This design comes from an exercise in tuning for small area, a short achievable clock period and few clock cycles on the open sky130 flow, not from production work. At most, simulation tests tie the RTL to the original design; equivalence was not proved. The series may have gaps, and a smaller design here may also do less where the tests do not look. No functional check of the RTL was part of run 8. Power and IR drop assume default switching activity.

==> flow/config.mk <==
export PLATFORM = sky130hd
export DESIGN_NAME = tomasulo_cpu
export DESIGN_NICKNAME = tomasulo_cpu
export VERILOG_FILES = /design/flow/design.v
export SDC_FILE = /design/flow/constraint.sdc
export NUM_CORES = 8
export LEC_CHECK = 0
export CAP_MARGIN = 20
export CORE_MARGIN = 2
export CORE_UTILIZATION = 28
export PLACE_DENSITY = 0.42
export SLEW_MARGIN = 20
==> flow/constraint.sdc <==
create_clock -name core_clock -period 20.0 [get_ports {clk}]
set_input_delay 4.0000 -clock core_clock [delete_from_list [all_inputs] [get_ports {clk}]]
set_output_delay 4.0000 -clock core_clock [all_outputs]
set_load 0.01 [all_outputs]
==> flow/design.v <==
module tomasulo_cpu(
    input  wire        clk,
    input  wire        rst,
    input  wire [31:0] inst_i,
    output wire [31:0] inst_addr_o,
    output wire        inst_ce_o,
    input  wire [31:0] mem_data_i,
    input  wire        mem_valid_i,
    input  wire        mem_ready_i,
    output wire [31:0] mem_addr_o,
    output wire [31:0] mem_data_o,
    output wire        mem_we_o,
    output wire        mem_req_o,
    output wire [3:0]  mem_sel_o
);
    integer i;
    reg  [31:0] pc;
    reg         d_valid;
    reg  [31:0] d_inst;
    reg         e_valid;
    reg  [31:0] e_a, e_b, e_c;
    reg  [4:0]  e_rd;
    reg         e_wr;           
    reg         e_ld, e_st, e_br, e_jalr, e_md, e_cres, e_addop, e_sub, e_sra, e_pred;
    reg  [2:0]  e_f3;
    reg         e_fa1, e_fa2, e_fb1, e_fb2, e_fc1, e_fc2;
    reg         m_wr, m_ld;
    reg  [4:0]  m_rd;
    reg  [31:0] m_res;
    reg  [2:0]  m_f3;
    reg         m_req, m_we;
    reg  [3:0]  m_sel;
    reg  [31:0] m_wdata;
    reg         w_wr;
    reg  [4:0]  w_rd;
    reg  [31:0] w_res;
    reg  [31:0] rf [1:31];
    reg  [31:1] rv;             
    assign inst_addr_o = pc;
    assign inst_ce_o   = 1'b1;
    assign mem_addr_o  = m_res;
    assign mem_data_o  = m_wdata;
    assign mem_we_o    = m_we;
    assign mem_req_o   = m_req;
    assign mem_sel_o   = m_sel;
    wire [4:0] opc = d_inst[6:2];
    wire [2:0] f3  = d_inst[14:12];
    wire [4:0] rd  = d_inst[11:7];
    wire [4:0] rs1 = d_inst[19:15];
    wire [4:0] rs2 = d_inst[24:20];
    wire is_lui   = (opc == 5'b01101);
    wire is_auipc = (opc == 5'b00101);
    wire is_jal   = (opc == 5'b11011);
    wire is_jalr  = (opc == 5'b11001);
    wire is_br    = (opc == 5'b11000);
    wire is_ld    = (opc == 5'b00000);
    wire is_st    = (opc == 5'b01000);
    wire is_opi   = (opc == 5'b00100);
    wire is_op    = (opc == 5'b01100);
    wire is_md    = is_op & d_inst[25];
    wire use_rs1 = is_jalr | is_br | is_ld | is_st | is_opi | is_op;
    wire use_rs2 = is_br | is_st | is_op;
    wire wr_rd   = (is_lui | is_auipc | is_jal | is_jalr | is_ld | is_opi | is_op) & (rd != 5'd0);
    wire [31:0] imm_i = {{20{d_inst[31]}}, d_inst[31:20]};
    wire [31:0] imm_s = {{20{d_inst[31]}}, d_inst[31:25], d_inst[11:7]};
    wire [31:0] imm_b = {{20{d_inst[31]}}, d_inst[7], d_inst[30:25], d_inst[11:8], 1'b0};
    wire [31:0] imm_u = {d_inst[31:12], 12'b0};
    wire [31:0] imm_j = {{12{d_inst[31]}}, d_inst[19:12], d_inst[20], d_inst[30:21], 1'b0};
    wire [31:0] id_pc  = pc - 32'd4;
    wire [31:0] t_imm  = is_jal ? imm_j : (is_br ? imm_b : imm_u);
    wire [31:0] id_tgt = id_pc + t_imm;
    wire id_pred = is_br & d_inst[31];      
    reg [31:0] r1, r2;
    always @(*) begin
        r1 = 32'd0;
        r2 = 32'd0;
        for (i = 1; i < 32; i = i + 1) begin
            if (rs1 == i[4:0] && rv[i]) r1 = r1 | rf[i];
            if (rs2 == i[4:0] && rv[i]) r2 = r2 | rf[i];
        end
        if (w_wr && w_rd == rs1) r1 = w_res;
        if (w_wr && w_rd == rs2) r2 = w_res;
    end
    wire f1_rs1 = e_valid & e_wr & (e_rd == rs1);
    wire f2_rs1 = m_wr & (m_rd == rs1);
    wire f1_rs2 = e_valid & e_wr & (e_rd == rs2);
    wire f2_rs2 = m_wr & (m_rd == rs2);
    wire stall_lu = d_valid & e_valid & e_ld & e_wr &
                    ((use_rs1 & (e_rd == rs1)) | (use_rs2 & (e_rd == rs2)));
    wire [31:0] fa = e_fa1 ? m_res : (e_fa2 ? w_res : e_a);
    wire [31:0] fb = e_fb1 ? m_res : (e_fb2 ? w_res : e_b);
    wire [31:0] fc = e_fc1 ? m_res : (e_fc2 ? w_res : e_c);
    wire [32:0] sum33 = {1'b0, fa} + {1'b0, fb ^ {32{e_sub}}} + {32'd0, e_sub};
    wire [31:0] sum   = sum33[31:0];
    wire        ltu   = ~sum33[32];
    wire        lt    = (fa[31] ^ fb[31]) ? fa[31] : ltu;
    wire        eq    = (fa == fb);
    wire        is_sll = (e_f3 == 3'b001);
    reg  [31:0] sh_in, sh_out;
    always @(*) begin
        for (i = 0; i < 32; i = i + 1) sh_in[i] = is_sll ? fa[31-i] : fa[i];
    end
    wire [32:0] sh_ext = {e_sra & fa[31], sh_in};
    wire [32:0] sh_r   = $signed(sh_ext) >>> fb[4:0];
    always @(*) begin
        for (i = 0; i < 32; i = i + 1) sh_out[i] = is_sll ? sh_r[31-i] : sh_r[i];
    end
    reg [31:0] alu;
    always @(*) begin
        case (e_f3)
            3'b000: alu = sum;
            3'b001: alu = sh_out;
            3'b010: alu = {31'd0, lt};
            3'b011: alu = {31'd0, ltu};
            3'b100: alu = fa ^ fb;
            3'b101: alu = sh_out;
            3'b110: alu = fa | fb;
            default: alu = fa & fb;
        endcase
    end
    wire br_taken = e_f3[0] ^ (e_f3[2] ? (e_f3[1] ? ltu : lt) : eq);
    wire ex_redirect = e_valid & (e_jalr | (e_br & (br_taken != e_pred)));
    wire [31:0] ex_tgt = e_jalr ? sum : e_c;
    localparam MD_IDLE = 3'd0, MD_NEGA = 3'd1, MD_NEGB = 3'd2, MD_ITER = 3'd3, MD_FIX = 3'd4;
    reg  [2:0]  md_ph;
    reg         md_done;
    reg  [4:0]  md_cnt;
    reg  [32:0] md_hi;
    reg  [31:0] md_lo;
    reg  [32:0] md_dv;
    reg  [2:0]  md_f3;
    reg         md_sa, md_sb, md_bz;
    wire md_isdiv = md_f3[2];
    wire md_start = e_valid & e_md & (md_ph == MD_IDLE) & ~md_done;
    wire stall_md = e_valid & e_md & ~md_done;
    reg  [33:0] md_x, md_y;
    reg         md_inv;
    always @(*) begin
        md_x = 34'd0;
        md_y = 34'd0;
        md_inv = 1'b0;
        case (md_ph)
            MD_NEGA: begin md_y = {2'b00, md_lo}; md_inv = 1'b1; end
            MD_NEGB: begin md_y = {1'b0, md_dv}; md_inv = 1'b1; end
            MD_ITER: begin
                if (md_isdiv) begin
                    md_x = {1'b0, md_hi[31:0], md_lo[31]};
                    md_y = {1'b0, md_dv};
                    md_inv = 1'b1;
                end else begin
                    md_x = {md_hi[32], md_hi};
                    md_y = md_lo[0] ? {md_dv[32], md_dv} : 34'd0;
                end
            end
            MD_FIX: begin
                if (md_isdiv) begin
                    md_y = md_f3[1] ? {1'b0, md_hi} : {2'b00, md_lo};
                    md_inv = 1'b1;
                end else begin
                    md_x = {md_hi[32], md_hi};
                    md_y = {md_dv[32], md_dv};
                    md_inv = 1'b1;
                end
            end
            default: ;
        endcase
    end
    wire [33:0] md_sum = md_x + (md_y ^ {34{md_inv}}) + {33'd0, md_inv};
    wire [31:0] md_res = (md_isdiv ? ~md_f3[1] : (md_f3[1:0] == 2'b00)) ? md_lo : md_hi[31:0];
    always @(posedge clk) begin
        if (rst) begin
            md_ph   <= MD_IDLE;
            md_done <= 1'b0;
        end else begin
            case (md_ph)
                MD_IDLE: begin
                    if (md_start) begin
                        md_f3  <= e_f3;
                        md_cnt <= 5'd0;
                        md_hi  <= 33'd0;
                        if (e_f3[2]) begin
                            md_lo <= fa;
                            md_dv <= {1'b0, fb};
                            md_sa <= ~e_f3[0] & fa[31];
                            md_sb <= ~e_f3[0] & fb[31];
                            md_bz <= (fb == 32'd0);
                            md_ph <= MD_NEGA;
                        end else begin
                            md_lo <= fb;
                            md_dv <= {(e_f3[1:0] != 2'b11) & fa[31], fa};
                            md_sb <= (e_f3[1:0] == 2'b01) & fb[31];
                            md_ph <= MD_ITER;
                        end
                    end else if (md_done & ~stall_mem) begin
                        md_done <= 1'b0;
                    end
                end
                MD_NEGA: begin
                    if (md_sa) md_lo <= md_sum[31:0];
                    md_ph <= MD_NEGB;
                end
                MD_NEGB: begin
                    if (md_sb) md_dv <= {1'b0, md_sum[31:0]};
                    md_ph <= MD_ITER;
                end
                MD_ITER: begin
                    md_cnt <= md_cnt + 5'd1;
                    if (md_isdiv) begin
                        md_hi <= md_sum[33] ? {md_hi[31:0], md_lo[31]} : md_sum[32:0];
                        md_lo <= {md_lo[30:0], ~md_sum[33]};
                    end else begin
                        md_hi <= md_sum[33:1];
                        md_lo <= {md_sum[0], md_lo[31:1]};
                    end
                    if (md_cnt == 5'd31) md_ph <= MD_FIX;
                end
                MD_FIX: begin
                    if (md_isdiv) begin
                        if (md_f3[1]) begin
                            if (md_sa) md_hi <= md_sum[32:0];
                        end else begin
                            if ((md_sa ^ md_sb) & ~md_bz) md_lo <= md_sum[31:0];
                        end
                    end else begin
                        if (md_sb) md_hi <= md_sum[32:0];
                    end
                    md_ph   <= MD_IDLE;
                    md_done <= 1'b1;
                end
                default: md_ph <= MD_IDLE;
            endcase
        end
    end
    wire [31:0] ex_res = e_md ? md_res : (e_cres ? e_c : (e_addop ? sum : alu));
    wire stall_mem = m_req & ~mem_ready_i;
    reg [31:0] ld_val;
    always @(*) begin
        case (m_f3)
            3'b000:  ld_val = {{24{mem_data_i[7]}}, mem_data_i[7:0]};
            3'b001:  ld_val = {{16{mem_data_i[15]}}, mem_data_i[15:0]};
            3'b100:  ld_val = {24'd0, mem_data_i[7:0]};
            3'b101:  ld_val = {16'd0, mem_data_i[15:0]};
            default: ld_val = mem_data_i;
        endcase
    end
    wire front_hold  = stall_mem | stall_md;
    wire id_redirect = d_valid & ~stall_lu & ~ex_redirect & (is_jal | id_pred);
    always @(posedge clk) begin
        if (w_wr) rf[w_rd] <= w_res;
    end
    always @(posedge clk) begin
        if (rst) rv <= 31'd0;
        else if (w_wr) rv[w_rd] <= 1'b1;
    end
    always @(posedge clk) begin
        if (rst) begin
            pc <= 32'd0;
            d_valid <= 1'b0;
        end else if (~front_hold) begin
            if (ex_redirect) begin
                pc <= ex_tgt;
                d_valid <= 1'b0;
            end else if (~stall_lu) begin
                pc <= id_redirect ? id_tgt : pc + 32'd4;
                d_valid <= ~id_redirect;
            end
        end
    end
    always @(posedge clk) begin
        if (~front_hold & ~stall_lu) d_inst <= inst_i;
    end
    always @(posedge clk) begin
        if (rst) begin
            e_valid <= 1'b0;
        end else if (~front_hold) begin
            e_valid <= d_valid & ~stall_lu & ~ex_redirect;
        end
    end
    always @(posedge clk) begin
        if (~front_hold) begin
            e_a    <= r1;
            e_b    <= (is_op | is_br) ? r2 : (is_st ? imm_s : imm_i);
            e_c    <= is_st ? r2 : (is_lui ? imm_u : ((is_auipc | (is_br & ~id_pred)) ? id_tgt : pc));
            e_rd   <= rd;
            e_wr   <= wr_rd;
            e_ld   <= is_ld;
            e_st   <= is_st;
            e_br   <= is_br;
            e_jalr <= is_jalr;
            e_md   <= is_md;
            e_cres <= is_lui | is_auipc | is_jal | is_jalr;
            e_addop <= is_ld | is_st | is_jalr;
            e_sub  <= is_br | ((is_op | is_opi) & (f3 == 3'b010 | f3 == 3'b011)) |
                      (is_op & (f3 == 3'b000) & d_inst[30]);
            e_sra  <= d_inst[30];
            e_pred <= id_pred;
            e_f3   <= f3;
            e_fa1  <= f1_rs1;
            e_fa2  <= ~f1_rs1 & f2_rs1;
            e_fb1  <= (is_op | is_br) & f1_rs2;
            e_fb2  <= (is_op | is_br) & ~f1_rs2 & f2_rs2;
            e_fc1  <= is_st & f1_rs2;
            e_fc2  <= is_st & ~f1_rs2 & f2_rs2;
        end
    end
    wire ex_go = e_valid & ~stall_md;
    always @(posedge clk) begin
        if (rst) begin
            m_wr  <= 1'b0;
            m_ld  <= 1'b0;
            m_req <= 1'b0;
            m_we  <= 1'b0;
        end else if (~stall_mem) begin
            m_wr  <= ex_go & e_wr;
            m_ld  <= ex_go & e_ld;
            m_req <= ex_go & (e_ld | e_st);
            m_we  <= ex_go & e_st;
        end
    end
    always @(posedge clk) begin
        if (~stall_mem) begin
            m_rd    <= e_rd;
            m_res   <= ex_res;
            m_f3    <= e_f3;
            m_wdata <= fc;
            m_sel   <= e_f3[1] ? 4'b1111 :
                       (e_f3[0] ? (4'b0011 << sum[1:0]) : (4'b0001 << sum[1:0]));
        end
    end
    always @(posedge clk) begin
        if (rst) begin
            w_wr <= 1'b0;
        end else if (~stall_mem) begin
            w_wr <= m_wr;
        end
    end
    always @(posedge clk) begin
        if (~stall_mem) begin
            w_rd  <= m_rd;
            w_res <= m_ld ? ld_val : m_res;
        end
    end
endmodule
==> flow/run.sh <==
#!/bin/bash
# synth_recipe.tcl (not shown) runs the flow's synth.tcl, then flattens the netlist and writes it again
# the make line also repeats each setting of config.mk as NAME=value (left out here)
make -C /OpenROAD-flow-scripts/flow DESIGN_CONFIG=/design/flow/config.mk WORK_HOME=/design/flow/orfs CLKGATE_MAP_FILE= SYNTH_SCRIPT=/design/flow/synth_recipe.tcl finish
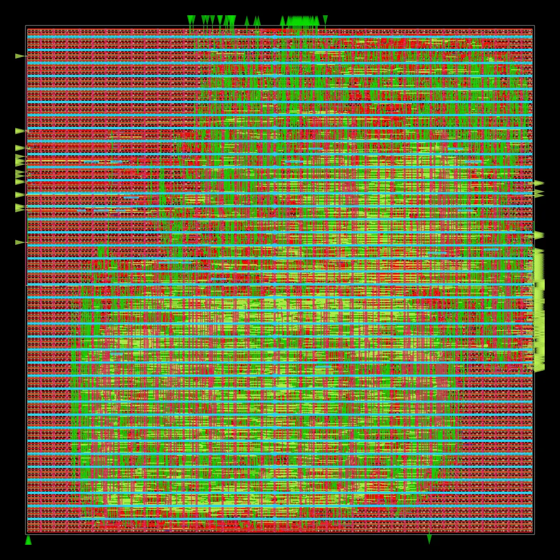
run_1/final_all.png
Die W: 531 um
non-filler instance count after layout: 10800
Total Wirelength: 446000 um

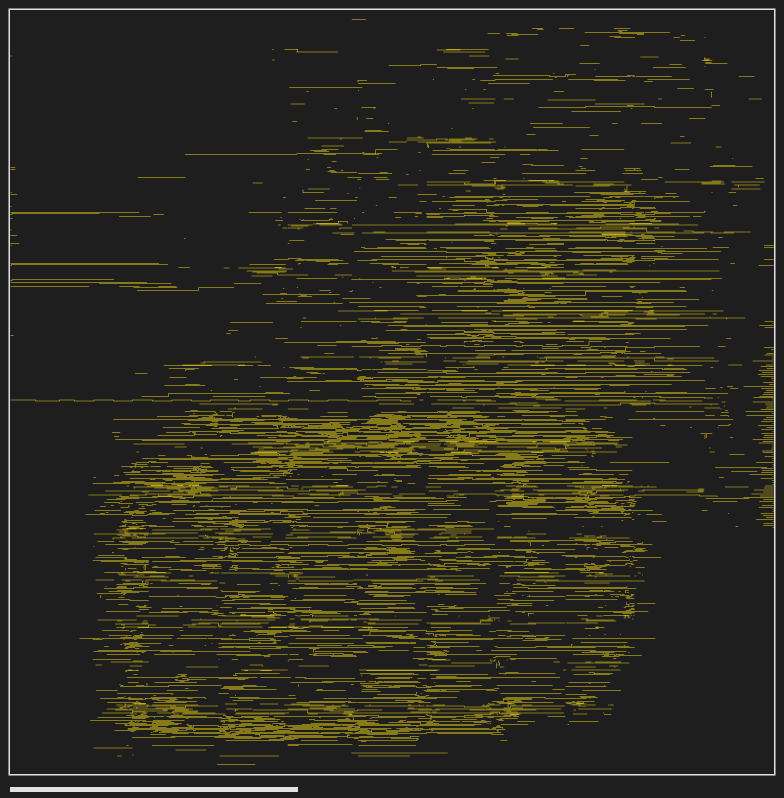
run_1/met3.png
The bar under the picture is 200 um long.
nets with wire on the layer: 1239
longest straight run: 241 um
share of all routed wire: 13%
met3 usage: 0.0911
routed vias: 69500

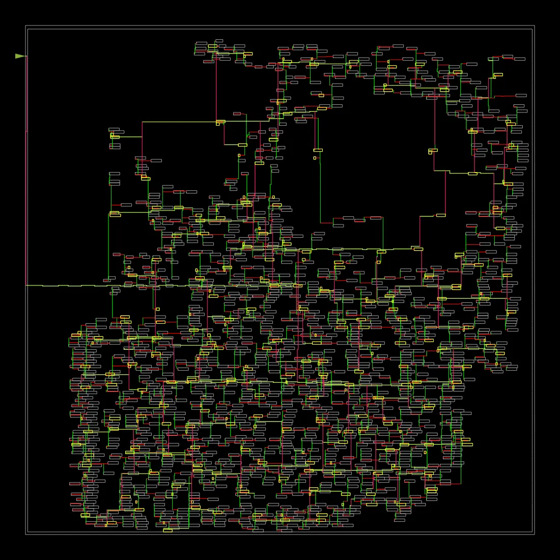
run_1/final_clocks.png
Num CTS Buffers: 175
clock sink count: 1439
clkbuf count: 211

==> impl_metrics.ini, run 1 <==
[synth]
yosysWarnings = 1
yosys-top-cells-area = edfxtp_1 (53%), a22o_1 (3.6%), a221oi_1 (3.5%)
synthSimpleGateAreaFrac = 0.0973
synth_fa_ha_area_frac = 0.0331
synth_top_family_by_area = compound AO/OA/AOI/OAI gates
yosysMostFrequentCell = edfxtp_1
yosysTopAreaCell = edfxtp_1
synth.distinct_cells = 103
ys_seq_elements = 1439
synth-seq-area-share = 0.545
netlist_instances = 6902
yosys.area.top_type_share = 0.526
synth_compound_area_frac = 0.217
synth_mux_area_frac = 0.0435

[global_route]
antenna_found_initial = 47
track_usage = 0.302
grt_overflow = 0
grt_pass1_wl_um = 589000
met2_usage = 0.438
grt_max_degree = 83
grt-busiest-layer = met2

[finish]
final_common_cell = edfxtp_1
nonClockInverterCount = 205
area_growth_pct = 15.9
finish.utilization = 0.327
top_area_cell_class = registers
num-nonclk-buffers = 479
multi_input_cells = 4691
drive_above_1_share = 0.113
top_regs = rf x992, md_dv x33, md_hi x33
largest-register = rf
fin_nets = 7263
clkCellAreaFrac = 0.0601
most-common-layout-cells = edfxtp_1 (1365), nand2_1 (458), a21oi_1 (458)
finalInstanceArea_um2 = 90300
largest_reg_flops = 992
antenna_cells = 13

[place]
dpl_cell_area_um2 = 84800
post-place-ws_ps = 11770
portBuffers = 166

[worst_setup_path]
r2r_slack_ps = 13100
path_depth = 12
cp.arrival_ps = 7970
cp-endpoint = pc[12]$_SDFFE_PP0P_
cp_num_buf_inv = 6
critPathSlowestCell = inv_6
rr_startpoint = md_ph[2]$_SDFFE_PP0P_
cp-startpoint = mem_ready_i
max_stage_delay_ps = 640
worstReg2RegEnd = md_hi[19]$_SDFFCE_PP0P_

[floorplanning]
taps = 3705
coreArea_um2 = 276000

[job]
cap_violations = 0

[power]
power_frac_clock = 0.391
p_leak_uw = 0.0313
power.switching_uw = 2400
finalPower_uw = 8080
internal-power_uw = 5680
combPwrFrac = 0.153
p_seq_uw = 3690

[min_path]
hp-start = m_we$_SDFFE_PP0N_

[timing]
max_slew.worst_pin.slew_ps = 1270
drv_slew = 0
timing.final.ws_setup_ps = 12700
layout_min_cycle_time_ps = 7300
setup_violations = 0

[route]
ant_nets = 0
wl_met3_um = 57400
drtIter0Drc = 13600
drc = 0
wl_per_cell_um = 41.1

[run_status]
status = no timing/DRC/antenna violations

[clock_network]
hold_buffers = 0
postCtsSetupRepairBufs = 0
cts_root_buffer = clkbuf_16
Testbench counts for the RTL of run 1, summed over its fixed seeds: cycles 16,611.
run_1/met2.png
The bar under the picture is 200 um long. Cells faint in the background.
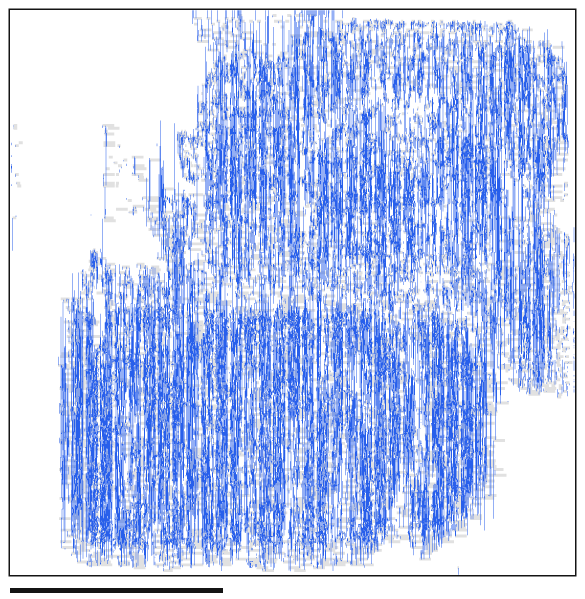

## Run 2: files that changed since run 1, shown whole
==> flow/design.v <==
module tomasulo_cpu(
    input  wire        clk,
    input  wire        rst,
    input  wire [31:0] inst_i,
    output wire [31:0] inst_addr_o,
    output wire        inst_ce_o,
    input  wire [31:0] mem_data_i,
    input  wire        mem_valid_i,
    input  wire        mem_ready_i,
    output wire [31:0] mem_addr_o,
    output wire [31:0] mem_data_o,
    output wire        mem_we_o,
    output wire        mem_req_o,
    output wire [3:0]  mem_sel_o
);
    integer i, b;
    function [32:0] ks_add;
        input [31:0] x;
        input [31:0] y;
        input        cin;
        reg   [31:0] g, p, gg, pp;
        integer k, d;
        begin
            g = x & y;
            p = x ^ y;
            gg = g;
            pp = p;
            gg[0] = g[0] | (p[0] & cin);
            for (d = 1; d < 32; d = d * 2) begin
                for (k = 31; k >= d; k = k - 1) begin
                    gg[k] = gg[k] | (pp[k] & gg[k-d]);
                    pp[k] = pp[k] & pp[k-d];
                end
            end
            ks_add[0] = p[0] ^ cin;
            for (k = 1; k < 32; k = k + 1) ks_add[k] = p[k] ^ gg[k-1];
            ks_add[32] = gg[31];
        end
    endfunction
    reg  [31:0] pc;
    reg         d_valid;
    reg  [31:0] d_inst;
    reg  [31:0] d_pc;
    reg         d_taken;        
    reg  [31:0] e_a, e_b, e_c;
    reg  [4:0]  e_rd;
    reg  [2:0]  e_f3;
    reg         e_wr, e_ld, e_st, e_md;
    reg         e_sub, e_sra, e_sll;
    reg         e_s_sum, e_s_sh, e_s_slt, e_s_sltu, e_s_xor, e_s_or, e_s_and, e_s_c;
    reg         e_r_jalr, e_r_eq, e_r_ne, e_r_lt, e_r_ge, e_r_ltu, e_r_geu;
    reg         e_fa1, e_fa2, e_fb1, e_fb2, e_fc1, e_fc2;
    reg         m_wr, m_ld, m_md;
    reg  [4:0]  m_rd;
    reg  [31:0] m_res;
    reg  [2:0]  m_f3;
    reg         m_req, m_req_o, m_we;
    reg  [3:0]  m_sel;
    reg  [31:0] m_addr;
    reg  [31:0] m_wdata;
    reg         w_wr;
    reg  [4:0]  w_rd;
    reg  [31:0] w_res;
    reg  [31:0] rf [1:31];
    reg  [31:1] rv;             
    assign inst_addr_o = pc;
    assign inst_ce_o   = 1'b1;
    assign mem_addr_o  = m_addr;
    assign mem_data_o  = m_wdata;
    assign mem_we_o    = m_we;
    assign mem_req_o   = m_req_o;
    assign mem_sel_o   = m_sel;
    wire [4:0] opc = d_inst[6:2];
    wire [2:0] f3  = d_inst[14:12];
    wire [4:0] rd  = d_inst[11:7];
    wire [4:0] rs1 = d_inst[19:15];
    wire [4:0] rs2 = d_inst[24:20];
    wire is_lui   = (opc == 5'b01101);
    wire is_auipc = (opc == 5'b00101);
    wire is_jal   = (opc == 5'b11011);
    wire is_jalr  = (opc == 5'b11001);
    wire is_br    = (opc == 5'b11000);
    wire is_ld    = (opc == 5'b00000);
    wire is_st    = (opc == 5'b01000);
    wire is_opi   = (opc == 5'b00100);
    wire is_op    = (opc == 5'b01100);
    wire is_md    = is_op & d_inst[25];
    wire is_rr    = is_op & ~d_inst[25];
    wire is_alu   = is_rr | is_opi;
    wire use_rs1 = is_jalr | is_br | is_ld | is_st | is_opi | is_op;
    wire use_rs2 = is_br | is_st | is_op;
    wire wr_rd   = (is_lui | is_auipc | is_jal | is_jalr | is_ld | is_opi | is_op) & (rd != 5'd0);
    wire [31:0] imm_i = {{20{d_inst[31]}}, d_inst[31:20]};
    wire [31:0] imm_s = {{20{d_inst[31]}}, d_inst[31:25], d_inst[11:7]};
    wire [31:0] imm_b = {{20{d_inst[31]}}, d_inst[7], d_inst[30:25], d_inst[11:8], 1'b0};
    wire [31:0] imm_u = {d_inst[31:12], 12'b0};
    wire [31:0] id_tgt  = d_pc + (is_br ? imm_b : imm_u);
    wire [31:0] id_link = d_pc + 32'd4;
    wire        byp1 = w_wr & (w_rd == rs1);
    wire        byp2 = w_wr & (w_rd == rs2);
    wire [31:0] sel1 = (32'd1 << rs1) & {rv, 1'b0} & {32{~byp1}};
    wire [31:0] sel2 = (32'd1 << rs2) & {rv, 1'b0} & {32{~byp2}};
    reg  [31:0] r1, r2;
    always @(*) begin
        for (b = 0; b < 32; b = b + 1) begin
            r1[b] = byp1 & w_res[b];
            r2[b] = byp2 & w_res[b];
            for (i = 1; i < 32; i = i + 1) begin
                r1[b] = r1[b] | (sel1[i] & rf[i][b]);
                r2[b] = r2[b] | (sel2[i] & rf[i][b]);
            end
        end
    end
    wire f1_rs1 = e_wr & (e_rd == rs1);
    wire f2_rs1 = m_wr & (m_rd == rs1);
    wire f1_rs2 = e_wr & (e_rd == rs2);
    wire f2_rs2 = m_wr & (m_rd == rs2);
    wire stall_lu = d_valid & e_ld & ((use_rs1 & f1_rs1) | (use_rs2 & f1_rs2));
    wire [31:0] fa = ({32{e_fa1}} & m_res) | ({32{e_fa2}} & w_res) | ({32{~e_fa1 & ~e_fa2}} & e_a);
    wire [31:0] fb = ({32{e_fb1}} & m_res) | ({32{e_fb2}} & w_res) | ({32{~e_fb1 & ~e_fb2}} & e_b);
    wire [31:0] fc = ({32{e_fc1}} & m_res) | ({32{e_fc2}} & w_res) | ({32{~e_fc1 & ~e_fc2}} & e_c);
    wire [32:0] sumc = ks_add(fa, fb ^ {32{e_sub}}, e_sub);
    wire [31:0] sum  = sumc[31:0];
    wire        ltu  = ~sumc[32];
    wire        lt   = (fa[31] ^ fb[31]) ? fa[31] : ltu;
    wire        eq   = (fa == fb);
    reg  [31:0] sh_in, sh_out;
    always @(*) begin
        for (i = 0; i < 32; i = i + 1) sh_in[i] = e_sll ? fa[31-i] : fa[i];
    end
    wire [32:0] sh_ext = {e_sra & fa[31], sh_in};
    wire [32:0] sh_r   = $signed(sh_ext) >>> fb[4:0];
    always @(*) begin
        for (i = 0; i < 32; i = i + 1) sh_out[i] = e_sll ? sh_r[31-i] : sh_r[i];
    end
    wire ex_redirect = e_r_jalr | (e_r_eq & eq) | (e_r_ne & ~eq) | (e_r_lt & lt) | (e_r_ge & ~lt) |
                       (e_r_ltu & ltu) | (e_r_geu & ~ltu);
    wire [31:0] ex_tgt = e_r_jalr ? sum : e_c;
    wire [31:0] ex_res = ({32{e_s_sum}} & sum) | ({32{e_s_sh}} & sh_out) |
                         {31'd0, (e_s_slt & lt) | (e_s_sltu & ltu)} |
                         ({32{e_s_xor}} & (fa ^ fb)) | ({32{e_s_or}} & (fa | fb)) |
                         ({32{e_s_and}} & (fa & fb)) | ({32{e_s_c}} & e_c);
    reg         md_nega, md_negb, md_iter, md_fix;    
    reg         md_done;
    reg  [5:0]  md_cnt;
    reg         md_lead;            
    reg         md_hi32, md_dv32;
    reg         md_sa, md_sb;       
    reg         md_bp;              
    wire md_busy  = m_md & ~md_done;
    wire md_isdiv = m_f3[2];
    wire md_bz    = (m_wdata == 32'd0);
    wire [32:0] md_hi = {md_hi32, m_res};
    wire [31:0] md_lo = m_addr;
    wire [32:0] md_dv = {md_dv32, m_wdata};
    wire bzero = (md_lo[1] == md_lo[0]) & (md_lo[0] == md_bp);
    wire btwo  = (md_lo[1] & ~md_lo[0] & ~md_bp) | (~md_lo[1] & md_lo[0] & md_bp);
    wire bneg  = md_lo[1] & ~(md_lo[0] & md_bp);
    wire mul_it = md_iter & ~md_isdiv;
    wire xs_sh  = md_iter & md_isdiv;
    wire xs_hi  = (md_iter | md_fix) & ~md_isdiv;
    wire ys_lo  = md_nega | (md_fix & md_isdiv & ~m_f3[1]);
    wire ys_hi  = md_fix & md_isdiv & m_f3[1];
    wire ys_dv  = md_negb | (md_iter & md_isdiv) | (md_fix & ~md_isdiv) | (mul_it & ~bzero & ~btwo);
    wire ys_dv2 = mul_it & btwo;
    wire md_inv = md_nega | md_negb | (md_iter & md_isdiv) | (md_fix & (md_isdiv | md_sb)) |
                  (mul_it & bneg);
    wire [34:0] md_x = ({35{xs_sh}} & {2'b00, md_hi[31:0], md_lo[31]}) |
                       ({35{xs_hi}} & {{2{md_hi[32]}}, md_hi});
    wire [34:0] md_y = ({35{ys_lo}} & {3'b000, md_lo}) |
                       ({35{ys_hi}} & {{2{md_hi[32]}}, md_hi}) |
                       ({35{ys_dv}} & {{2{md_dv[32]}}, md_dv}) |
                       ({35{ys_dv2}} & {md_dv[32], md_dv, 1'b0});
    wire [34:0] md_sum = md_x + (md_y ^ {35{md_inv}}) + {34'd0, md_inv};
    wire        md_skip    = md_isdiv & md_lead & (md_lo[31:24] == 8'd0);
    wire [5:0]  md_cnt_nx  = md_cnt + (md_skip ? 6'd8 : (md_isdiv ? 6'd1 : 6'd2));
    wire        md_last    = md_cnt_nx[5];
    wire        md_needfix = md_isdiv ? (m_f3[1] ? md_sa : (md_sa ^ md_sb)) :
                             ((m_f3[1:0] != 2'b00) & (md_sb ^ md_lo[1]));
    wire        md_res_lo  = md_isdiv ? ~m_f3[1] : (m_f3[1:0] == 2'b00);
    wire [32:0] it_hi = md_isdiv ? (md_sum[34] ? {md_hi[31:0], md_lo[31]} : md_sum[32:0]) : md_sum[34:2];
    wire [31:0] it_lo = md_skip ? {md_lo[23:0], 8'd0} :
                        (md_isdiv ? {md_lo[30:0], ~md_sum[34]} : {md_sum[1:0], md_lo[31:2]});
    wire st_div = e_f3[2];
    wire st_sa  = st_div & ~e_f3[0] & fa[31];
    wire st_sb  = st_div & ~e_f3[0] & fc[31];
    wire st_bz  = st_div & (fc == 32'd0);
    always @(posedge clk) begin
        if (rst) begin
            md_nega <= 1'b0;
            md_negb <= 1'b0;
            md_iter <= 1'b0;
            md_fix  <= 1'b0;
            md_done <= 1'b0;
        end else if (~md_busy) begin
            if (~stall_mem) begin
                md_done <= 1'b0;
                md_cnt  <= 6'd0;
                md_lead <= 1'b1;
                md_hi32 <= 1'b0;
                md_bp   <= 1'b0;
                md_dv32 <= ~e_f3[2] & ~e_f3[1] & fc[31];
                md_sa   <= st_sa;
                md_sb   <= st_div ? st_sb : (((e_f3[1:0] == 2'b01) | (e_f3[1:0] == 2'b10)) & fa[31]);
                md_nega <= e_md & st_sa & ~st_bz;
                md_negb <= e_md & ~st_sa & st_sb & ~st_bz;
                md_iter <= e_md & ~st_sa & ~st_sb & ~st_bz;
                md_fix  <= e_md & st_bz;
            end
        end else begin
            if (md_nega) begin
                md_nega <= 1'b0;
                md_negb <= md_sb;
                md_iter <= ~md_sb;
            end
            if (md_negb) begin
                md_negb <= 1'b0;
                md_iter <= 1'b1;
            end
            if (md_iter) begin
                md_cnt <= md_cnt_nx;
                md_bp  <= md_lo[1];
                if (~md_skip) begin
                    md_lead <= 1'b0;
                    md_hi32 <= it_hi[32];
                end
                if (md_last) begin
                    md_iter <= 1'b0;
                    md_fix  <= md_needfix;
                    md_done <= ~md_needfix;
                end
            end
            if (md_fix) begin
                md_fix  <= 1'b0;
                md_done <= 1'b1;
            end
        end
    end
    wire stall_mem = m_req & ~mem_ready_i;
    reg [31:0] ld_val;
    always @(*) begin
        case (m_f3)
            3'b000:  ld_val = {{24{mem_data_i[7]}}, mem_data_i[7:0]};
            3'b001:  ld_val = {{16{mem_data_i[15]}}, mem_data_i[15:0]};
            3'b100:  ld_val = {24'd0, mem_data_i[7:0]};
            3'b101:  ld_val = {16'd0, mem_data_i[15:0]};
            default: ld_val = mem_data_i;
        endcase
    end
    wire front_hold = stall_mem | md_busy;
    wire ra_ok = ~(d_valid & wr_rd & (rd == 5'd1)) & ~(e_wr & (e_rd == 5'd1)) &
                 ~(m_wr & (m_rd == 5'd1));
    wire [31:0] ra_val = (w_wr && w_rd == 5'd1) ? w_res : (rv[1] ? rf[1] : 32'd0);
    wire        i_jb  = (inst_i[6:2] == 5'b11011) | ((inst_i[6:2] == 5'b11000) & inst_i[31]);
    wire        i_ret = (inst_i[6:2] == 5'b11001) & (inst_i[19:15] == 5'd1) &
                        (inst_i[31:20] == 12'd0) & ra_ok;
    wire [31:0] i_imm = {{12{inst_i[31]}},
                         inst_i[3] ? inst_i[19:12] : {8{inst_i[31]}},
                         inst_i[3] ? inst_i[20] : inst_i[7],
                         inst_i[30:25],
                         inst_i[3] ? inst_i[24:21] : inst_i[11:8],
                         1'b0};
    wire [32:0] if_sum = ks_add(pc, i_imm, 1'b0);
    wire [31:0] pc4    = pc + 32'd4;
    wire [31:0] pc_nx  = ex_redirect ? ex_tgt : (i_ret ? ra_val : (i_jb ? if_sum[31:0] : pc4));
    wire        if_en  = ~front_hold & ~stall_lu;    
    always @(posedge clk) begin
        if (w_wr) rf[w_rd] <= w_res;
    end
    always @(posedge clk) begin
        if (rst) rv <= 31'd0;
        else if (w_wr) rv[w_rd] <= 1'b1;
    end
    always @(posedge clk) begin
        if (rst) begin
            pc      <= 32'd0;
            d_valid <= 1'b0;
        end else if (if_en) begin
            pc      <= pc_nx;
            d_valid <= ~ex_redirect;
        end
    end
    always @(posedge clk) begin
        if (if_en) begin
            d_inst  <= inst_i;
            d_pc    <= pc;
            d_taken <= i_jb | i_ret;
        end
    end
    wire id_go = d_valid & ~stall_lu & ~ex_redirect;
    always @(posedge clk) begin
        if (rst) begin
            e_wr <= 1'b0; e_ld <= 1'b0; e_st <= 1'b0; e_md <= 1'b0;
            e_r_jalr <= 1'b0; e_r_eq <= 1'b0; e_r_ne <= 1'b0; e_r_lt <= 1'b0;
            e_r_ge <= 1'b0; e_r_ltu <= 1'b0; e_r_geu <= 1'b0;
        end else if (~front_hold) begin
            e_wr     <= id_go & wr_rd;
            e_ld     <= id_go & is_ld;
            e_st     <= id_go & is_st;
            e_md     <= id_go & is_md;
            e_r_jalr <= id_go & is_jalr & ~d_taken;
            e_r_eq   <= id_go & is_br & (d_taken ? (f3 == 3'b001) : (f3 == 3'b000));
            e_r_ne   <= id_go & is_br & (d_taken ? (f3 == 3'b000) : (f3 == 3'b001));
            e_r_lt   <= id_go & is_br & (d_taken ? (f3 == 3'b101) : (f3 == 3'b100));
            e_r_ge   <= id_go & is_br & (d_taken ? (f3 == 3'b100) : (f3 == 3'b101));
            e_r_ltu  <= id_go & is_br & (d_taken ? (f3 == 3'b111) : (f3 == 3'b110));
            e_r_geu  <= id_go & is_br & (d_taken ? (f3 == 3'b110) : (f3 == 3'b111));
        end
    end
    always @(posedge clk) begin
        if (~front_hold) begin
            e_a    <= r1;
            e_b    <= (is_rr | is_br) ? r2 : (is_md ? 32'd0 : (is_st ? imm_s : imm_i));
            e_c    <= (is_st | is_md) ? r2 :
                      (is_lui ? imm_u : ((is_auipc | (is_br & ~d_taken)) ? id_tgt : id_link));
            e_rd   <= rd;
            e_f3   <= f3;
            e_sub  <= is_br | (is_alu & (f3 == 3'b010 | f3 == 3'b011)) |
                      (is_rr & (f3 == 3'b000) & d_inst[30]);
            e_sra  <= d_inst[30];
            e_sll  <= (f3 == 3'b001);
            e_s_sum  <= (is_alu & (f3 == 3'b000)) | is_ld | is_st;
            e_s_sh   <= is_alu & (f3 == 3'b001 | f3 == 3'b101);
            e_s_slt  <= is_alu & (f3 == 3'b010);
            e_s_sltu <= is_alu & (f3 == 3'b011);
            e_s_xor  <= is_alu & (f3 == 3'b100);
            e_s_or   <= is_alu & (f3 == 3'b110);
            e_s_and  <= is_alu & (f3 == 3'b111);
            e_s_c    <= is_lui | is_auipc | is_jal | is_jalr;
            e_fa1  <= f1_rs1;
            e_fa2  <= ~f1_rs1 & f2_rs1;
            e_fb1  <= (is_rr | is_br) & f1_rs2;
            e_fb2  <= (is_rr | is_br) & ~f1_rs2 & f2_rs2;
            e_fc1  <= (is_st | is_md) & f1_rs2;
            e_fc2  <= (is_st | is_md) & ~f1_rs2 & f2_rs2;
        end
    end
    always @(posedge clk) begin
        if (rst) begin
            m_wr    <= 1'b0;
            m_ld    <= 1'b0;
            m_md    <= 1'b0;
            m_req   <= 1'b0;
            m_req_o <= 1'b0;
            m_we    <= 1'b0;
        end else if (~front_hold) begin
            m_wr    <= e_wr;
            m_ld    <= e_ld;
            m_md    <= e_md;
            m_req   <= e_ld | e_st;
            m_req_o <= e_ld | e_st;
            m_we    <= e_st;
        end
    end
    always @(posedge clk) begin
        if (~front_hold) begin
            m_rd    <= e_rd;
            m_f3    <= e_f3;
            m_sel   <= e_f3[1] ? 4'b1111 :
                       (e_f3[0] ? (4'b0011 << sum[1:0]) : (4'b0001 << sum[1:0]));
        end
    end
    always @(posedge clk) begin
        if (~md_busy) begin
            if (~stall_mem) begin
                m_res   <= ex_res;
                m_addr  <= sum;
                m_wdata <= fc;
            end
        end else begin
            if (md_nega) m_addr <= md_sum[31:0];
            if (md_negb) m_wdata <= md_sum[31:0];
            if (md_iter) begin
                m_addr <= it_lo;
                if (md_last & ~md_needfix & md_res_lo) m_res <= it_lo;
                else if (~md_skip) m_res <= it_hi[31:0];
            end
            if (md_fix) begin
                if (md_isdiv & md_bz) m_res <= m_f3[1] ? md_lo : 32'hFFFFFFFF;
                else m_res <= md_sum[31:0];
            end
        end
    end
    always @(posedge clk) begin
        if (rst) begin
            w_wr <= 1'b0;
        end else if (~front_hold) begin
            w_wr <= m_wr;
        end
    end
    always @(posedge clk) begin
        if (~front_hold) begin
            w_rd  <= m_rd;
            w_res <= m_ld ? ld_val : m_res;
        end
    end
endmodule
==> flow/config.mk <==
export PLATFORM = sky130hd
export DESIGN_NAME = tomasulo_cpu
export DESIGN_NICKNAME = tomasulo_cpu
export VERILOG_FILES = /design/flow/design.v
export SDC_FILE = /design/flow/constraint.sdc
export NUM_CORES = 8
export LEC_CHECK = 0
export ABC_AREA = 1
export CAP_MARGIN = 20
export CORE_MARGIN = 2
export CORE_UTILIZATION = 45
export PLACE_DENSITY = 0.6
export SLEW_MARGIN = 20
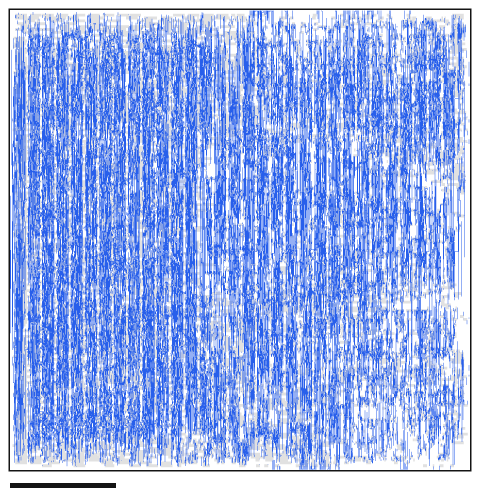
run_2/met2.png
The bar under the picture is 100 um long. Cells faint in the background.
main direction: vertical
share of all routed wire: 40%
longest straight run: 187 um

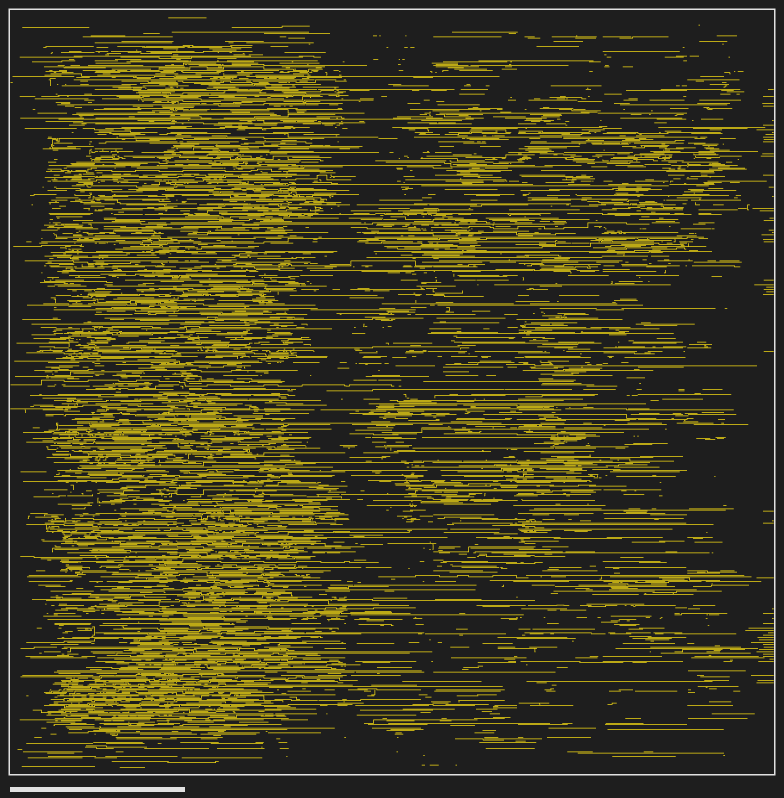
run_2/met3.png
The bar under the picture is 100 um long.
share of all routed wire: 16%
main direction: horizontal
longest straight run: 237 um
nets with wire on the layer: 1634
wire length on this layer: 78.5 mm
routed vias: 87300
Total Wirelength: 492000 um
met3 usage: 0.215

==> impl_metrics.ini, run 2 <==
[run_status]
status = no timing/DRC/antenna violations

[worst_setup_path]
worstReg2RegEnd = m_res[11]$_DFFE_PP_
r2r_slack_ps = 13510
path_depth = 17
cp_num_buf_inv = 3
rr_startpoint = m_f3[2]$_DFFE_PN_
cp-startpoint = inst_i[3]
critPathSlowestCell = o21ai_0
cp.arrival_ps = 8340
max_stage_delay_ps = 760
cp-endpoint = pc[22]$_SDFFE_PP0P_

[synth]
synth_mux_area_frac = 0.000238
synth.distinct_cells = 75
ys_seq_elements = 1419
yosysWarnings = 1
synth_fa_ha_area_frac = 0.0322
yosysTopAreaCell = edfxtp_1
synth_top_family_by_area = simple AND/OR/NAND/NOR gates
yosys-top-cells-area = edfxtp_1 (48%), nand2_1 (10%), inv_1 (5.6%)
netlist_instances = 9852
yosysMostFrequentCell = nand2_1
yosys.area.top_type_share = 0.477

[finish]
fin_nets = 10300
clkCellAreaFrac = 0.0572
num-nonclk-buffers = 412
nonClockInverterCount = 1338
drive_above_1_share = 0.0743
area_growth_pct = 12.6
layoutNonFillerInstCount = 12600
finish.utilization = 0.510
most-common-layout-cells = nand2_1 (2218), edfxtp_1 (1333), inv_1 (1245)
clockBufferCount = 196
top_area_cell_class = registers
largest-register = rf
finalInstanceArea_um2 = 94600
final_common_cell = nand2_1

[power]
finalPower_uw = 7230
power_frac_clock = 0.429
internal-power_uw = 5250
p_leak_uw = 0.0375
combPwrFrac = 0.100
power.switching_uw = 1990

[min_path]
hp-start = m_we$_SDFFE_PP0N_

[timing]
layout_min_cycle_time_ps = 7560
timing.final.ws_setup_ps = 12440
setup_violations = 0

[global_route]
antenna_found_initial = 54
grt_max_degree = 87
grt-busiest-layer = met2
grt_overflow = 0
met2_usage = 0.691
grt_pass1_wl_um = 651000

[clock_network]
postCtsSetupRepairBufs = 0
clock-sinks = 1419

[route]
ant_nets = 0
wl_met3_um = 78500
drc = 0

[place]
post-place-ws_ps = 11680

[floorplanning]
die_w_um = 436
Testbench counts for the RTL of run 2, summed over its fixed seeds: cycles 13,587.
run_2/final_clocks.png
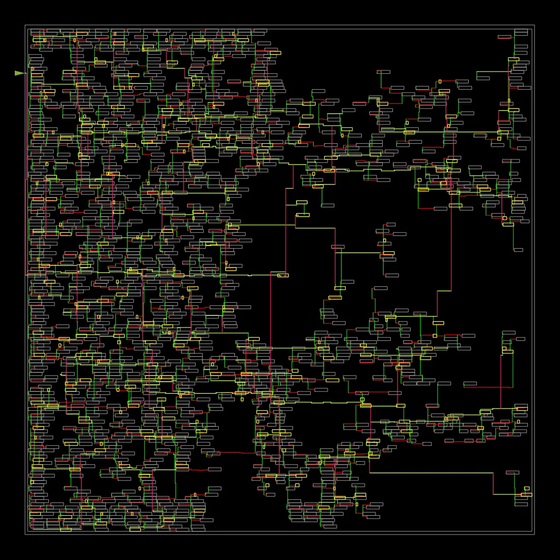

==> inputs of run 3 (changes only) <==
==> flow/flow/run.sh (new file) <==
#!/bin/bash
# Own layout flow: the standard ORFS flow (standard.sh), with
#  - port buffers of a plain buffer cell (buf_2) instead of the default delay buffer,
#  - adders left to abc as plain logic (no full-adder cell mapping; registers unchanged), and
#  - ORFS's repair_timing asked for extra setup margin, so that the layout is optimised
#    for a short achieved period (the clock and its constraints are unchanged).
# make's full output goes to flow_make.log here; ORFS keeps each step's log under orfs/logs.
set -euo pipefail
bash standard.sh finish \
  SETUP_SLACK_MARGIN=15.5 \
  ADDER_MAP_FILE= \
  "BUFFER_PORTS_ARGS=-buffer_cell sky130_fd_sc_hd__buf_2" \
  > flow_make.log 2>&1
==> flow/standard.sh (new file) <==
#!/bin/bash
# synth_recipe.tcl (not shown) runs the flow's synth.tcl, then flattens the netlist and writes it again
# the make line also repeats each setting of config.mk as NAME=value (left out here)
make -C /OpenROAD-flow-scripts/flow DESIGN_CONFIG=/design/flow/config.mk WORK_HOME=/design/flow/orfs CLKGATE_MAP_FILE= SYNTH_SCRIPT=/design/flow/synth_recipe.tcl "${@:-finish}"
removed: flow/run.sh
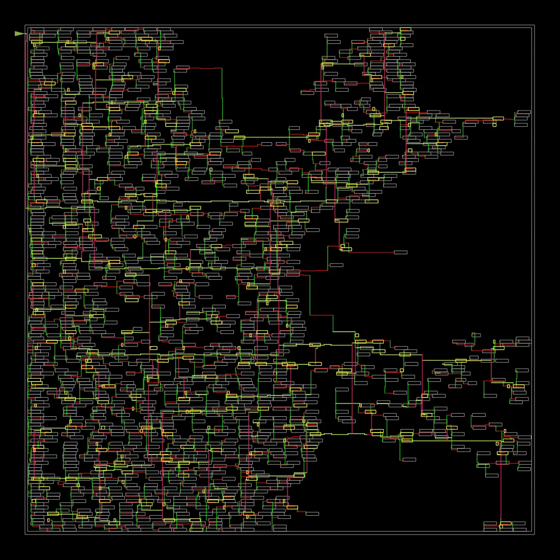
run_3/final_clocks.png
clock sink count: 1419
Worst Skew: 82.4 ps

==> impl_metrics.ini, run 3 <==
[worst_setup_path]
cp-startpoint = m_wdata[27]$_DFFE_PP_
critPathSlowestCell = edfxtp_1
cp_cell_sequence = buf_2
critical_path_required_ps = 16000
cp-endpoint = mem_data_o[27]
r2r_slack_ps = 15210
worstReg2RegEnd = pc[9]$_SDFFE_PP0P_
path_depth = 1
rr_startpoint = m_res[4]$_DFFE_PP_
cp_num_buf_inv = 1
max_stage_delay_ps = 540
cp.arrival_ps = 1600

[synth]
ys_seq_elements = 1419
yosys.area.top_type_share = 0.479
yosys-top-cells-area = edfxtp_1 (48%), nand2_1 (12%), inv_1 (5.4%)
yosysTopAreaCell = edfxtp_1
yosysMostFrequentCell = nand2_1
synth_fa_ha_area_frac = 0
synth.distinct_cells = 75
synthSimpleGateAreaFrac = 0.236
netlist_instances = 10100
yosysWarnings = 1
synth-seq-area-share = 0.500
synth_compound_area_frac = 0.173

[route]
drtIter0Drc = 15600
wl_met3_um = 70100
ant_nets = 0
vias = 89600

[timing]
max_slew.worst_pin.slew_ps = 1190
timing.final.ws_setup_ps = 14400
layout_min_cycle_time_ps = 5600
setup_violations = 0

[finish]
num-nonclk-buffers = 989
top_area_cell_class = registers
largest-register = rf
final_common_cell = nand2_1
largest_reg_flops = 992
multi_input_cells = 6999
layoutNonFillerInstCount = 13500
drive_above_1_share = 0.196
finish.utilization = 0.563
area_growth_pct = 24.7
antenna_cells = 31
clkCellAreaFrac = 0.0509
finalInstanceArea_um2 = 104000
clockBufferCount = 192
most-common-layout-cells = nand2_1 (2538), edfxtp_1 (1333), inv_1 (1113)

[place]
post-place-ws_ps = 12770
dpl_cell_area_um2 = 88900
portBuffers = 166

[floorplanning]
die_w_um = 435
coreArea_um2 = 185000
die_y_um = 435
dieArea_um2 = 189000
taps = 2480

[power]
power.switching_uw = 2060
combPwrFrac = 0.123
internal-power_uw = 5250
power_frac_clock = 0.414
p_leak_uw = 0.0422
finalPower_uw = 7320
p_seq_uw = 3390

[job]
cap_violations = 0

[global_route]
grt_max_degree = 64
grt-busiest-layer = met2
grt_pass1_wl_um = 653000
antenna_found_initial = 48
met2_usage = 0.706
grt_overflow = 0

[min_path]
min_to = m_md$_SDFFE_PP0N_
hp-start = m_md$_SDFFE_PP0N_

[clock_network]
cts_root_buffer = clkbuf_16
hold_buffers = 0
cts_buffers = 157

[run_status]
status = no timing/DRC/antenna violations
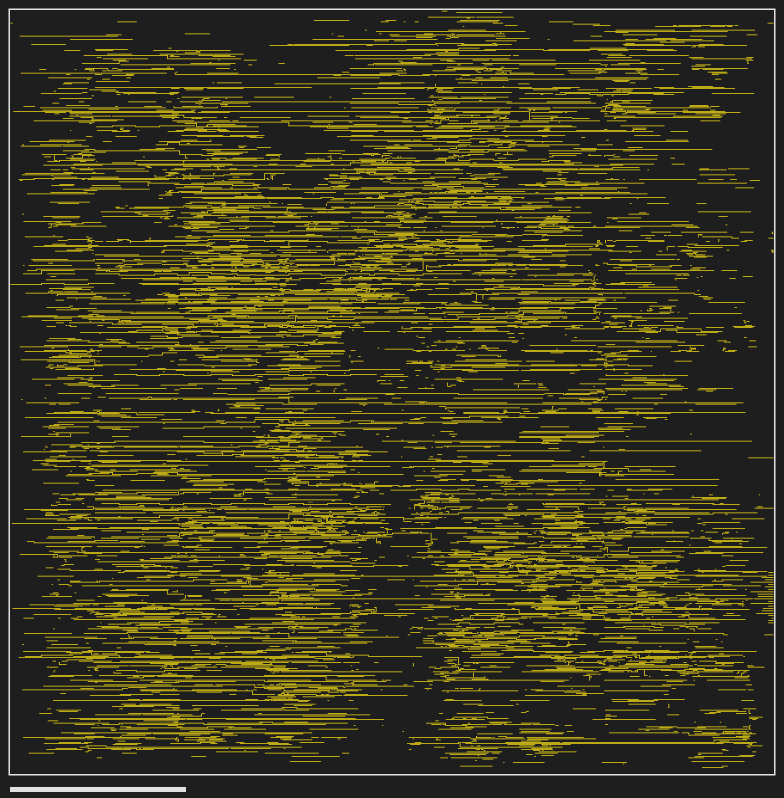
run_3/met3.png
The bar under the picture is 100 um long.
share of all routed wire: 14%
main direction: horizontal
met3 usage: 0.169
Total Wirelength: 492000 um

run_3/clock_map.png
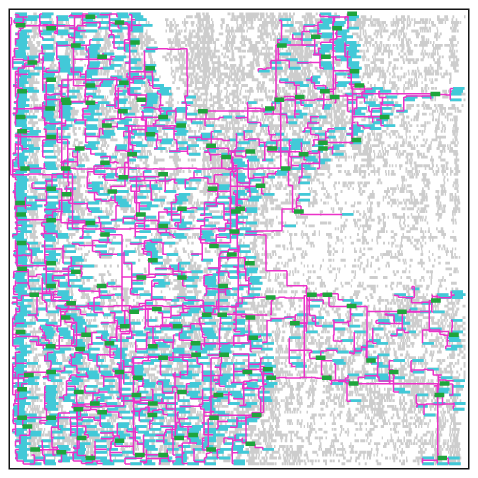

==> inputs of run 4 (changes only) <==
--- a/flow/flow/run.sh
+++ b/flow/flow/run.sh
@@ -8,5 +8,5 @@
 set -euo pipefail
 bash standard.sh finish \
-  SETUP_SLACK_MARGIN=15.5 \
+  SETUP_SLACK_MARGIN=13.5 \
   ADDER_MAP_FILE= \
   "BUFFER_PORTS_ARGS=-buffer_cell sky130_fd_sc_hd__buf_2" \
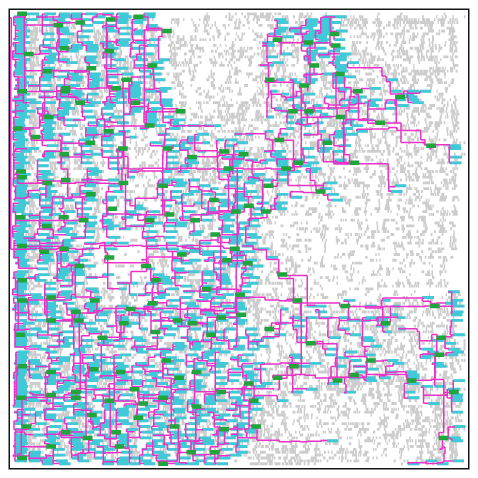
run_4/clock_map.png
legend:
  cyan:
    item: flip-flops
    count: 1419
  magenta:
    item: clock wires
    length: 18700 um
  green:
    item: cells driving clock nets
    count: 157
flops lie: all over the die
share of power burned in the clock network: 0.413
clock latency (worst-skew pair): 880 ps
Worst Skew: 73.1 ps
clock-net power: 2900 uW

==> impl_metrics.ini, run 4 <==
[route]
drtIter0Drc = 14700
wl_met3_um = 63600
drc = 0

[finish]
largest-register = rf
layoutNonFillerInstCount = 13000
num-nonclk-buffers = 498
clkCellAreaFrac = 0.0532
finish.utilization = 0.507
finalInstanceArea_um2 = 93800
top_area_cell_class = registers
drive_above_1_share = 0.0961
area_growth_pct = 12.3
final_common_cell = nand2_1
largest_reg_flops = 992

[clock_network]
hold_buffers = 0

[power]
p_leak_uw = 0.0380
internal-power_uw = 5060
power.switching_uw = 1950
finalPower_uw = 7020
combPwrFrac = 0.101

[floorplanning]
die_y_um = 435
coreArea_um2 = 185000
dieArea_um2 = 189000

[synth]
synth.distinct_cells = 75
synth-seq-area-share = 0.500
synth_compound_area_frac = 0.173
yosysMostFrequentCell = nand2_1
netlist_instances = 10100
yosysTopAreaCell = edfxtp_1
ys_seq_elements = 1419

[timing]
setup_violations = 0
layout_min_cycle_time_ps = 6760
drv_slew = 0

[worst_setup_path]
critical_path_required_ps = 20610
cp-startpoint = d_inst[24]$_DFFE_PP_
cp_cell_sequence = buf_4, clkinv_1, buf_4, o22ai_1, nor2_1, nand3_4, buf_4, nand2_1, buf_4, inv_1, buf_4, a221oi_2, nand2_1, nor4_1, nand4_1, nand2_1, o31ai_1
worstReg2RegEnd = e_c[3]$_DFFE_PN_
path_depth = 17
r2r_slack_ps = 13240
max_stage_delay_ps = 830
cp.arrival_ps = 7370

[min_path]
hp-start = rv[14]$_SDFFE_PP0P_
min_to = rv[14]$_SDFFE_PP0P_

[global_route]
antenna_found_initial = 48
track_usage = 0.475
grt-busiest-layer = met2
grt_pass1_wl_um = 625000
grt_use_met3 = 0.149

[place]
dpl_cell_area_um2 = 88400
portBuffers = 166

[run_status]
status = no timing/DRC/antenna violations
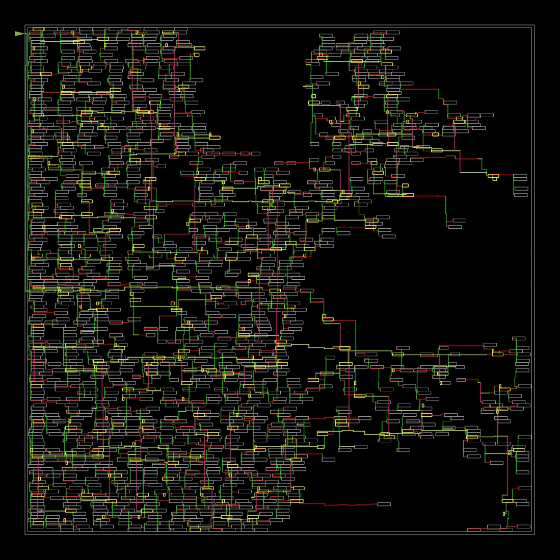
run_4/final_clocks.png
clkbuf count: 185
FF+latch count: 1419
Num CTS Buffers: 157

run_4/met2.png
The bar under the picture is 100 um long. Cells faint in the background.
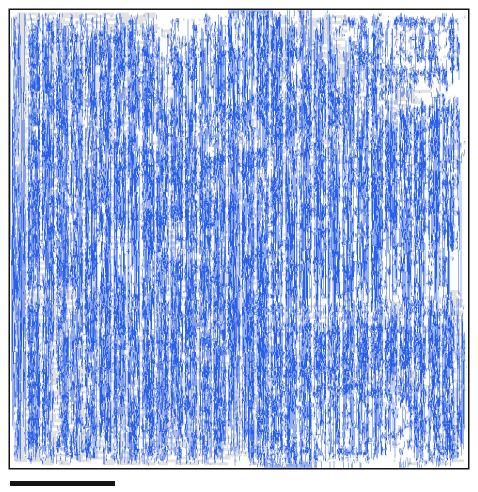

==> inputs of run 5 (changes only) <==
--- a/flow/flow/run.sh
+++ b/flow/flow/run.sh
@@ -8,5 +8,5 @@
 set -euo pipefail
 bash standard.sh finish \
-  SETUP_SLACK_MARGIN=13.5 \
+  SETUP_SLACK_MARGIN=14.5 \
   ADDER_MAP_FILE= \
   "BUFFER_PORTS_ARGS=-buffer_cell sky130_fd_sc_hd__buf_2" \
--- a/flow/config.mk
+++ b/flow/config.mk
@@ -10,4 +10,5 @@
 export CORE_MARGIN = 2
 export CORE_UTILIZATION = 45
+export GPL_TIMING_DRIVEN = 1
 export PLACE_DENSITY = 0.6
 export SLEW_MARGIN = 20
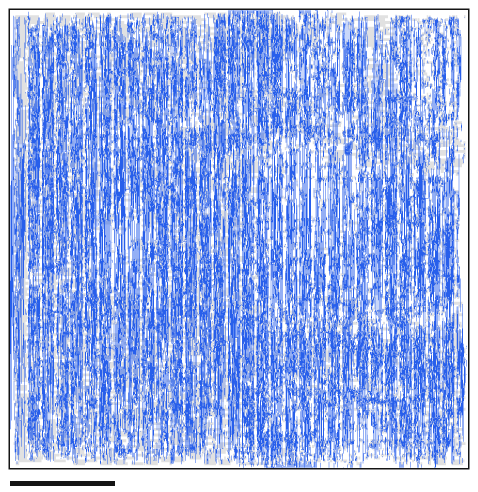
run_5/met2.png
The bar under the picture is 100 um long. Cells faint in the background.
wire length on this layer: 192 mm
longest straight run: 356 um
nets with wire on the layer: 8811
share of all routed wire: 41%
GRT met2 Usage: 0.685
Total Wirelength: 470000 um

==> impl_metrics.ini, run 5 <==
[run_status]
status = no timing/DRC/antenna violations

[global_route]
grt-busiest-layer = met2
grt_overflow = 0
grt_use_met3 = 0.156
track_usage = 0.477
grt_max_degree = 71
grt_pass1_wl_um = 628000
antenna_found_initial = 56

[route]
drtIter0Drc = 14700
vias = 87000
wl_per_cell_um = 35.7
ant_nets = 0
drc = 0
wl_met3_um = 65000

[floorplanning]
coreArea_um2 = 185000
die_w_um = 435
die_y_um = 435
dieArea_um2 = 189000

[min_path]
hp-start = e_r_geu$_SDFFE_PP0N_
min_to = e_r_geu$_SDFFE_PP0N_

[worst_setup_path]
cp.arrival_ps = 6120
critPathSlowestCell = a21oi_1
critical_path_required_ps = 20410
worstReg2RegEnd = e_a[8]$_DFFE_PN_
path_depth = 17
cp-startpoint = d_inst[16]$_DFFE_PP_
cp-endpoint = e_a[8]$_DFFE_PN_
max_stage_delay_ps = 550
rr_startpoint = d_inst[16]$_DFFE_PP_
cp_cell_sequence = buf_4, inv_1, o22ai_1, a21oi_1, nand3_4, buf_4, nand2_1, buf_4, clkinv_1, buf_4, nand2_1, o21ai_0, a211oi_1, nand3_1, a2111oi_1, buf_4, nand4_1

[synth]
synth_top_family_by_area = simple AND/OR/NAND/NOR gates
synth_compound_area_frac = 0.173
ys_seq_elements = 1419
netlist_instances = 10100
yosysMostFrequentCell = nand2_1
yosysTopAreaCell = edfxtp_1
yosys.area.top_type_share = 0.479
synth.distinct_cells = 75
synthSimpleGateAreaFrac = 0.236
yosysWarnings = 1
synth_fa_ha_area_frac = 0
synth-seq-area-share = 0.500
synth_mux_area_frac = 0.00156

[finish]
clockBufferCount = 202
largest-register = rf
multi_input_area_um2 = 37400
final_common_cell = nand2_1
finalInstanceArea_um2 = 97700
nonClockInverterCount = 1273
top_area_cell_class = registers
antenna_cells = 26
area_growth_pct = 16.9
drive_above_1_share = 0.141
clkCellAreaFrac = 0.0536
most-common-layout-cells = nand2_1 (2585), edfxtp_1 (1333), inv_1 (1167)
seq_cell_count = 1419
layoutNonFillerInstCount = 13200
largest_reg_flops = 992

[power]
p_seq_uw = 3390
combPwrFrac = 0.114
finalPower_uw = 7190
p_leak_uw = 0.0396
power.switching_uw = 2010
internal-power_uw = 5190

[clock_network]
clock-sinks = 1419
hold_buffers = 0
cts_root_buffer = clkbuf_16

[timing]
max_slew.worst_pin.slew_ps = 1330
setup_violations = 0
timing.final.ws_setup_ps = 14290
layout_min_cycle_time_ps = 5710

[place]
dpl_cell_area_um2 = 88600
post-place-ws_ps = 12700
portBuffers = 166

[job]
cap_violations = 0
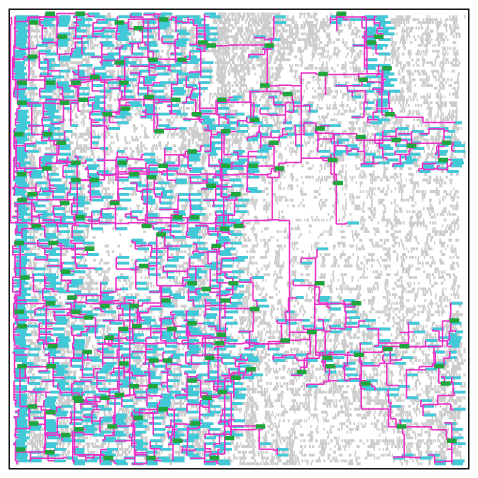
run_5/clock_map.png
share of power burned in the clock network: 0.415
Worst Skew: 61.7 ps
clock latency (worst-skew pair): 890 ps
clock-net power: 2990 uW

==> inputs of run 6 (changes only) <==
--- a/flow/config.mk
+++ b/flow/config.mk
@@ -10,5 +10,4 @@
 export CORE_MARGIN = 2
 export CORE_UTILIZATION = 45
-export GPL_TIMING_DRIVEN = 1
 export PLACE_DENSITY = 0.6
 export SLEW_MARGIN = 20
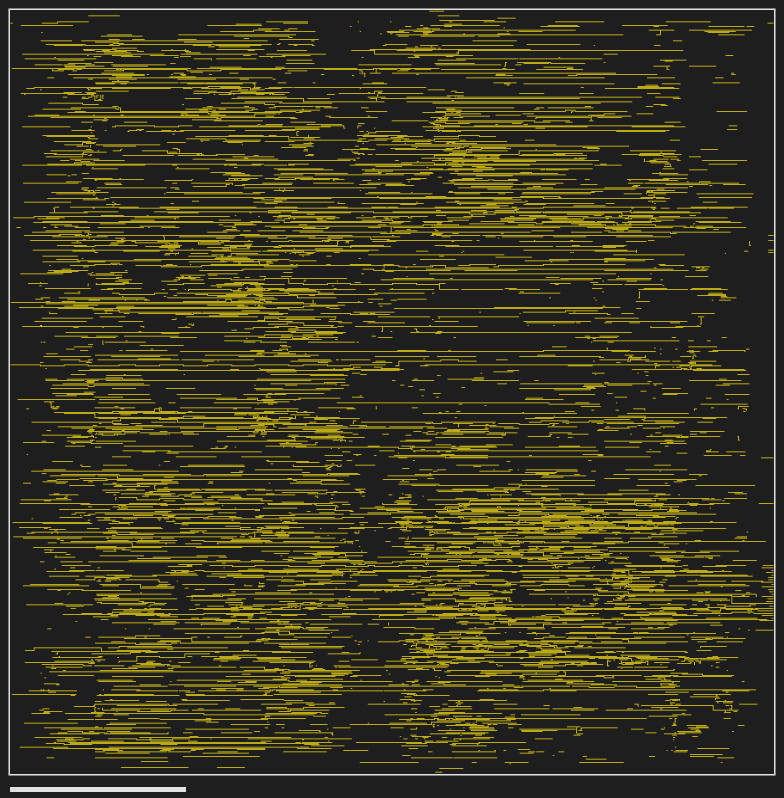
run_6/met3.png
The bar under the picture is 100 um long.
met3 usage: 0.156
routed vias: 87000

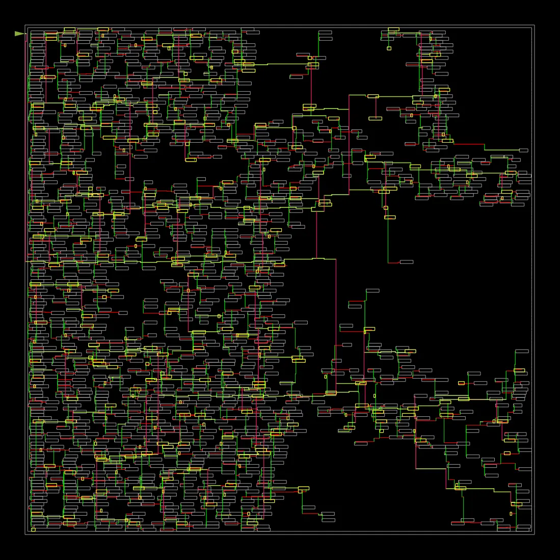
run_6/final_clocks.png
Num CTS Buffers: 159
clkbuf count: 202

==> impl_metrics.ini, run 6 <==
[finish]
seq_cell_count = 1419
layoutNonFillerInstCount = 13200
clkCellAreaFrac = 0.0536
nonClockInverterCount = 1273
final_common_cell = nand2_1
num-nonclk-buffers = 687
most-common-layout-cells = nand2_1 (2585), edfxtp_1 (1333), inv_1 (1167)
fin_nets = 10600
largest_reg_flops = 992
multi_input_area_um2 = 37400
drive_above_1_share = 0.141
multi_input_cells = 6989
antenna_cells = 26
finalInstanceArea_um2 = 97700
top_area_cell_class = registers
largest-register = rf
area_growth_pct = 16.9
finish.utilization = 0.528

[worst_setup_path]
cp_cell_sequence = buf_4, inv_1, o22ai_1, a21oi_1, nand3_4, buf_4, nand2_1, buf_4, clkinv_1, buf_4, nand2_1, o21ai_0, a211oi_1, nand3_1, a2111oi_1, buf_4, nand4_1
cp-startpoint = d_inst[16]$_DFFE_PP_
cp_num_buf_inv = 7
crit_top_cell = buf_4
critical_path_required_ps = 20410
r2r_slack_ps = 14290
critPathSlowestCell = a21oi_1
path_depth = 17
worstReg2RegEnd = e_a[8]$_DFFE_PN_
rr_startpoint = d_inst[16]$_DFFE_PP_
cp-endpoint = e_a[8]$_DFFE_PN_
max_stage_delay_ps = 550

[route]
drtIter0Drc = 14700
wl_met3_um = 65000
wl_um = 470000
wl_per_cell_um = 35.7
ant_nets = 0
drc = 0

[timing]
drv_slew = 0
rsz0062_at_grt = true
finalCritPeriodShare = 0.286
setup_violations = 0
fin_skew_ps = 61.7
timing.final.ws_setup_ps = 14290

[synth]
synthSimpleGateAreaFrac = 0.236
ys_seq_elements = 1419
netlist_instances = 10100
yosysMostFrequentCell = nand2_1
synth-seq-area-share = 0.500
yosysTopAreaCell = edfxtp_1
synth_compound_area_frac = 0.173
synth_top_family_by_area = simple AND/OR/NAND/NOR gates
yosys-top-cells-area = edfxtp_1 (48%), nand2_1 (12%), inv_1 (5.4%)
synth_mux_area_frac = 0.00156
synth.distinct_cells = 75
syn-num-nets = 10200
async_reset_ff_frac = 0
yosysWarnings = 1
yosys.area.top_type_share = 0.479
synth_fa_ha_area_frac = 0

[floorplanning]
die_w_um = 435
coreArea_um2 = 185000
taps = 2480
dieArea_um2 = 189000
die_y_um = 435

[power]
power.switching_uw = 2010
finalPower_uw = 7190
p_leak_uw = 0.0396
pg_clk_uw = 2990
internal-power_uw = 5190
p_seq_uw = 3390
power_frac_clock = 0.415

[global_route]
antenna_found_initial = 56
track_usage = 0.477
grt_pass1_wl_um = 628000
grt_overflow = 0
grt_max_degree = 71
met2_usage = 0.685
grt-busiest-layer = met2

[clock_network]
clk_latency_ps = 890
cts_root_buffer = clkbuf_16
hold_buffers = 0
clock-sinks = 1419
cts_resized = 330
postCtsSetupRepairBufs = 151

[place]
dpl_cell_area_um2 = 88600
portBuffers = 166
post-place-ws_ps = 12700

[min_path]
hp-start = e_r_geu$_SDFFE_PP0N_
min_to = e_r_geu$_SDFFE_PP0N_

[run_status]
status = no timing/DRC/antenna violations

[job]
cap_violations = 0
run_6/final_all.png
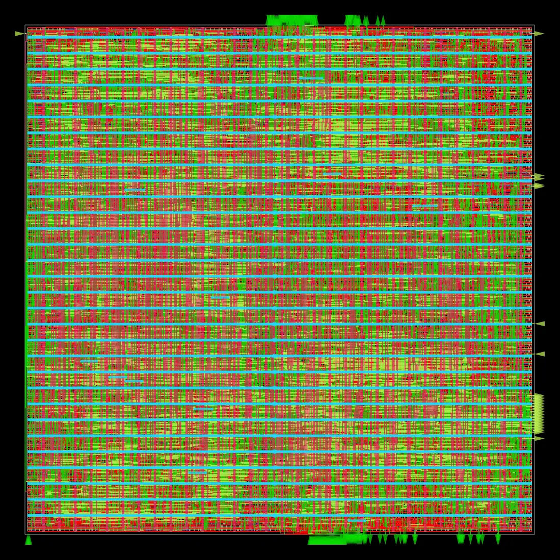

==> inputs of run 7 (changes only) <==
--- a/flow/flow/run.sh
+++ b/flow/flow/run.sh
@@ -8,5 +8,5 @@
 set -euo pipefail
 bash standard.sh finish \
-  SETUP_SLACK_MARGIN=14.5 \
+  SETUP_SLACK_MARGIN=14.8 \
   ADDER_MAP_FILE= \
   "BUFFER_PORTS_ARGS=-buffer_cell sky130_fd_sc_hd__buf_2" \
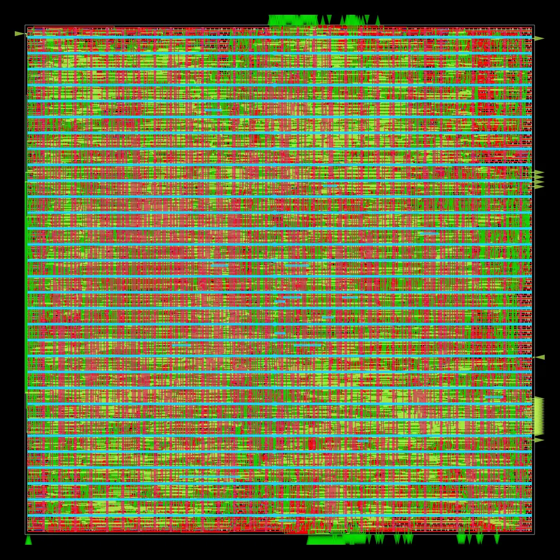
run_7/final_all.png
Rows: 158
IO Pins: 171
non-filler instance count after layout: 13200
Die Height: 435 um

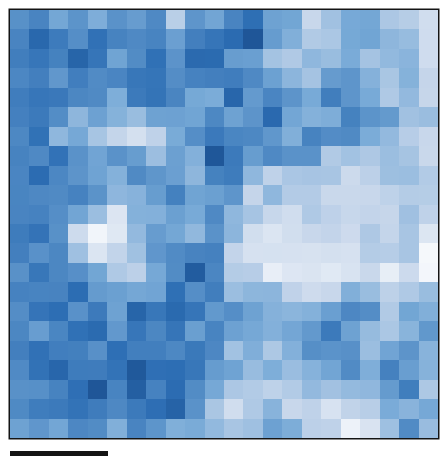
run_7/density.png
The bar under the picture is 100 um long. 22 x 22 tiles, from white (low) to dark blue (high), 0 to 100% covered.
densest ninth of the die: south-west
tiles over 75% full: 4.5%
emptiest ninth of the die: east
mean over tiles: 51%
Core Util, Final: 0.536
Initial Util: 0.452
core area: 185000 um^2

==> impl_metrics.ini, run 7 <==
[run_status]
status = no timing/DRC/antenna violations

[floorplanning]
die_w_um = 435

[synth]
yosysMostFrequentCell = nand2_1
netlist_instances = 10100
yosysWarnings = 1
yosys.area.top_type_share = 0.479
synth_top_family_by_area = simple AND/OR/NAND/NOR gates
yosys-top-cells-area = edfxtp_1 (48%), nand2_1 (12%), inv_1 (5.4%)
synth_compound_area_frac = 0.173
async_reset_ff_frac = 0
yosysTopAreaCell = edfxtp_1
synth_mux_area_frac = 0.00156
syn-num-nets = 10200
synth_fa_ha_area_frac = 0
synthSimpleGateAreaFrac = 0.236

[finish]
top_area_cell_class = registers
antenna_cells = 24
clockBufferCount = 202
seq_cell_count = 1419
largest_reg_flops = 992
nonClockInverterCount = 1273
num-nonclk-buffers = 742
most-common-layout-cells = nand2_1 (2563), edfxtp_1 (1333), inv_1 (1150)
multi_input_cells = 6989
largest-register = rf
area_growth_pct = 18.6
fin_nets = 10700
clkCellAreaFrac = 0.0508
finalInstanceArea_um2 = 99000

[clock_network]
cts_root_buffer = clkbuf_16
postCtsSetupRepairBufs = 196
clock-sinks = 1419
cts_resized = 526
cts_buffers = 157
clk_latency_ps = 870
hold_buffers = 0

[global_route]
grt_overflow = 0
met2_usage = 0.688
grt_use_met3 = 0.164
grt_pass1_wl_um = 642000
track_usage = 0.489
grt-busiest-layer = met2
antenna_found_initial = 41

[place]
post-place-ws_ps = 12060
portBuffers = 166

[worst_setup_path]
r2r_slack_ps = 14540
path_depth = 1
max_stage_delay_ps = 650
critPathSlowestCell = edfxtp_1
critical_path_required_ps = 16000
cp_cell_sequence = buf_2
cp-endpoint = mem_addr_o[27]
cp-startpoint = m_addr[27]$_DFFE_PP_
cp.arrival_ps = 1710
worstReg2RegEnd = e_a[0]$_DFFE_PN_

[power]
p_seq_uw = 3380
power_frac_clock = 0.407
pg_clk_uw = 2910
finalPower_uw = 7140
combPwrFrac = 0.119
internal-power_uw = 5110
p_leak_uw = 0.0402

[min_path]
hp-start = pc[3]$_SDFFE_PP0P_
min_to = d_pc[3]$_DFFE_PP_

[route]
ant_nets = 0
drtIter0Drc = 16400
wl_per_cell_um = 36.5
drc = 0
wl_um = 482000
wl_met3_um = 69800

[timing]
rsz0062_at_grt = true
layout_min_cycle_time_ps = 5710
timing.final.ws_setup_ps = 14290
fin_skew_ps = 48.1

[job]
cap_violations = 0
run_7/final_clocks.png
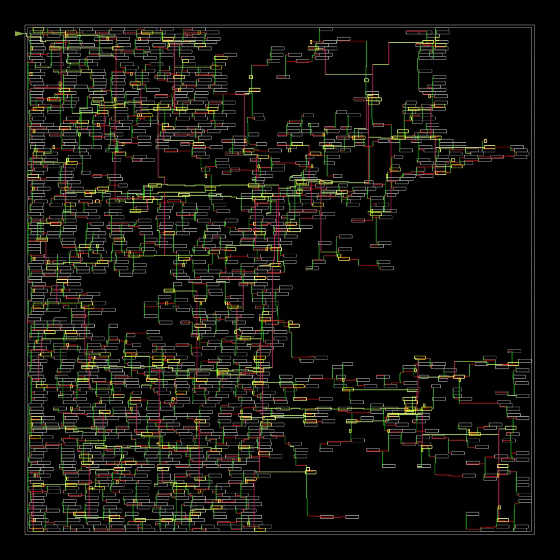

==> inputs of run 8 (changes only) <==
--- a/flow/design.v
+++ b/flow/design.v
@@ -43,4 +43,5 @@
     reg  [31:0] d_pc;
     reg         d_taken;        
+    reg  [31:1] d_s1, d_s2;     
     reg  [31:0] e_a, e_b, e_c;
     reg  [4:0]  e_rd;
@@ -99,6 +100,6 @@
     wire        byp1 = w_wr & (w_rd == rs1);
     wire        byp2 = w_wr & (w_rd == rs2);
-    wire [31:0] sel1 = (32'd1 << rs1) & {rv, 1'b0} & {32{~byp1}};
-    wire [31:0] sel2 = (32'd1 << rs2) & {rv, 1'b0} & {32{~byp2}};
+    wire [31:0] sel1 = {d_s1 & rv & {31{~byp1}}, 1'b0};
+    wire [31:0] sel2 = {d_s2 & rv & {31{~byp2}}, 1'b0};
     reg  [31:0] r1, r2;
     always @(*) begin
@@ -261,4 +262,6 @@
                          inst_i[3] ? inst_i[24:21] : inst_i[11:8],
                          1'b0};
+    wire [31:0] i_s1 = 32'd1 << inst_i[19:15];
+    wire [31:0] i_s2 = 32'd1 << inst_i[24:20];
     wire [32:0] if_sum = ks_add(pc, i_imm, 1'b0);
     wire [31:0] pc4    = pc + 32'd4;
@@ -286,4 +289,6 @@
             d_pc    <= pc;
             d_taken <= i_jb | i_ret;
+            d_s1    <= i_s1[31:1];
+            d_s2    <= i_s2[31:1];
         end
     end
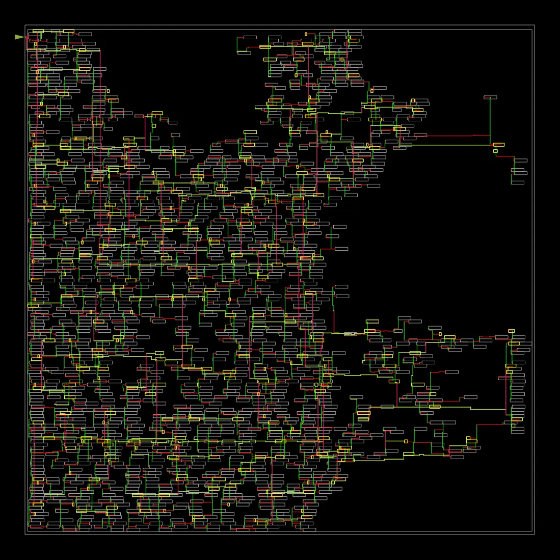
run_8/final_clocks.png
Worst Skew: 93.8 ps
clock-net power: 3080 uW
clock latency (worst-skew pair): 870 ps

==> impl_metrics.ini, run 8 <==
[synth]
synth_top_family_by_area = simple AND/OR/NAND/NOR gates
yosysTopAreaCell = edfxtp_1
synth_fa_ha_area_frac = 0
netlist_instances = 10100
synth_compound_area_frac = 0.171
synthSimpleGateAreaFrac = 0.227
synth.distinct_cells = 80
synth-seq-area-share = 0.512
yosys.area.top_type_share = 0.492
synth_mux_area_frac = 0.00106

[floorplanning]
die_y_um = 439
start_util = 0.453
io_pins = 171
core.rowCount = 159
coreArea_um2 = 188000
dieArea_um2 = 193000

[worst_setup_path]
path_depth = 20
r2r_slack_ps = 14530
cp_cell_sequence = buf_16, clkinvlp_4, buf_6, nand2_8, o21ai_4, or2_4, nand2_4, nor2_4, inv_2, o21ai_2, a21oi_2, nand3_2, a31o_4, or2_4, nand3_4, nand3_4, o21ai_4, nor2_1, nor2_1, nor2_1
critical_path_required_ps = 20690
worstReg2RegEnd = e_b[3]$_DFFE_PN_
cp.arrival_ps = 6490
cp-startpoint = inst_i[3]
max_stage_delay_ps = 280
critPathSlowestCell = a31o_4

[global_route]
met2_usage = 0.681
grt_max_degree = 79
antenna_found_initial = 41
track_usage = 0.484
grt_use_met3 = 0.161

[finish]
num-nonclk-buffers = 726
drive_above_1_share = 0.149
antenna_cells = 26
final_common_cell = nand2_1
top_area_cell_class = registers
multi_input_cells = 6906
multi_input_area_um2 = 37300
clkCellAreaFrac = 0.0534
finalInstanceArea_um2 = 101000

[clock_network]
cts_root_buffer = clkbuf_16
hold_buffers = 0
clock-sinks = 1481

[run_status]
so_faults = max-slew violations
status = complete, but fails checks

[timing]
setup_violations = 0
drv_slew = 1
timing.final.ws_setup_ps = 14200

[route]
drc = 0
vias = 87400
ant_nets = 0
wl_per_cell_um = 36.3

[job]
cap_violations = 0

[place]
post-place-ws_ps = 12240

[min_path]
min_to = m_rd[0]$_DFFE_PN_

[power]
p_leak_uw = 0.0411
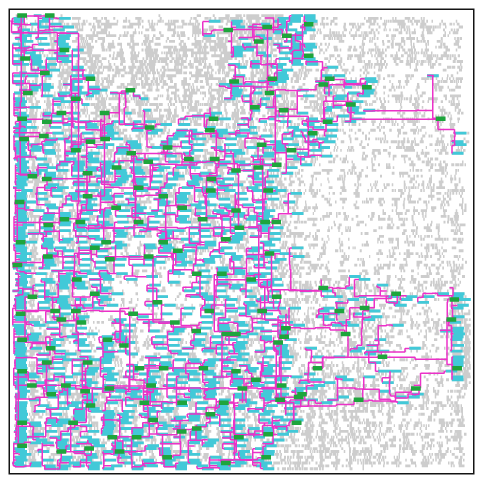
run_8/clock_map.png
legend:
  cyan:
    item: flip-flops
    count: 1481
  magenta:
    item: clock wires
    length: 18900 um
  green:
    item: cells driving clock nets
    count: 162
routed clock nets: 163
share of power burned in the clock network: 0.413

run_8/final_all.png
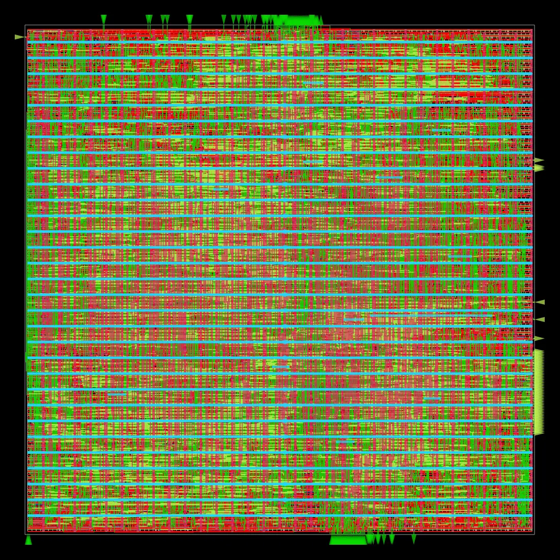

==> inputs of run 9 (changes only) <==
--- a/flow/design.v
+++ b/flow/design.v
@@ -43,5 +43,4 @@
     reg  [31:0] d_pc;
     reg         d_taken;        
-    reg  [31:1] d_s1, d_s2;     
     reg  [31:0] e_a, e_b, e_c;
     reg  [4:0]  e_rd;
@@ -100,6 +99,6 @@
     wire        byp1 = w_wr & (w_rd == rs1);
     wire        byp2 = w_wr & (w_rd == rs2);
-    wire [31:0] sel1 = {d_s1 & rv & {31{~byp1}}, 1'b0};
-    wire [31:0] sel2 = {d_s2 & rv & {31{~byp2}}, 1'b0};
+    wire [31:0] sel1 = (32'd1 << rs1) & {rv, 1'b0} & {32{~byp1}};
+    wire [31:0] sel2 = (32'd1 << rs2) & {rv, 1'b0} & {32{~byp2}};
     reg  [31:0] r1, r2;
     always @(*) begin
@@ -174,6 +173,8 @@
                        ({35{ys_dv2}} & {md_dv[32], md_dv, 1'b0});
     wire [34:0] md_sum = md_x + (md_y ^ {35{md_inv}}) + {34'd0, md_inv};
-    wire        md_skip    = md_isdiv & md_lead & (md_lo[31:24] == 8'd0);
-    wire [5:0]  md_cnt_nx  = md_cnt + (md_skip ? 6'd8 : (md_isdiv ? 6'd1 : 6'd2));
+    wire        md_one     = md_isdiv & (md_cnt == 6'd0) & (m_wdata == 32'd1);
+    wire        md_skip    = md_isdiv & md_lead & ~md_one & (md_lo[31:24] == 8'd0);
+    wire        md_hold    = md_skip | md_one;
+    wire [5:0]  md_cnt_nx  = md_one ? 6'd32 : (md_cnt + (md_skip ? 6'd8 : (md_isdiv ? 6'd1 : 6'd2)));
     wire        md_last    = md_cnt_nx[5];
     wire        md_needfix = md_isdiv ? (m_f3[1] ? md_sa : (md_sa ^ md_sb)) :
@@ -181,5 +182,5 @@
     wire        md_res_lo  = md_isdiv ? ~m_f3[1] : (m_f3[1:0] == 2'b00);
     wire [32:0] it_hi = md_isdiv ? (md_sum[34] ? {md_hi[31:0], md_lo[31]} : md_sum[32:0]) : md_sum[34:2];
-    wire [31:0] it_lo = md_skip ? {md_lo[23:0], 8'd0} :
+    wire [31:0] it_lo = md_one ? md_lo : md_skip ? {md_lo[23:0], 8'd0} :
                         (md_isdiv ? {md_lo[30:0], ~md_sum[34]} : {md_sum[1:0], md_lo[31:2]});
     wire st_div = e_f3[2];
@@ -222,5 +223,5 @@
                 md_cnt <= md_cnt_nx;
                 md_bp  <= md_lo[1];
-                if (~md_skip) begin
+                if (~md_hold) begin
                     md_lead <= 1'b0;
                     md_hi32 <= it_hi[32];
@@ -262,6 +263,4 @@
                          inst_i[3] ? inst_i[24:21] : inst_i[11:8],
                          1'b0};
-    wire [31:0] i_s1 = 32'd1 << inst_i[19:15];
-    wire [31:0] i_s2 = 32'd1 << inst_i[24:20];
     wire [32:0] if_sum = ks_add(pc, i_imm, 1'b0);
     wire [31:0] pc4    = pc + 32'd4;
@@ -289,6 +288,4 @@
             d_pc    <= pc;
             d_taken <= i_jb | i_ret;
-            d_s1    <= i_s1[31:1];
-            d_s2    <= i_s2[31:1];
         end
     end
@@ -379,5 +376,5 @@
                 m_addr <= it_lo;
                 if (md_last & ~md_needfix & md_res_lo) m_res <= it_lo;
-                else if (~md_skip) m_res <= it_hi[31:0];
+                else if (~md_hold) m_res <= it_hi[31:0];
             end
             if (md_fix) begin
--- a/flow/flow/run.sh
+++ b/flow/flow/run.sh
@@ -9,5 +9,4 @@
 bash standard.sh finish \
   SETUP_SLACK_MARGIN=14.8 \
-  ADDER_MAP_FILE= \
   "BUFFER_PORTS_ARGS=-buffer_cell sky130_fd_sc_hd__buf_2" \
   > flow_make.log 2>&1
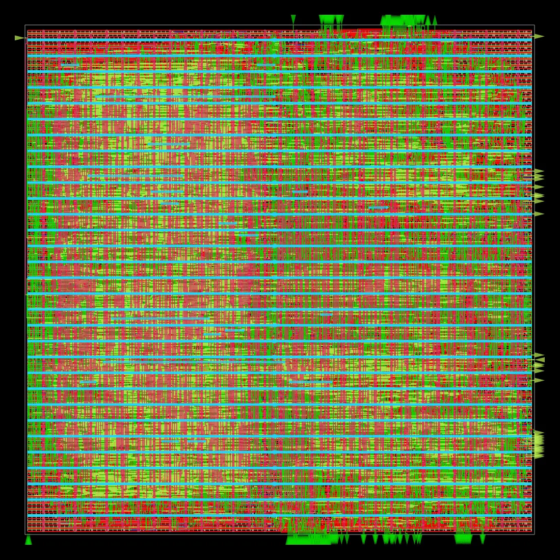
run_9/final_all.png
die area: 191000 um^2
cell area after layout: 97400 um^2
Core Util, Final: 0.524

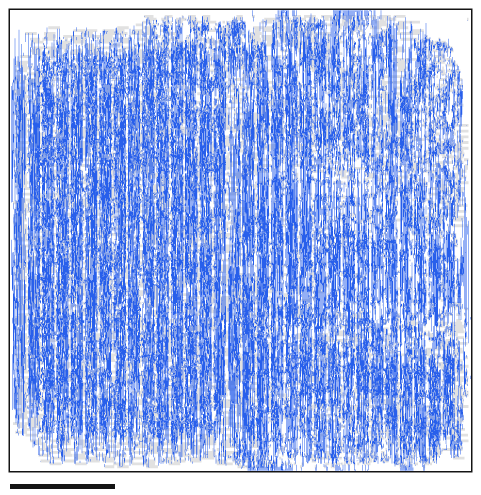
run_9/met2.png
The bar under the picture is 100 um long. Cells faint in the background.
Total Wirelength: 494000 um
routed vias: 88700

==> impl_metrics.ini, run 9 <==
[route]
drtIter0Drc = 17300
ant_nets = 0

[synth]
synth-seq-area-share = 0.495
yosysWarnings = 1
yosysTopAreaCell = edfxtp_1
synth_compound_area_frac = 0.163
yosysMostFrequentCell = nand2_1
yosys.area.top_type_share = 0.474
syn-num-nets = 10100

[finish]
multi_input_cells = 6680
clockBufferCount = 189
fin_nets = 10500
num-nonclk-buffers = 611
clkCellAreaFrac = 0.0550
antenna_cells = 53

[worst_setup_path]
cp_num_buf_inv = 5
cp_cell_sequence = buf_12, inv_8, o21ai_4, ha_4, inv_2, fa_2, nand3b_1, nand2_2, a21oi_4, o21ai_4, buf_6, buf_6, nand4_1, nand3_1, nand3_2, nand2_2, o21ai_1, a21oi_1, nand2_1, a21oi_1
rr_startpoint = d_inst[20]$_DFFE_PP_
worstReg2RegEnd = e_c[0]$_DFFE_PN_

[clock_network]
postCtsSetupRepairBufs = 126
cts_buffers = 159

[job]
cap_violations = 0

[timing]
finalCritPeriodShare = 0.293
layout_min_cycle_time_ps = 5860
fin_skew_ps = 87.4
max_slew.worst_pin.slew_ps = 1440
rsz0062_at_grt = true
setup_violations = 0
timing.final.ws_setup_ps = 14140

[run_status]
status = no timing/DRC/antenna violations

[floorplanning]
die_y_um = 437
coreArea_um2 = 186000

[global_route]
grt_overflow = 0
track_usage = 0.495
grt_pass1_wl_um = 651000
met2_usage = 0.690
grt_max_degree = 80

[place]
post-place-ws_ps = 12520

[power]
p_seq_uw = 3390
internal-power_uw = 5260

[min_path]
hp-start = e_r_ltu$_SDFFE_PP0N_
Testbench counts for the RTL of run 9, summed over its fixed seeds: cycles 13,401.
run_9/clock_map.png
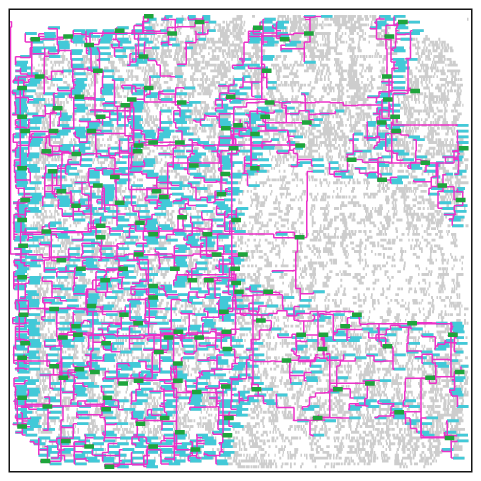

==> inputs of run 10 (changes only) <==
--- a/flow/flow/run.sh
+++ b/flow/flow/run.sh
@@ -8,5 +8,6 @@
 set -euo pipefail
 bash standard.sh finish \
-  SETUP_SLACK_MARGIN=14.8 \
+  SETUP_SLACK_MARGIN=15.1 \
+  ADDER_MAP_FILE= \
   "BUFFER_PORTS_ARGS=-buffer_cell sky130_fd_sc_hd__buf_2" \
   > flow_make.log 2>&1
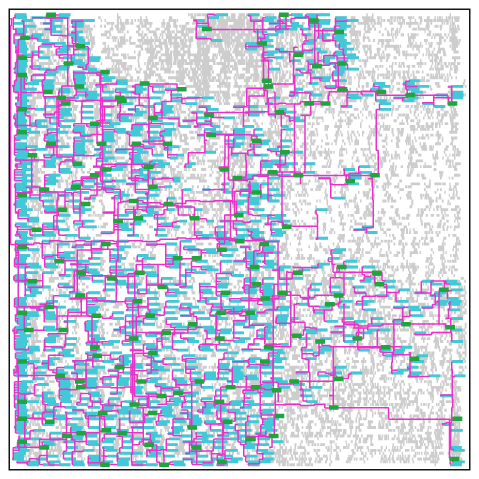
run_10/clock_map.png
legend:
  cyan:
    item: flip-flops
    count: 1419
  magenta:
    item: clock wires
    length: 19000 um
  green:
    item: cells driving clock nets
    count: 161
routed clock nets: 162
flops lie: all over the die

==> impl_metrics.ini, run 10 <==
[run_status]
status = no timing/DRC/antenna violations

[finish]
clkCellAreaFrac = 0.0537
area_growth_pct = 20.5
multi_input_area_um2 = 38500
largest_reg_flops = 992
multi_input_cells = 7038
finish.utilization = 0.545
final_common_cell = nand2_1
seq_cell_count = 1419
finalInstanceArea_um2 = 101000
drive_above_1_share = 0.166
layoutNonFillerInstCount = 13400
top_area_cell_class = registers
largest-register = rf
num-nonclk-buffers = 816
antenna_cells = 45

[synth]
ys_seq_elements = 1419
synthSimpleGateAreaFrac = 0.237
synth-seq-area-share = 0.498
yosysTopAreaCell = edfxtp_1
synth.distinct_cells = 76
yosysWarnings = 1
syn-num-nets = 10300
yosys.area.top_type_share = 0.477
synth_top_family_by_area = simple AND/OR/NAND/NOR gates
yosysMostFrequentCell = nand2_1
synth_mux_area_frac = 0.00157
yosys-top-cells-area = edfxtp_1 (48%), nand2_1 (12%), inv_1 (5.5%)

[worst_setup_path]
max_stage_delay_ps = 280
r2r_slack_ps = 14870
path_depth = 17
worstReg2RegEnd = e_c[25]$_DFFE_PN_
cp_cell_sequence = buf_16, clkinv_16, nand2_8, inv_6, a21oi_4, nor2_4, buf_4, a21oi_2, a21boi_4, a21boi_4, a21oi_1, o21ai_1, nand2_1, o21ai_2, nand4_1, nand3_1, a21oi_1
critPathSlowestCell = a21boi_4
cp_num_buf_inv = 4
cp.arrival_ps = 6400

[floorplanning]
coreArea_um2 = 185000
start_util = 0.453
die_y_um = 436
dieArea_um2 = 190000
io_pins = 171

[route]
wl_um = 511000
vias = 91500
wl_per_cell_um = 38.1
wl_met3_um = 80600
drtIter0Drc = 17700

[global_route]
antenna_found_initial = 57
grt_max_degree = 83
grt_overflow = 0
grt_pass1_wl_um = 677000

[clock_network]
clock-sinks = 1419
hold_buffers = 0
postCtsSetupRepairBufs = 238
cts_root_buffer = clkbuf_16

[timing]
setup_violations = 0
drv_slew = 0
max_slew.worst_pin.slew_ps = 1390
timing.final.ws_setup_ps = 14300
rsz0062_at_grt = true

[place]
post-place-ws_ps = 12200
portBuffers = 166

[min_path]
hp-start = m_md$_SDFFE_PP0N_
min_to = m_md$_SDFFE_PP0N_

[power]
finalPower_uw = 7360
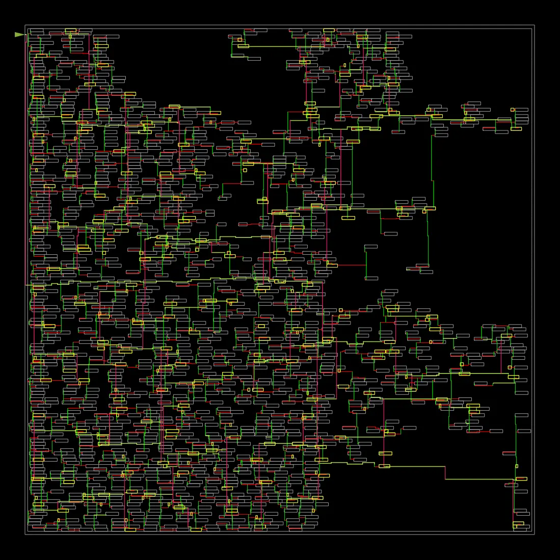
run_10/final_clocks.png
Num CTS Buffers: 161
clock latency (worst-skew pair): 900 ps
Worst Skew: 88.2 ps
clkbuf count: 198

run_10/met2.png
The bar under the picture is 100 um long. Cells faint in the background.
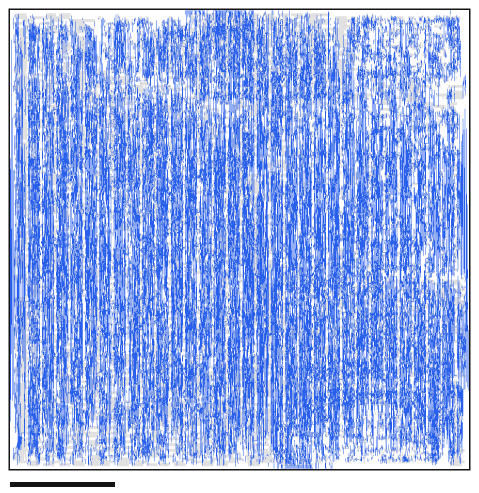

==> inputs of run 11 (changes only) <==
--- a/flow/flow/run.sh
+++ b/flow/flow/run.sh
@@ -8,5 +8,5 @@
 set -euo pipefail
 bash standard.sh finish \
-  SETUP_SLACK_MARGIN=15.1 \
+  SETUP_SLACK_MARGIN=14.8 \
   ADDER_MAP_FILE= \
   "BUFFER_PORTS_ARGS=-buffer_cell sky130_fd_sc_hd__buf_2" \
--- a/flow/config.mk
+++ b/flow/config.mk
@@ -10,4 +10,6 @@
 export CORE_MARGIN = 2
 export CORE_UTILIZATION = 45
+export CTS_CLUSTER_DIAMETER = 90
+export CTS_CLUSTER_SIZE = 24
 export PLACE_DENSITY = 0.6
 export SLEW_MARGIN = 20
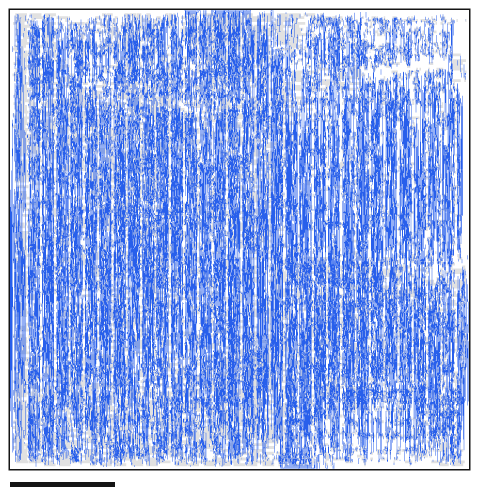
run_11/met2.png
The bar under the picture is 100 um long. Cells faint in the background.
nets with wire on the layer: 8912
share of all routed wire: 39%
wire length on this layer: 204 mm
main direction: vertical

==> impl_metrics.ini, run 11 <==
[global_route]
grt_max_degree = 94
grt_pass1_wl_um = 680000
track_usage = 0.523
grt_use_met3 = 0.233
antenna_found_initial = 90
met2_usage = 0.720
grt-busiest-layer = met2
grt_overflow = 0
grt_pass1_vias = 80800

[run_status]
status = no timing/DRC/antenna violations

[finish]
seq_cell_count = 1419
num-nonclk-buffers = 759
multi_input_area_um2 = 37800
clockBufferCount = 100
drive_above_1_share = 0.147
finalInstanceArea_um2 = 97300
most-common-layout-cells = nand2_1 (2560), edfxtp_1 (1333), inv_1 (1184)
fin_nets = 10700
area_growth_pct = 16.0
nonClockInverterCount = 1320
largest_reg_flops = 992
layoutNonFillerInstCount = 13200
antenna_cells = 81
multi_input_cells = 7032
final_common_cell = nand2_1
largest-register = rf
clkCellAreaFrac = 0.0310

[synth]
yosys.area.top_type_share = 0.477
yosysMostFrequentCell = nand2_1
synth-seq-area-share = 0.498
synth_mux_area_frac = 0.00157
synth_fa_ha_area_frac = 0
synthSimpleGateAreaFrac = 0.237
yosysTopAreaCell = edfxtp_1
syn-num-nets = 10300
async_reset_ff_frac = 0
synth_compound_area_frac = 0.173
synthTopCellsByCount = nand2_1 (2657), edfxtp_1 (1333), inv_1 (1239)
yosys-top-cells-area = edfxtp_1 (48%), nand2_1 (12%), inv_1 (5.5%)
synth_top_family_by_area = simple AND/OR/NAND/NOR gates
yosysWarnings = 1

[timing]
finalCritPeriodShare = 0.283
layout_min_cycle_time_ps = 5660
max_slew.worst_pin.slew_ps = 1300
setup_violations = 0
rsz0062_at_grt = true
drv_slew = 0

[floorplanning]
io_pins = 171
die_w_um = 436
dieArea_um2 = 190000
core.rowCount = 158
taps = 2480
die_y_um = 436

[power]
power.switching_uw = 1950
finalPower_uw = 6390
combPwrFrac = 0.135
internal-power_uw = 4440
p_seq_uw = 3390
p_leak_uw = 0.0394

[clock_network]
cts_resized = 474
postCtsSetupRepairBufs = 185
cts_buffers = 87
hold_buffers = 0
clock-sinks = 1419
clk_latency_ps = 860

[min_path]
min_to = e_r_ltu$_SDFFE_PP0N_
hp-start = e_r_ltu$_SDFFE_PP0N_

[worst_setup_path]
worstReg2RegEnd = e_b[11]$_DFFE_PN_
rr_startpoint = d_inst[23]$_DFFE_PP_
cp-endpoint = mem_addr_o[28]
cp-startpoint = m_addr[28]$_DFFE_PP_
cp_num_buf_inv = 1
path_depth = 1
cp.arrival_ps = 1660
critPathSlowestCell = edfxtp_1
cp_cell_sequence = buf_2
r2r_slack_ps = 14540
max_stage_delay_ps = 600

[place]
dpl_cell_area_um2 = 89200
post-place-ws_ps = 12370
portBuffers = 166

[route]
wl_per_cell_um = 39.0
wl_met3_um = 81400
vias = 91400
drtIter0Drc = 17600
drc = 0
ant_nets = 0
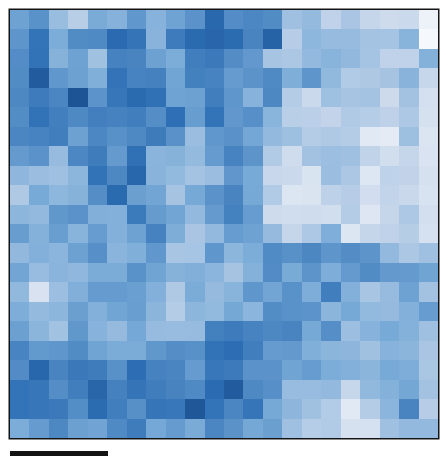
run_11/density.png
The bar under the picture is 100 um long. 22 x 22 tiles, from white (low) to dark blue (high), 0 to 100% covered.
tiles over 75% full: 3.9%
mean over tiles: 50%
fullest tile: 86%
Initial Util: 0.453
Core Util, Final: 0.525
core area: 185000 um^2

run_11/final_clocks.png
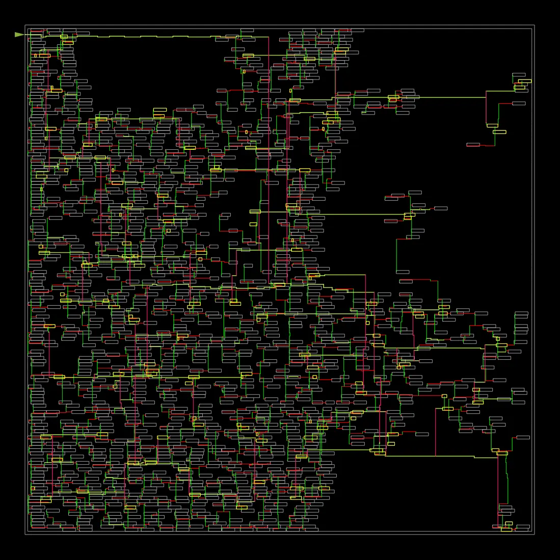

==> inputs of run 12 (changes only) <==
--- a/flow/config.mk
+++ b/flow/config.mk
@@ -10,6 +10,5 @@
 export CORE_MARGIN = 2
 export CORE_UTILIZATION = 45
-export CTS_CLUSTER_DIAMETER = 90
-export CTS_CLUSTER_SIZE = 24
 export PLACE_DENSITY = 0.6
 export SLEW_MARGIN = 20
+export TNS_END_PERCENT = 20
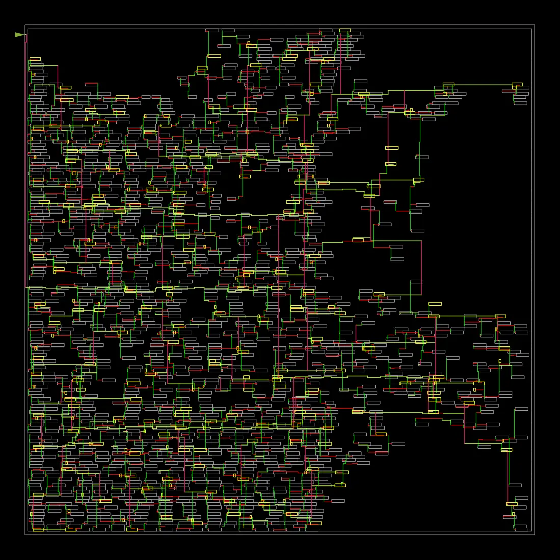
run_12/final_clocks.png
Worst Skew: 85.3 ps
clock-net power: 3090 uW
clkbuf count: 195
clock latency (worst-skew pair): 890 ps

==> impl_metrics.ini, run 12 <==
[clock_network]
postCtsSetupRepairBufs = 110
clock-sinks = 1419
cts_resized = 358
hold_buffers = 0

[worst_setup_path]
critical_path_required_ps = 20350
cp.arrival_ps = 6400
r2r_slack_ps = 13950
cp-endpoint = e_a[4]$_DFFE_PN_
path_depth = 11
cp-startpoint = d_inst[15]$_DFFE_PP_
critPathSlowestCell = edfxtp_1
worstReg2RegEnd = e_a[4]$_DFFE_PN_
cp_cell_sequence = inv_1, a21oi_1, nand3_2, buf_12, nand2_1, buf_4, clkinv_1, a21oi_1, nand4_1, nor2_1, nand4_1

[place]
dpl_cell_area_um2 = 89000
portBuffers = 166

[synth]
async_reset_ff_frac = 0
synth_compound_area_frac = 0.173
synthSimpleGateAreaFrac = 0.237
yosysMostFrequentCell = nand2_1
synth.distinct_cells = 76
yosysWarnings = 1
yosysTopAreaCell = edfxtp_1
synthTopCellsByCount = nand2_1 (2657), edfxtp_1 (1333), inv_1 (1239)
ys_seq_elements = 1419
synth_fa_ha_area_frac = 0
syn-num-nets = 10300
synth-seq-area-share = 0.498
yosys.area.top_type_share = 0.477
netlist_instances = 10200
synth_mux_area_frac = 0.00157
synth_top_family_by_area = simple AND/OR/NAND/NOR gates

[power]
combPwrFrac = 0.114
internal-power_uw = 5250

[finish]
most-common-layout-cells = nand2_1 (2568), edfxtp_1 (1333), inv_1 (1182)
num-nonclk-buffers = 692
final_common_cell = nand2_1
finalInstanceArea_um2 = 98500
nonClockInverterCount = 1319
multi_input_area_um2 = 37600
fin_nets = 10700
clkCellAreaFrac = 0.0547
drive_above_1_share = 0.145
finish.utilization = 0.532
area_growth_pct = 17.5
seq_cell_count = 1419
multi_input_cells = 7032
antenna_cells = 48

[floorplanning]
core.rowCount = 158
start_util = 0.453
die_y_um = 436
taps = 2480
io_pins = 171
die_w_um = 436
coreArea_um2 = 185000

[global_route]
grt_pass1_vias = 81700
grt_pass1_wl_um = 682000
grt-busiest-layer = met2
grt_overflow = 0
antenna_found_initial = 81
grt_max_degree = 98

[timing]
setup_violations = 0
drv_slew = 0
rsz0062_at_grt = true
finalCritPeriodShare = 0.303
timing.final.ws_setup_ps = 13950

[route]
ant_nets = 0
wl_met3_um = 83800
wl_per_cell_um = 38.8
drc = 0

[min_path]
hp-start = e_r_geu$_SDFFE_PP0N_

[run_status]
status = no timing/DRC/antenna violations
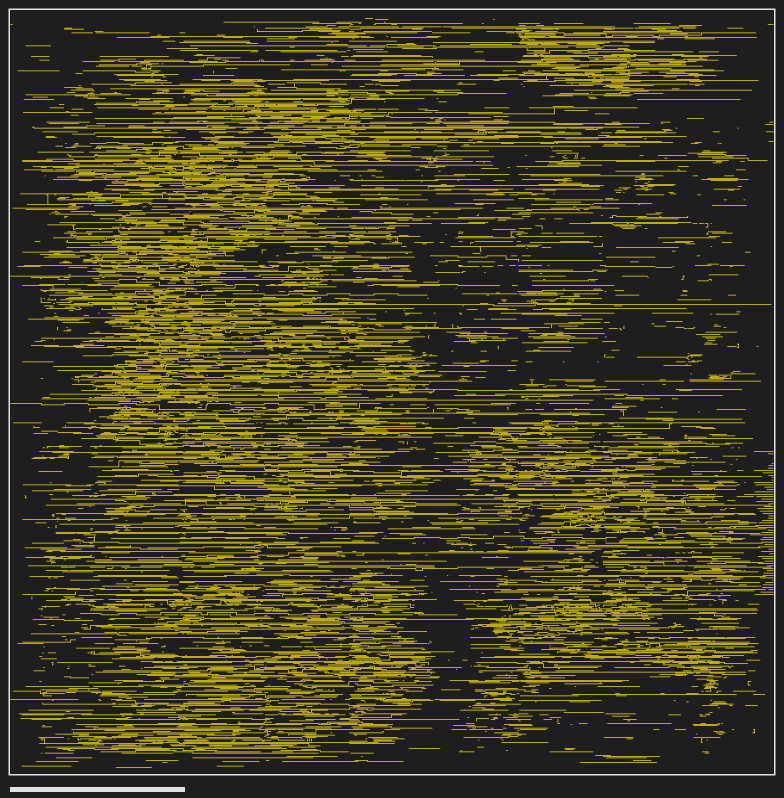
run_12/met3.png
The bar under the picture is 100 um long.
Total Wirelength: 515000 um
met3 usage: 0.239
routed vias: 91500

run_12/final_all.png
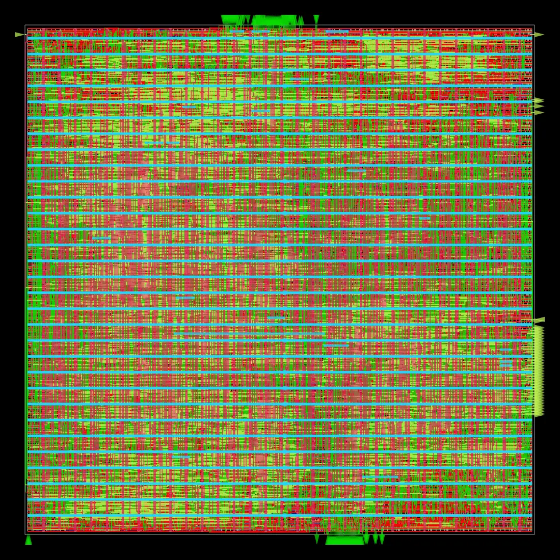

==> inputs of run 13 (changes only) <==
--- a/flow/config.mk
+++ b/flow/config.mk
@@ -12,3 +12,2 @@
 export PLACE_DENSITY = 0.6
 export SLEW_MARGIN = 20
-export TNS_END_PERCENT = 20
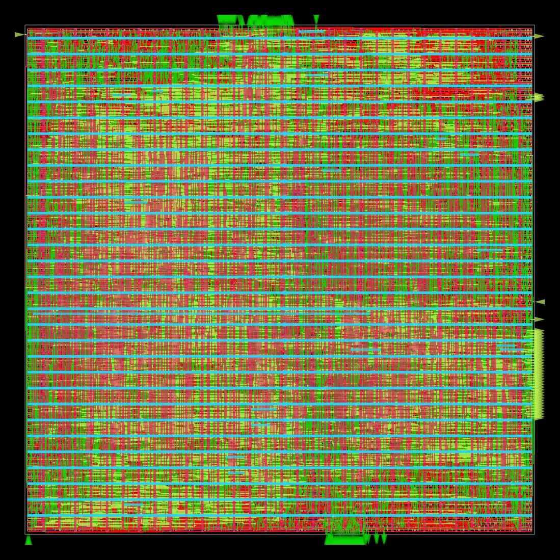
run_13/final_all.png
cell area after layout: 99600 um^2
Die W: 436 um
Die Height: 436 um
non-filler instance count after layout: 13400

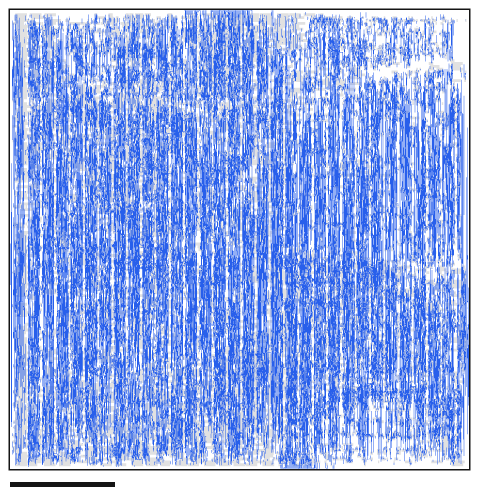
run_13/met2.png
The bar under the picture is 100 um long. Cells faint in the background.
wire length on this layer: 205 mm
longest straight run: 245 um
share of all routed wire: 40%
Total Wirelength: 517000 um
routed vias: 91600

==> impl_metrics.ini, run 13 <==
[synth]
netlist_instances = 10200
synth-seq-area-share = 0.498
synthSimpleGateAreaFrac = 0.237
yosys.area.top_type_share = 0.477
yosysWarnings = 1
yosysMostFrequentCell = nand2_1
synth_fa_ha_area_frac = 0
ys_seq_elements = 1419

[finish]
largest_reg_flops = 992
most-common-layout-cells = nand2_1 (2560), edfxtp_1 (1333), inv_1 (1184)
largest-register = rf
num-nonclk-buffers = 776
drive_above_1_share = 0.154
final_common_cell = nand2_1
area_growth_pct = 18.8
multi_input_cells = 7032
seq_cell_count = 1419
clkCellAreaFrac = 0.0532

[clock_network]
hold_buffers = 0
cts_resized = 413
cts_root_buffer = clkbuf_16

[floorplanning]
taps = 2480
dieArea_um2 = 190000
start_util = 0.453

[power]
p_seq_uw = 3390
internal-power_uw = 5240
power.switching_uw = 2090
power_frac_clock = 0.419
pg_clk_uw = 3070
finalPower_uw = 7330

[worst_setup_path]
r2r_slack_ps = 14500
cp_num_buf_inv = 1
cp_cell_sequence = buf_2
critPathSlowestCell = edfxtp_1
cp.arrival_ps = 1670
worstReg2RegEnd = e_a[19]$_DFFE_PN_

[place]
post-place-ws_ps = 12370

[global_route]
grt_pass1_wl_um = 678000
track_usage = 0.522
grt_pass1_vias = 81300
grt_max_degree = 98
grt-busiest-layer = met2
met2_usage = 0.722
grt_overflow = 0
grt_use_met3 = 0.231

[timing]
fin_skew_ps = 62.5

[min_path]
hp-start = e_r_geu$_SDFFE_PP0N_
min_to = e_r_geu$_SDFFE_PP0N_

[run_status]
status = no timing/DRC/antenna violations
run_13/clock_map.png
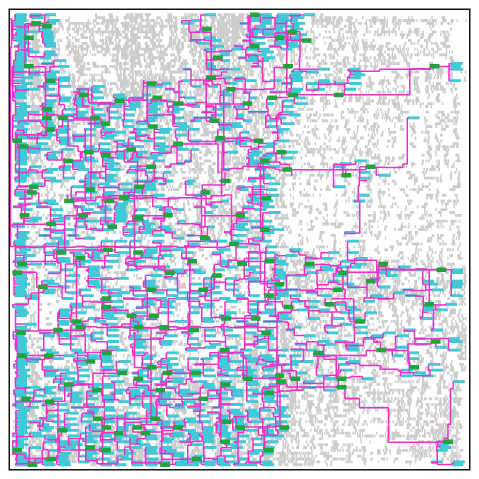

==> inputs of run 14 (changes only) <==
--- a/flow/config.mk
+++ b/flow/config.mk
@@ -10,4 +10,6 @@
 export CORE_MARGIN = 2
 export CORE_UTILIZATION = 45
+export CTS_CLUSTER_DIAMETER = 60
+export CTS_CLUSTER_SIZE = 28
 export PLACE_DENSITY = 0.6
 export SLEW_MARGIN = 20
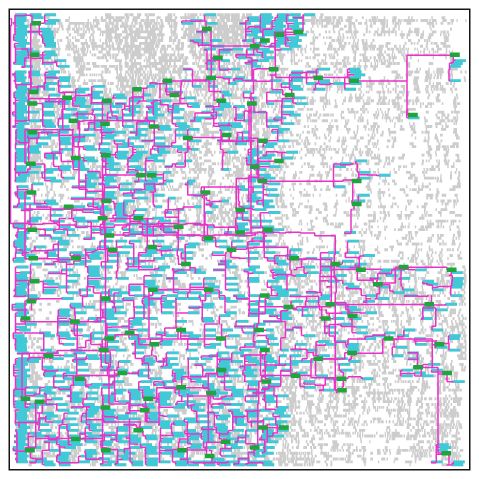
run_14/clock_map.png
Worst Skew: 74.5 ps
share of power burned in the clock network: 0.390

==> impl_metrics.ini, run 14 <==
[global_route]
grt_use_met3 = 0.226
antenna_found_initial = 79
grt_pass1_vias = 81000
grt_max_degree = 98
grt_pass1_wl_um = 678000
grt-busiest-layer = met2
grt_overflow = 0
met2_usage = 0.720
track_usage = 0.522

[timing]
rsz0062_at_grt = true
drv_slew = 0
finalCritPeriodShare = 0.284
layout_min_cycle_time_ps = 5680
max_slew.worst_pin.slew_ps = 1330
hold_slack_ps = 467
timing.final.ws_setup_ps = 14320
setup_violations = 0

[floorplanning]
start_util = 0.453
coreArea_um2 = 185000
taps = 2480
io_pins = 171
die_w_um = 436
die_y_um = 436
core.rowCount = 158
dieArea_um2 = 190000

[route]
wl_met2_um = 205000
top_layer = met5
wl_per_cell_um = 38.8
wl_um = 517000
wl_met3_um = 82300
drc = 0
ant_nets = 0
vias = 91400
drtIter0Drc = 17500

[worst_setup_path]
cp-startpoint = inst_i[3]
cp_num_buf_inv = 2
critPathSlowestCell = or2_4
cp-endpoint = pc[26]$_SDFFE_PP0P_
rr_startpoint = d_inst[23]$_DFFE_PP_
cp_cell_sequence = buf_16, clkinv_16, nand2_8, o21ai_4, or2_4, nand2_8, o21ai_4, nand2_1, nand3_1, o21bai_4, a21oi_2, nand2_2, a21o_1, or2_4, nand3_4, nand2_4, o21ai_4, nor2_1, nor2_1, nor2_1
r2r_slack_ps = 14390
worstReg2RegEnd = e_b[12]$_DFFE_PN_
max_stage_delay_ps = 270
cp.arrival_ps = 6360
critical_path_required_ps = 20680
path_depth = 20

[run_status]
status = no timing/DRC/antenna violations

[synth]
synth_compound_area_frac = 0.173
synth_mux_area_frac = 0.00157
synth_xor_area_frac = 0.00804
ys_seq_elements = 1419
synth_top_family_by_area = simple AND/OR/NAND/NOR gates
synth-seq-area-share = 0.498
synthTopCellsByCount = nand2_1 (2657), edfxtp_1 (1333), inv_1 (1239)
yosysTopAreaCell = edfxtp_1
synth.distinct_cells = 76
netlist_instances = 10200
async_reset_ff_frac = 0
syn-num-nets = 10300
synthSimpleGateAreaFrac = 0.237
yosysMostFrequentCell = nand2_1
yosys.area.top_type_share = 0.477
yosys-top-cells-area = edfxtp_1 (48%), nand2_1 (12%), inv_1 (5.5%)
synth_fa_ha_area_frac = 0

[power]
finalPower_uw = 6970
p_leak_uw = 0.0402
power.switching_uw = 2150
internal-power_uw = 4820
p_seq_uw = 3390
pg_clk_uw = 2720
combPwrFrac = 0.124

[finish]
clockBufferCount = 122
final_common_cell = nand2_1
largest-register = rf
antenna_cells = 53
most-common-layout-cells = nand2_1 (2558), edfxtp_1 (1333), inv_1 (1189)
multi_input_area_um2 = 37800
num-nonclk-buffers = 774
seq_cell_count = 1419
top_area_cell_class = registers
multi_input_cells = 7032
drive_above_1_share = 0.156
final.fill_count = 17500
area_growth_pct = 17.9
clkCellAreaFrac = 0.0456
largest_reg_flops = 992
fin_nets = 10700
multi_input_area_share = 0.383
nonClockInverterCount = 1323
finalInstanceArea_um2 = 98800
layoutNonFillerInstCount = 13300

[clock_network]
cts_resized = 436
clk_latency_ps = 870
cts.htree.levels = 3
hold_buffers = 0
cts_tree = yes
cts_root_buffer = clkbuf_16
postCtsSetupRepairBufs = 182
cts_buffers = 119
clock-sinks = 1419

[min_path]
hp-start = e_r_geu$_SDFFE_PP0N_
min_to = e_r_geu$_SDFFE_PP0N_
min_delay_path_depth = 2

[place]
portBuffers = 166
dpl_cell_area_um2 = 89200
post-place-ws_ps = 12370

[job]
cap_violations = 0
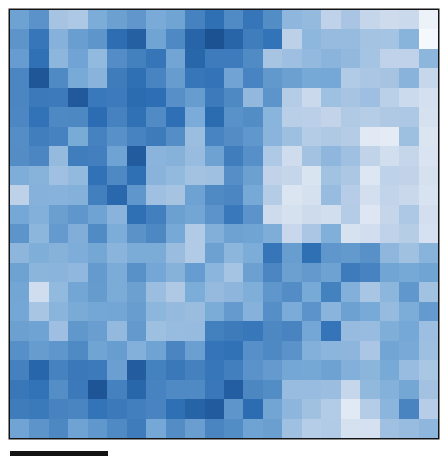
run_14/density.png
The bar under the picture is 100 um long. 22 x 22 tiles, from white (low) to dark blue (high), 0 to 100% covered.
Core Util, Final: 0.533

run_14/met3.png
The bar under the picture is 100 um long.
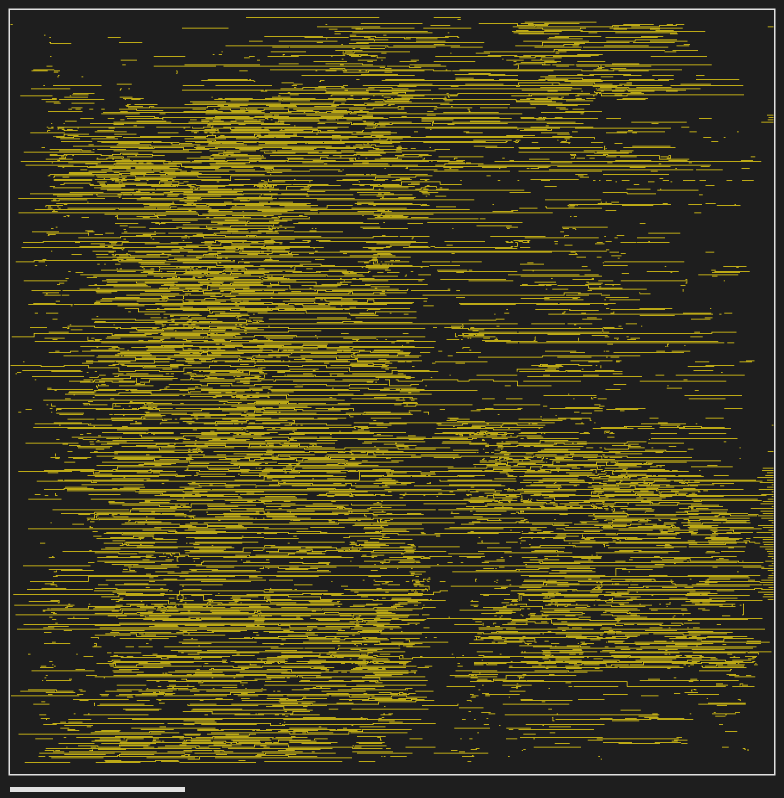

==> inputs of run 15 (changes only) <==
--- a/flow/flow/run.sh
+++ b/flow/flow/run.sh
@@ -8,5 +8,5 @@
 set -euo pipefail
 bash standard.sh finish \
-  SETUP_SLACK_MARGIN=14.8 \
+  SETUP_SLACK_MARGIN=14.6 \
   ADDER_MAP_FILE= \
   "BUFFER_PORTS_ARGS=-buffer_cell sky130_fd_sc_hd__buf_2" \
--- a/flow/config.mk
+++ b/flow/config.mk
@@ -10,6 +10,6 @@
 export CORE_MARGIN = 2
 export CORE_UTILIZATION = 45
-export CTS_CLUSTER_DIAMETER = 60
-export CTS_CLUSTER_SIZE = 28
+export CTS_CLUSTER_DIAMETER = 80
+export CTS_CLUSTER_SIZE = 20
 export PLACE_DENSITY = 0.6
 export SLEW_MARGIN = 20
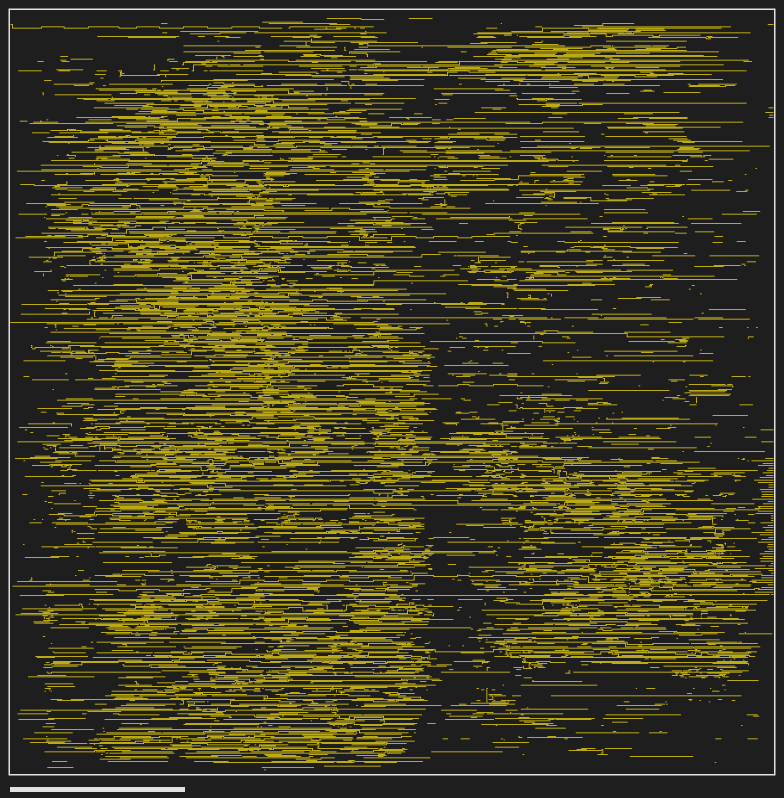
run_15/met3.png
The bar under the picture is 100 um long.
Total Wirelength: 511000 um
met3 usage: 0.223
routed vias: 90600

==> impl_metrics.ini, run 15 <==
[power]
combPwrFrac = 0.133
pg_clk_uw = 2190
p_seq_uw = 3390
p_leak_uw = 0.0394

[synth]
yosysTopAreaCell = edfxtp_1
yosys.area.top_type_share = 0.477
yosysMostFrequentCell = nand2_1
netlist_instances = 10200
synth.distinct_cells = 76
synth_fa_ha_area_frac = 0
synth_mux_area_frac = 0.00157
ys_seq_elements = 1419
yosysWarnings = 1
synth_compound_area_frac = 0.173
synthSimpleGateAreaFrac = 0.237
synth_xor_area_frac = 0.00804

[global_route]
antenna_found_initial = 72
grt-busiest-layer = met2
grt_pass1_wl_um = 674000
track_usage = 0.518
grt_pass1_vias = 80500

[timing]
layout_min_cycle_time_ps = 5770
setup_violations = 0
finalCritPeriodShare = 0.289
rsz0062_at_grt = true
timing.final.ws_setup_ps = 14230
fin_skew_ps = 89.9

[finish]
antenna_cells = 41
largest-register = rf
most-common-layout-cells = nand2_1 (2565), edfxtp_1 (1333), inv_1 (1184)
final.fill_count = 17700
area_growth_pct = 15.5
num-nonclk-buffers = 751
clockBufferCount = 116
multi_input_cells = 7027
finish.utilization = 0.523

[worst_setup_path]
rr_startpoint = d_inst[16]$_DFFE_PP_
path_depth = 23
cp_num_buf_inv = 5
critical_path_required_ps = 20760
max_stage_delay_ps = 280

[clock_network]
clk_latency_ps = 870
cts_buffers = 98
cts_tree = yes
hold_buffers = 0
cts.htree.levels = 3
postCtsSetupRepairBufs = 161
cts_resized = 367

[run_status]
status = no timing/DRC/antenna violations

[min_path]
hp-start = e_r_ltu$_SDFFE_PP0N_
min_delay_path_depth = 2
min_to = e_r_ltu$_SDFFE_PP0N_

[floorplanning]
taps = 2480
die_w_um = 436
core.rowCount = 158
start_util = 0.453

[job]
cap_violations = 0

[route]
ant_nets = 0

[place]
portBuffers = 166
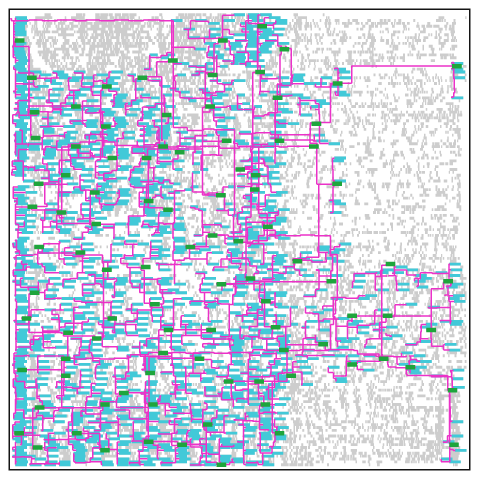
run_15/clock_map.png
legend:
  green:
    item: cells driving clock nets
    count: 98
  magenta:
    item: clock wires
    length: 17700 um
  cyan:
    item: flip-flops
    count: 1419
routed clock nets: 99

run_15/final_clocks.png
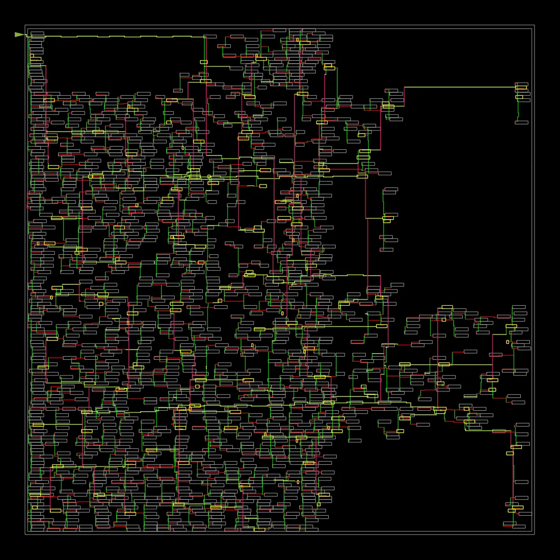

==> inputs of run 16 (changes only) <==
--- a/flow/flow/run.sh
+++ b/flow/flow/run.sh
@@ -8,5 +8,5 @@
 set -euo pipefail
 bash standard.sh finish \
-  SETUP_SLACK_MARGIN=14.6 \
+  SETUP_SLACK_MARGIN=14.8 \
   ADDER_MAP_FILE= \
   "BUFFER_PORTS_ARGS=-buffer_cell sky130_fd_sc_hd__buf_2" \
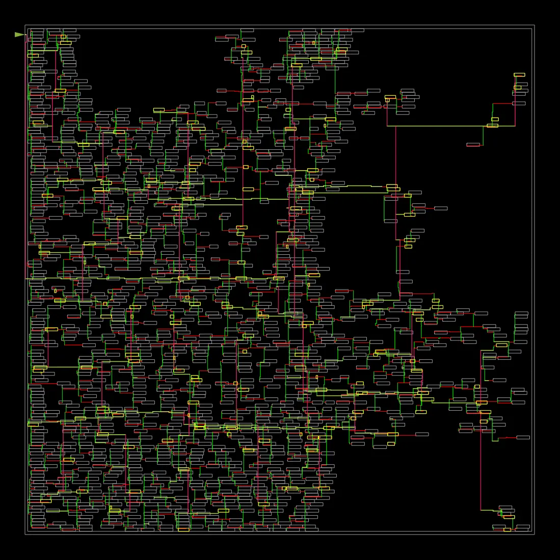
run_16/final_clocks.png
clkbuf count: 115
clock latency (worst-skew pair): 840 ps
clock-net power: 2270 uW
Num CTS Buffers: 101
Worst Skew: 84.2 ps

==> impl_metrics.ini, run 16 <==
[run_status]
status = no timing/DRC/antenna violations

[clock_network]
hold_buffers = 0
cts_root_buffer = clkbuf_16
cts.htree.levels = 3
cts_tree = yes
clock-sinks = 1419
postCtsSetupRepairBufs = 189

[floorplanning]
core.rowCount = 158
die_w_um = 436
start_util = 0.453
io_pins = 171
coreArea_um2 = 185000
taps = 2480

[worst_setup_path]
path_depth = 20
crit_type = primary input to flop
cp_cell_sequence = buf_16, clkinv_16, nand2_8, o21ai_4, or2_4, nand2_4, o21ai_4, nand2_1, nand3_1, o21bai_4, a21oi_2, nand2_2, a21o_1, or2_4, nand3_4, nand2_4, o21ai_4, nor2_1, nor2_1, nor2_1
critPathSlowestCell = or2_4
cp-startpoint = inst_i[3]
max_stage_delay_ps = 250
cp_num_buf_inv = 2
worstReg2RegEnd = e_b[11]$_DFFE_PN_
cp.arrival_ps = 6330
cp-endpoint = pc[26]$_SDFFE_PP0P_
r2r_slack_ps = 14510

[job]
cap_violations = 0

[finish]
largest-register = rf
multi_input_area_share = 0.387
multi_input_area_um2 = 37700
fin_nets = 10700
most-common-layout-cells = nand2_1 (2561), edfxtp_1 (1333), inv_1 (1184)
final_common_cell = nand2_1
finalInstanceArea_um2 = 97400
clkCellAreaFrac = 0.0348
antenna_cells = 49
seq_cell_count = 1419
area_growth_pct = 16.2
final.fill_count = 17700
num-nonclk-buffers = 771
largest_reg_flops = 992
multi_input_cells = 7032
layoutNonFillerInstCount = 13200

[global_route]
grt-busiest-layer = met2
track_usage = 0.521
met2_usage = 0.719
grt_pass1_vias = 80700
grt_overflow = 0
antenna_found_initial = 77

[route]
drc = 0
ant_nets = 0
top_layer = met5
wl_met3_um = 81500

[synth]
synth_top_family_by_area = simple AND/OR/NAND/NOR gates
yosysMostFrequentCell = nand2_1
ys_seq_elements = 1419
synth_xor_area_frac = 0.00804
yosys.area.top_type_share = 0.477
synth_fa_ha_area_frac = 0
netlist_instances = 10200
synthTopCellsByCount = nand2_1 (2657), edfxtp_1 (1333), inv_1 (1239)
synth_mux_area_frac = 0.00157
synthSimpleGateAreaFrac = 0.237
yosys-top-cells-area = edfxtp_1 (48%), nand2_1 (12%), inv_1 (5.5%)
synth.distinct_cells = 76
synth_compound_area_frac = 0.173
syn-num-nets = 10300
yosysWarnings = 1

[timing]
timing.final.ws_setup_ps = 14350
hold_slack_ps = 468
drv_slew = 0
max_slew.worst_pin.slew_ps = 1330
layout_min_cycle_time_ps = 5650
setup_violations = 0
finalCritPeriodShare = 0.283

[power]
p_seq_uw = 3390
power.switching_uw = 1940
p_leak_uw = 0.0396
power_frac_clock = 0.349
internal-power_uw = 4580
finalPower_uw = 6520
combPwrFrac = 0.131

[min_path]
hp-start = e_r_geu$_SDFFE_PP0N_
min_to = e_r_geu$_SDFFE_PP0N_
min_delay_path_depth = 2

[place]
post-place-ws_ps = 12370
portBuffers = 166
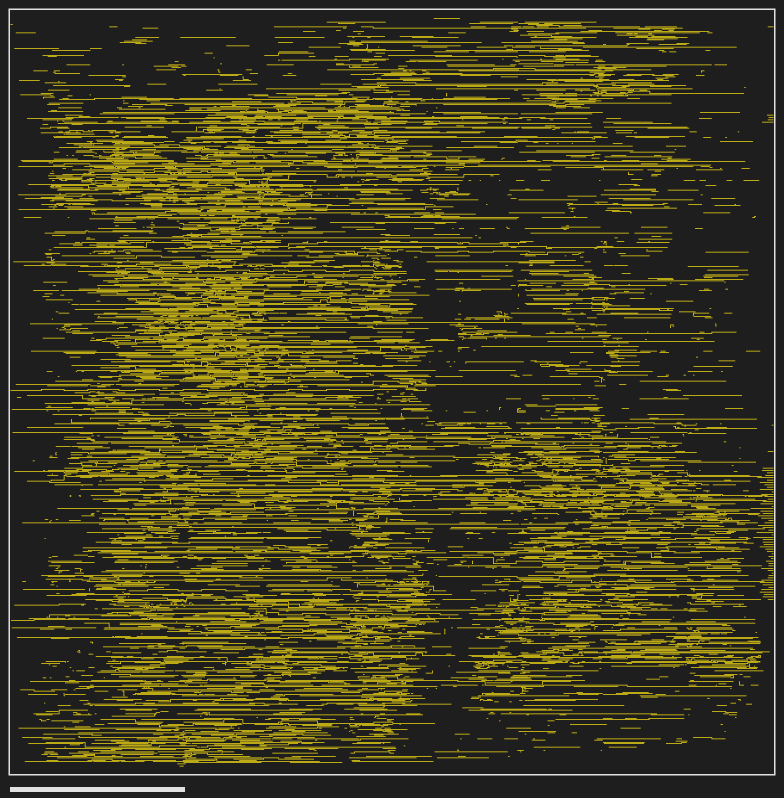
run_16/met3.png
The bar under the picture is 100 um long.
met3 usage: 0.224
Total Wirelength: 514000 um
routed vias: 91100

re-timing with driven ports:
In the flow no input, the clock included, has a driving cell. The finished layouts below were timed again as built, in two steps. Step 1 (the two cells are an assumption about what drives the block):
set clk [get_ports {clk}]
set_driving_cell -lib_cell sky130_fd_sc_hd__clkbuf_16 $clk
set_driving_cell -lib_cell sky130_fd_sc_hd__buf_2 [delete_from_list [all_inputs] $clk]
Step 2 also shifts input and output timing later by t, the mid clock arrival at the registers, as if the neighbouring blocks saw the same clock. a / b / c = ideal / step 1 / step 2; a / b = the first two.
run | t, ns | setup WS [ns] | worst setup path at the end | worst data-port slew with drivers (ns)
run 1 | 0.942 | 12.698 / 12.762 / 11.821 | input to register | 0.13
run 2 | 0.925 | 12.435 / 12.502 / 11.577 | input to register | 0.12
run 3 | 0.922 | 14.398 / 14.304 / 13.438 | input to register | 0.19
run 4 | 0.921 | 13.237 / 13.237 / 12.772 | input to register | 0.06
run 5 | 0.954 | 14.288 / 14.277 / 13.405 | input to register | 0.09
run 6 | 0.954 | 14.288 / 14.277 / 13.405 | input to register | 0.09
run 7 | 0.954 | 14.292 / 14.183 / 13.365 | input to register | 0.21
run 8 | 0.926 | 14.197 / 14.147 / 13.221 | input to register | 0.15
run 9 | 0.935 | 14.137 / 14.170 / 13.234 | input to register | 0.09
run 10 | 0.953 | 14.297 / 14.225 / 13.273 | input to register | 0.20
run 11 | 0.922 | 14.345 / 14.242 / 13.376 | input to register | 0.17
run 12 | 0.945 | 13.948 / 13.948 / 13.347 | input to register | 0.22
run 13 | 0.952 | 14.332 / 14.234 / 13.409 | input to register | 0.17
run 14 | 0.933 | 14.322 / 14.257 / 13.324 | input to register | 0.17
run 15 | 0.922 | 14.229 / 14.202 / 13.280 | input to register | 0.17
run 16 | 0.893 | 14.346 / 14.273 / 13.380 | input to register | 0.17
The setup slack of run 10, which loses most, moves by -0.072 ns with the drivers and by -1.024 ns with both steps.
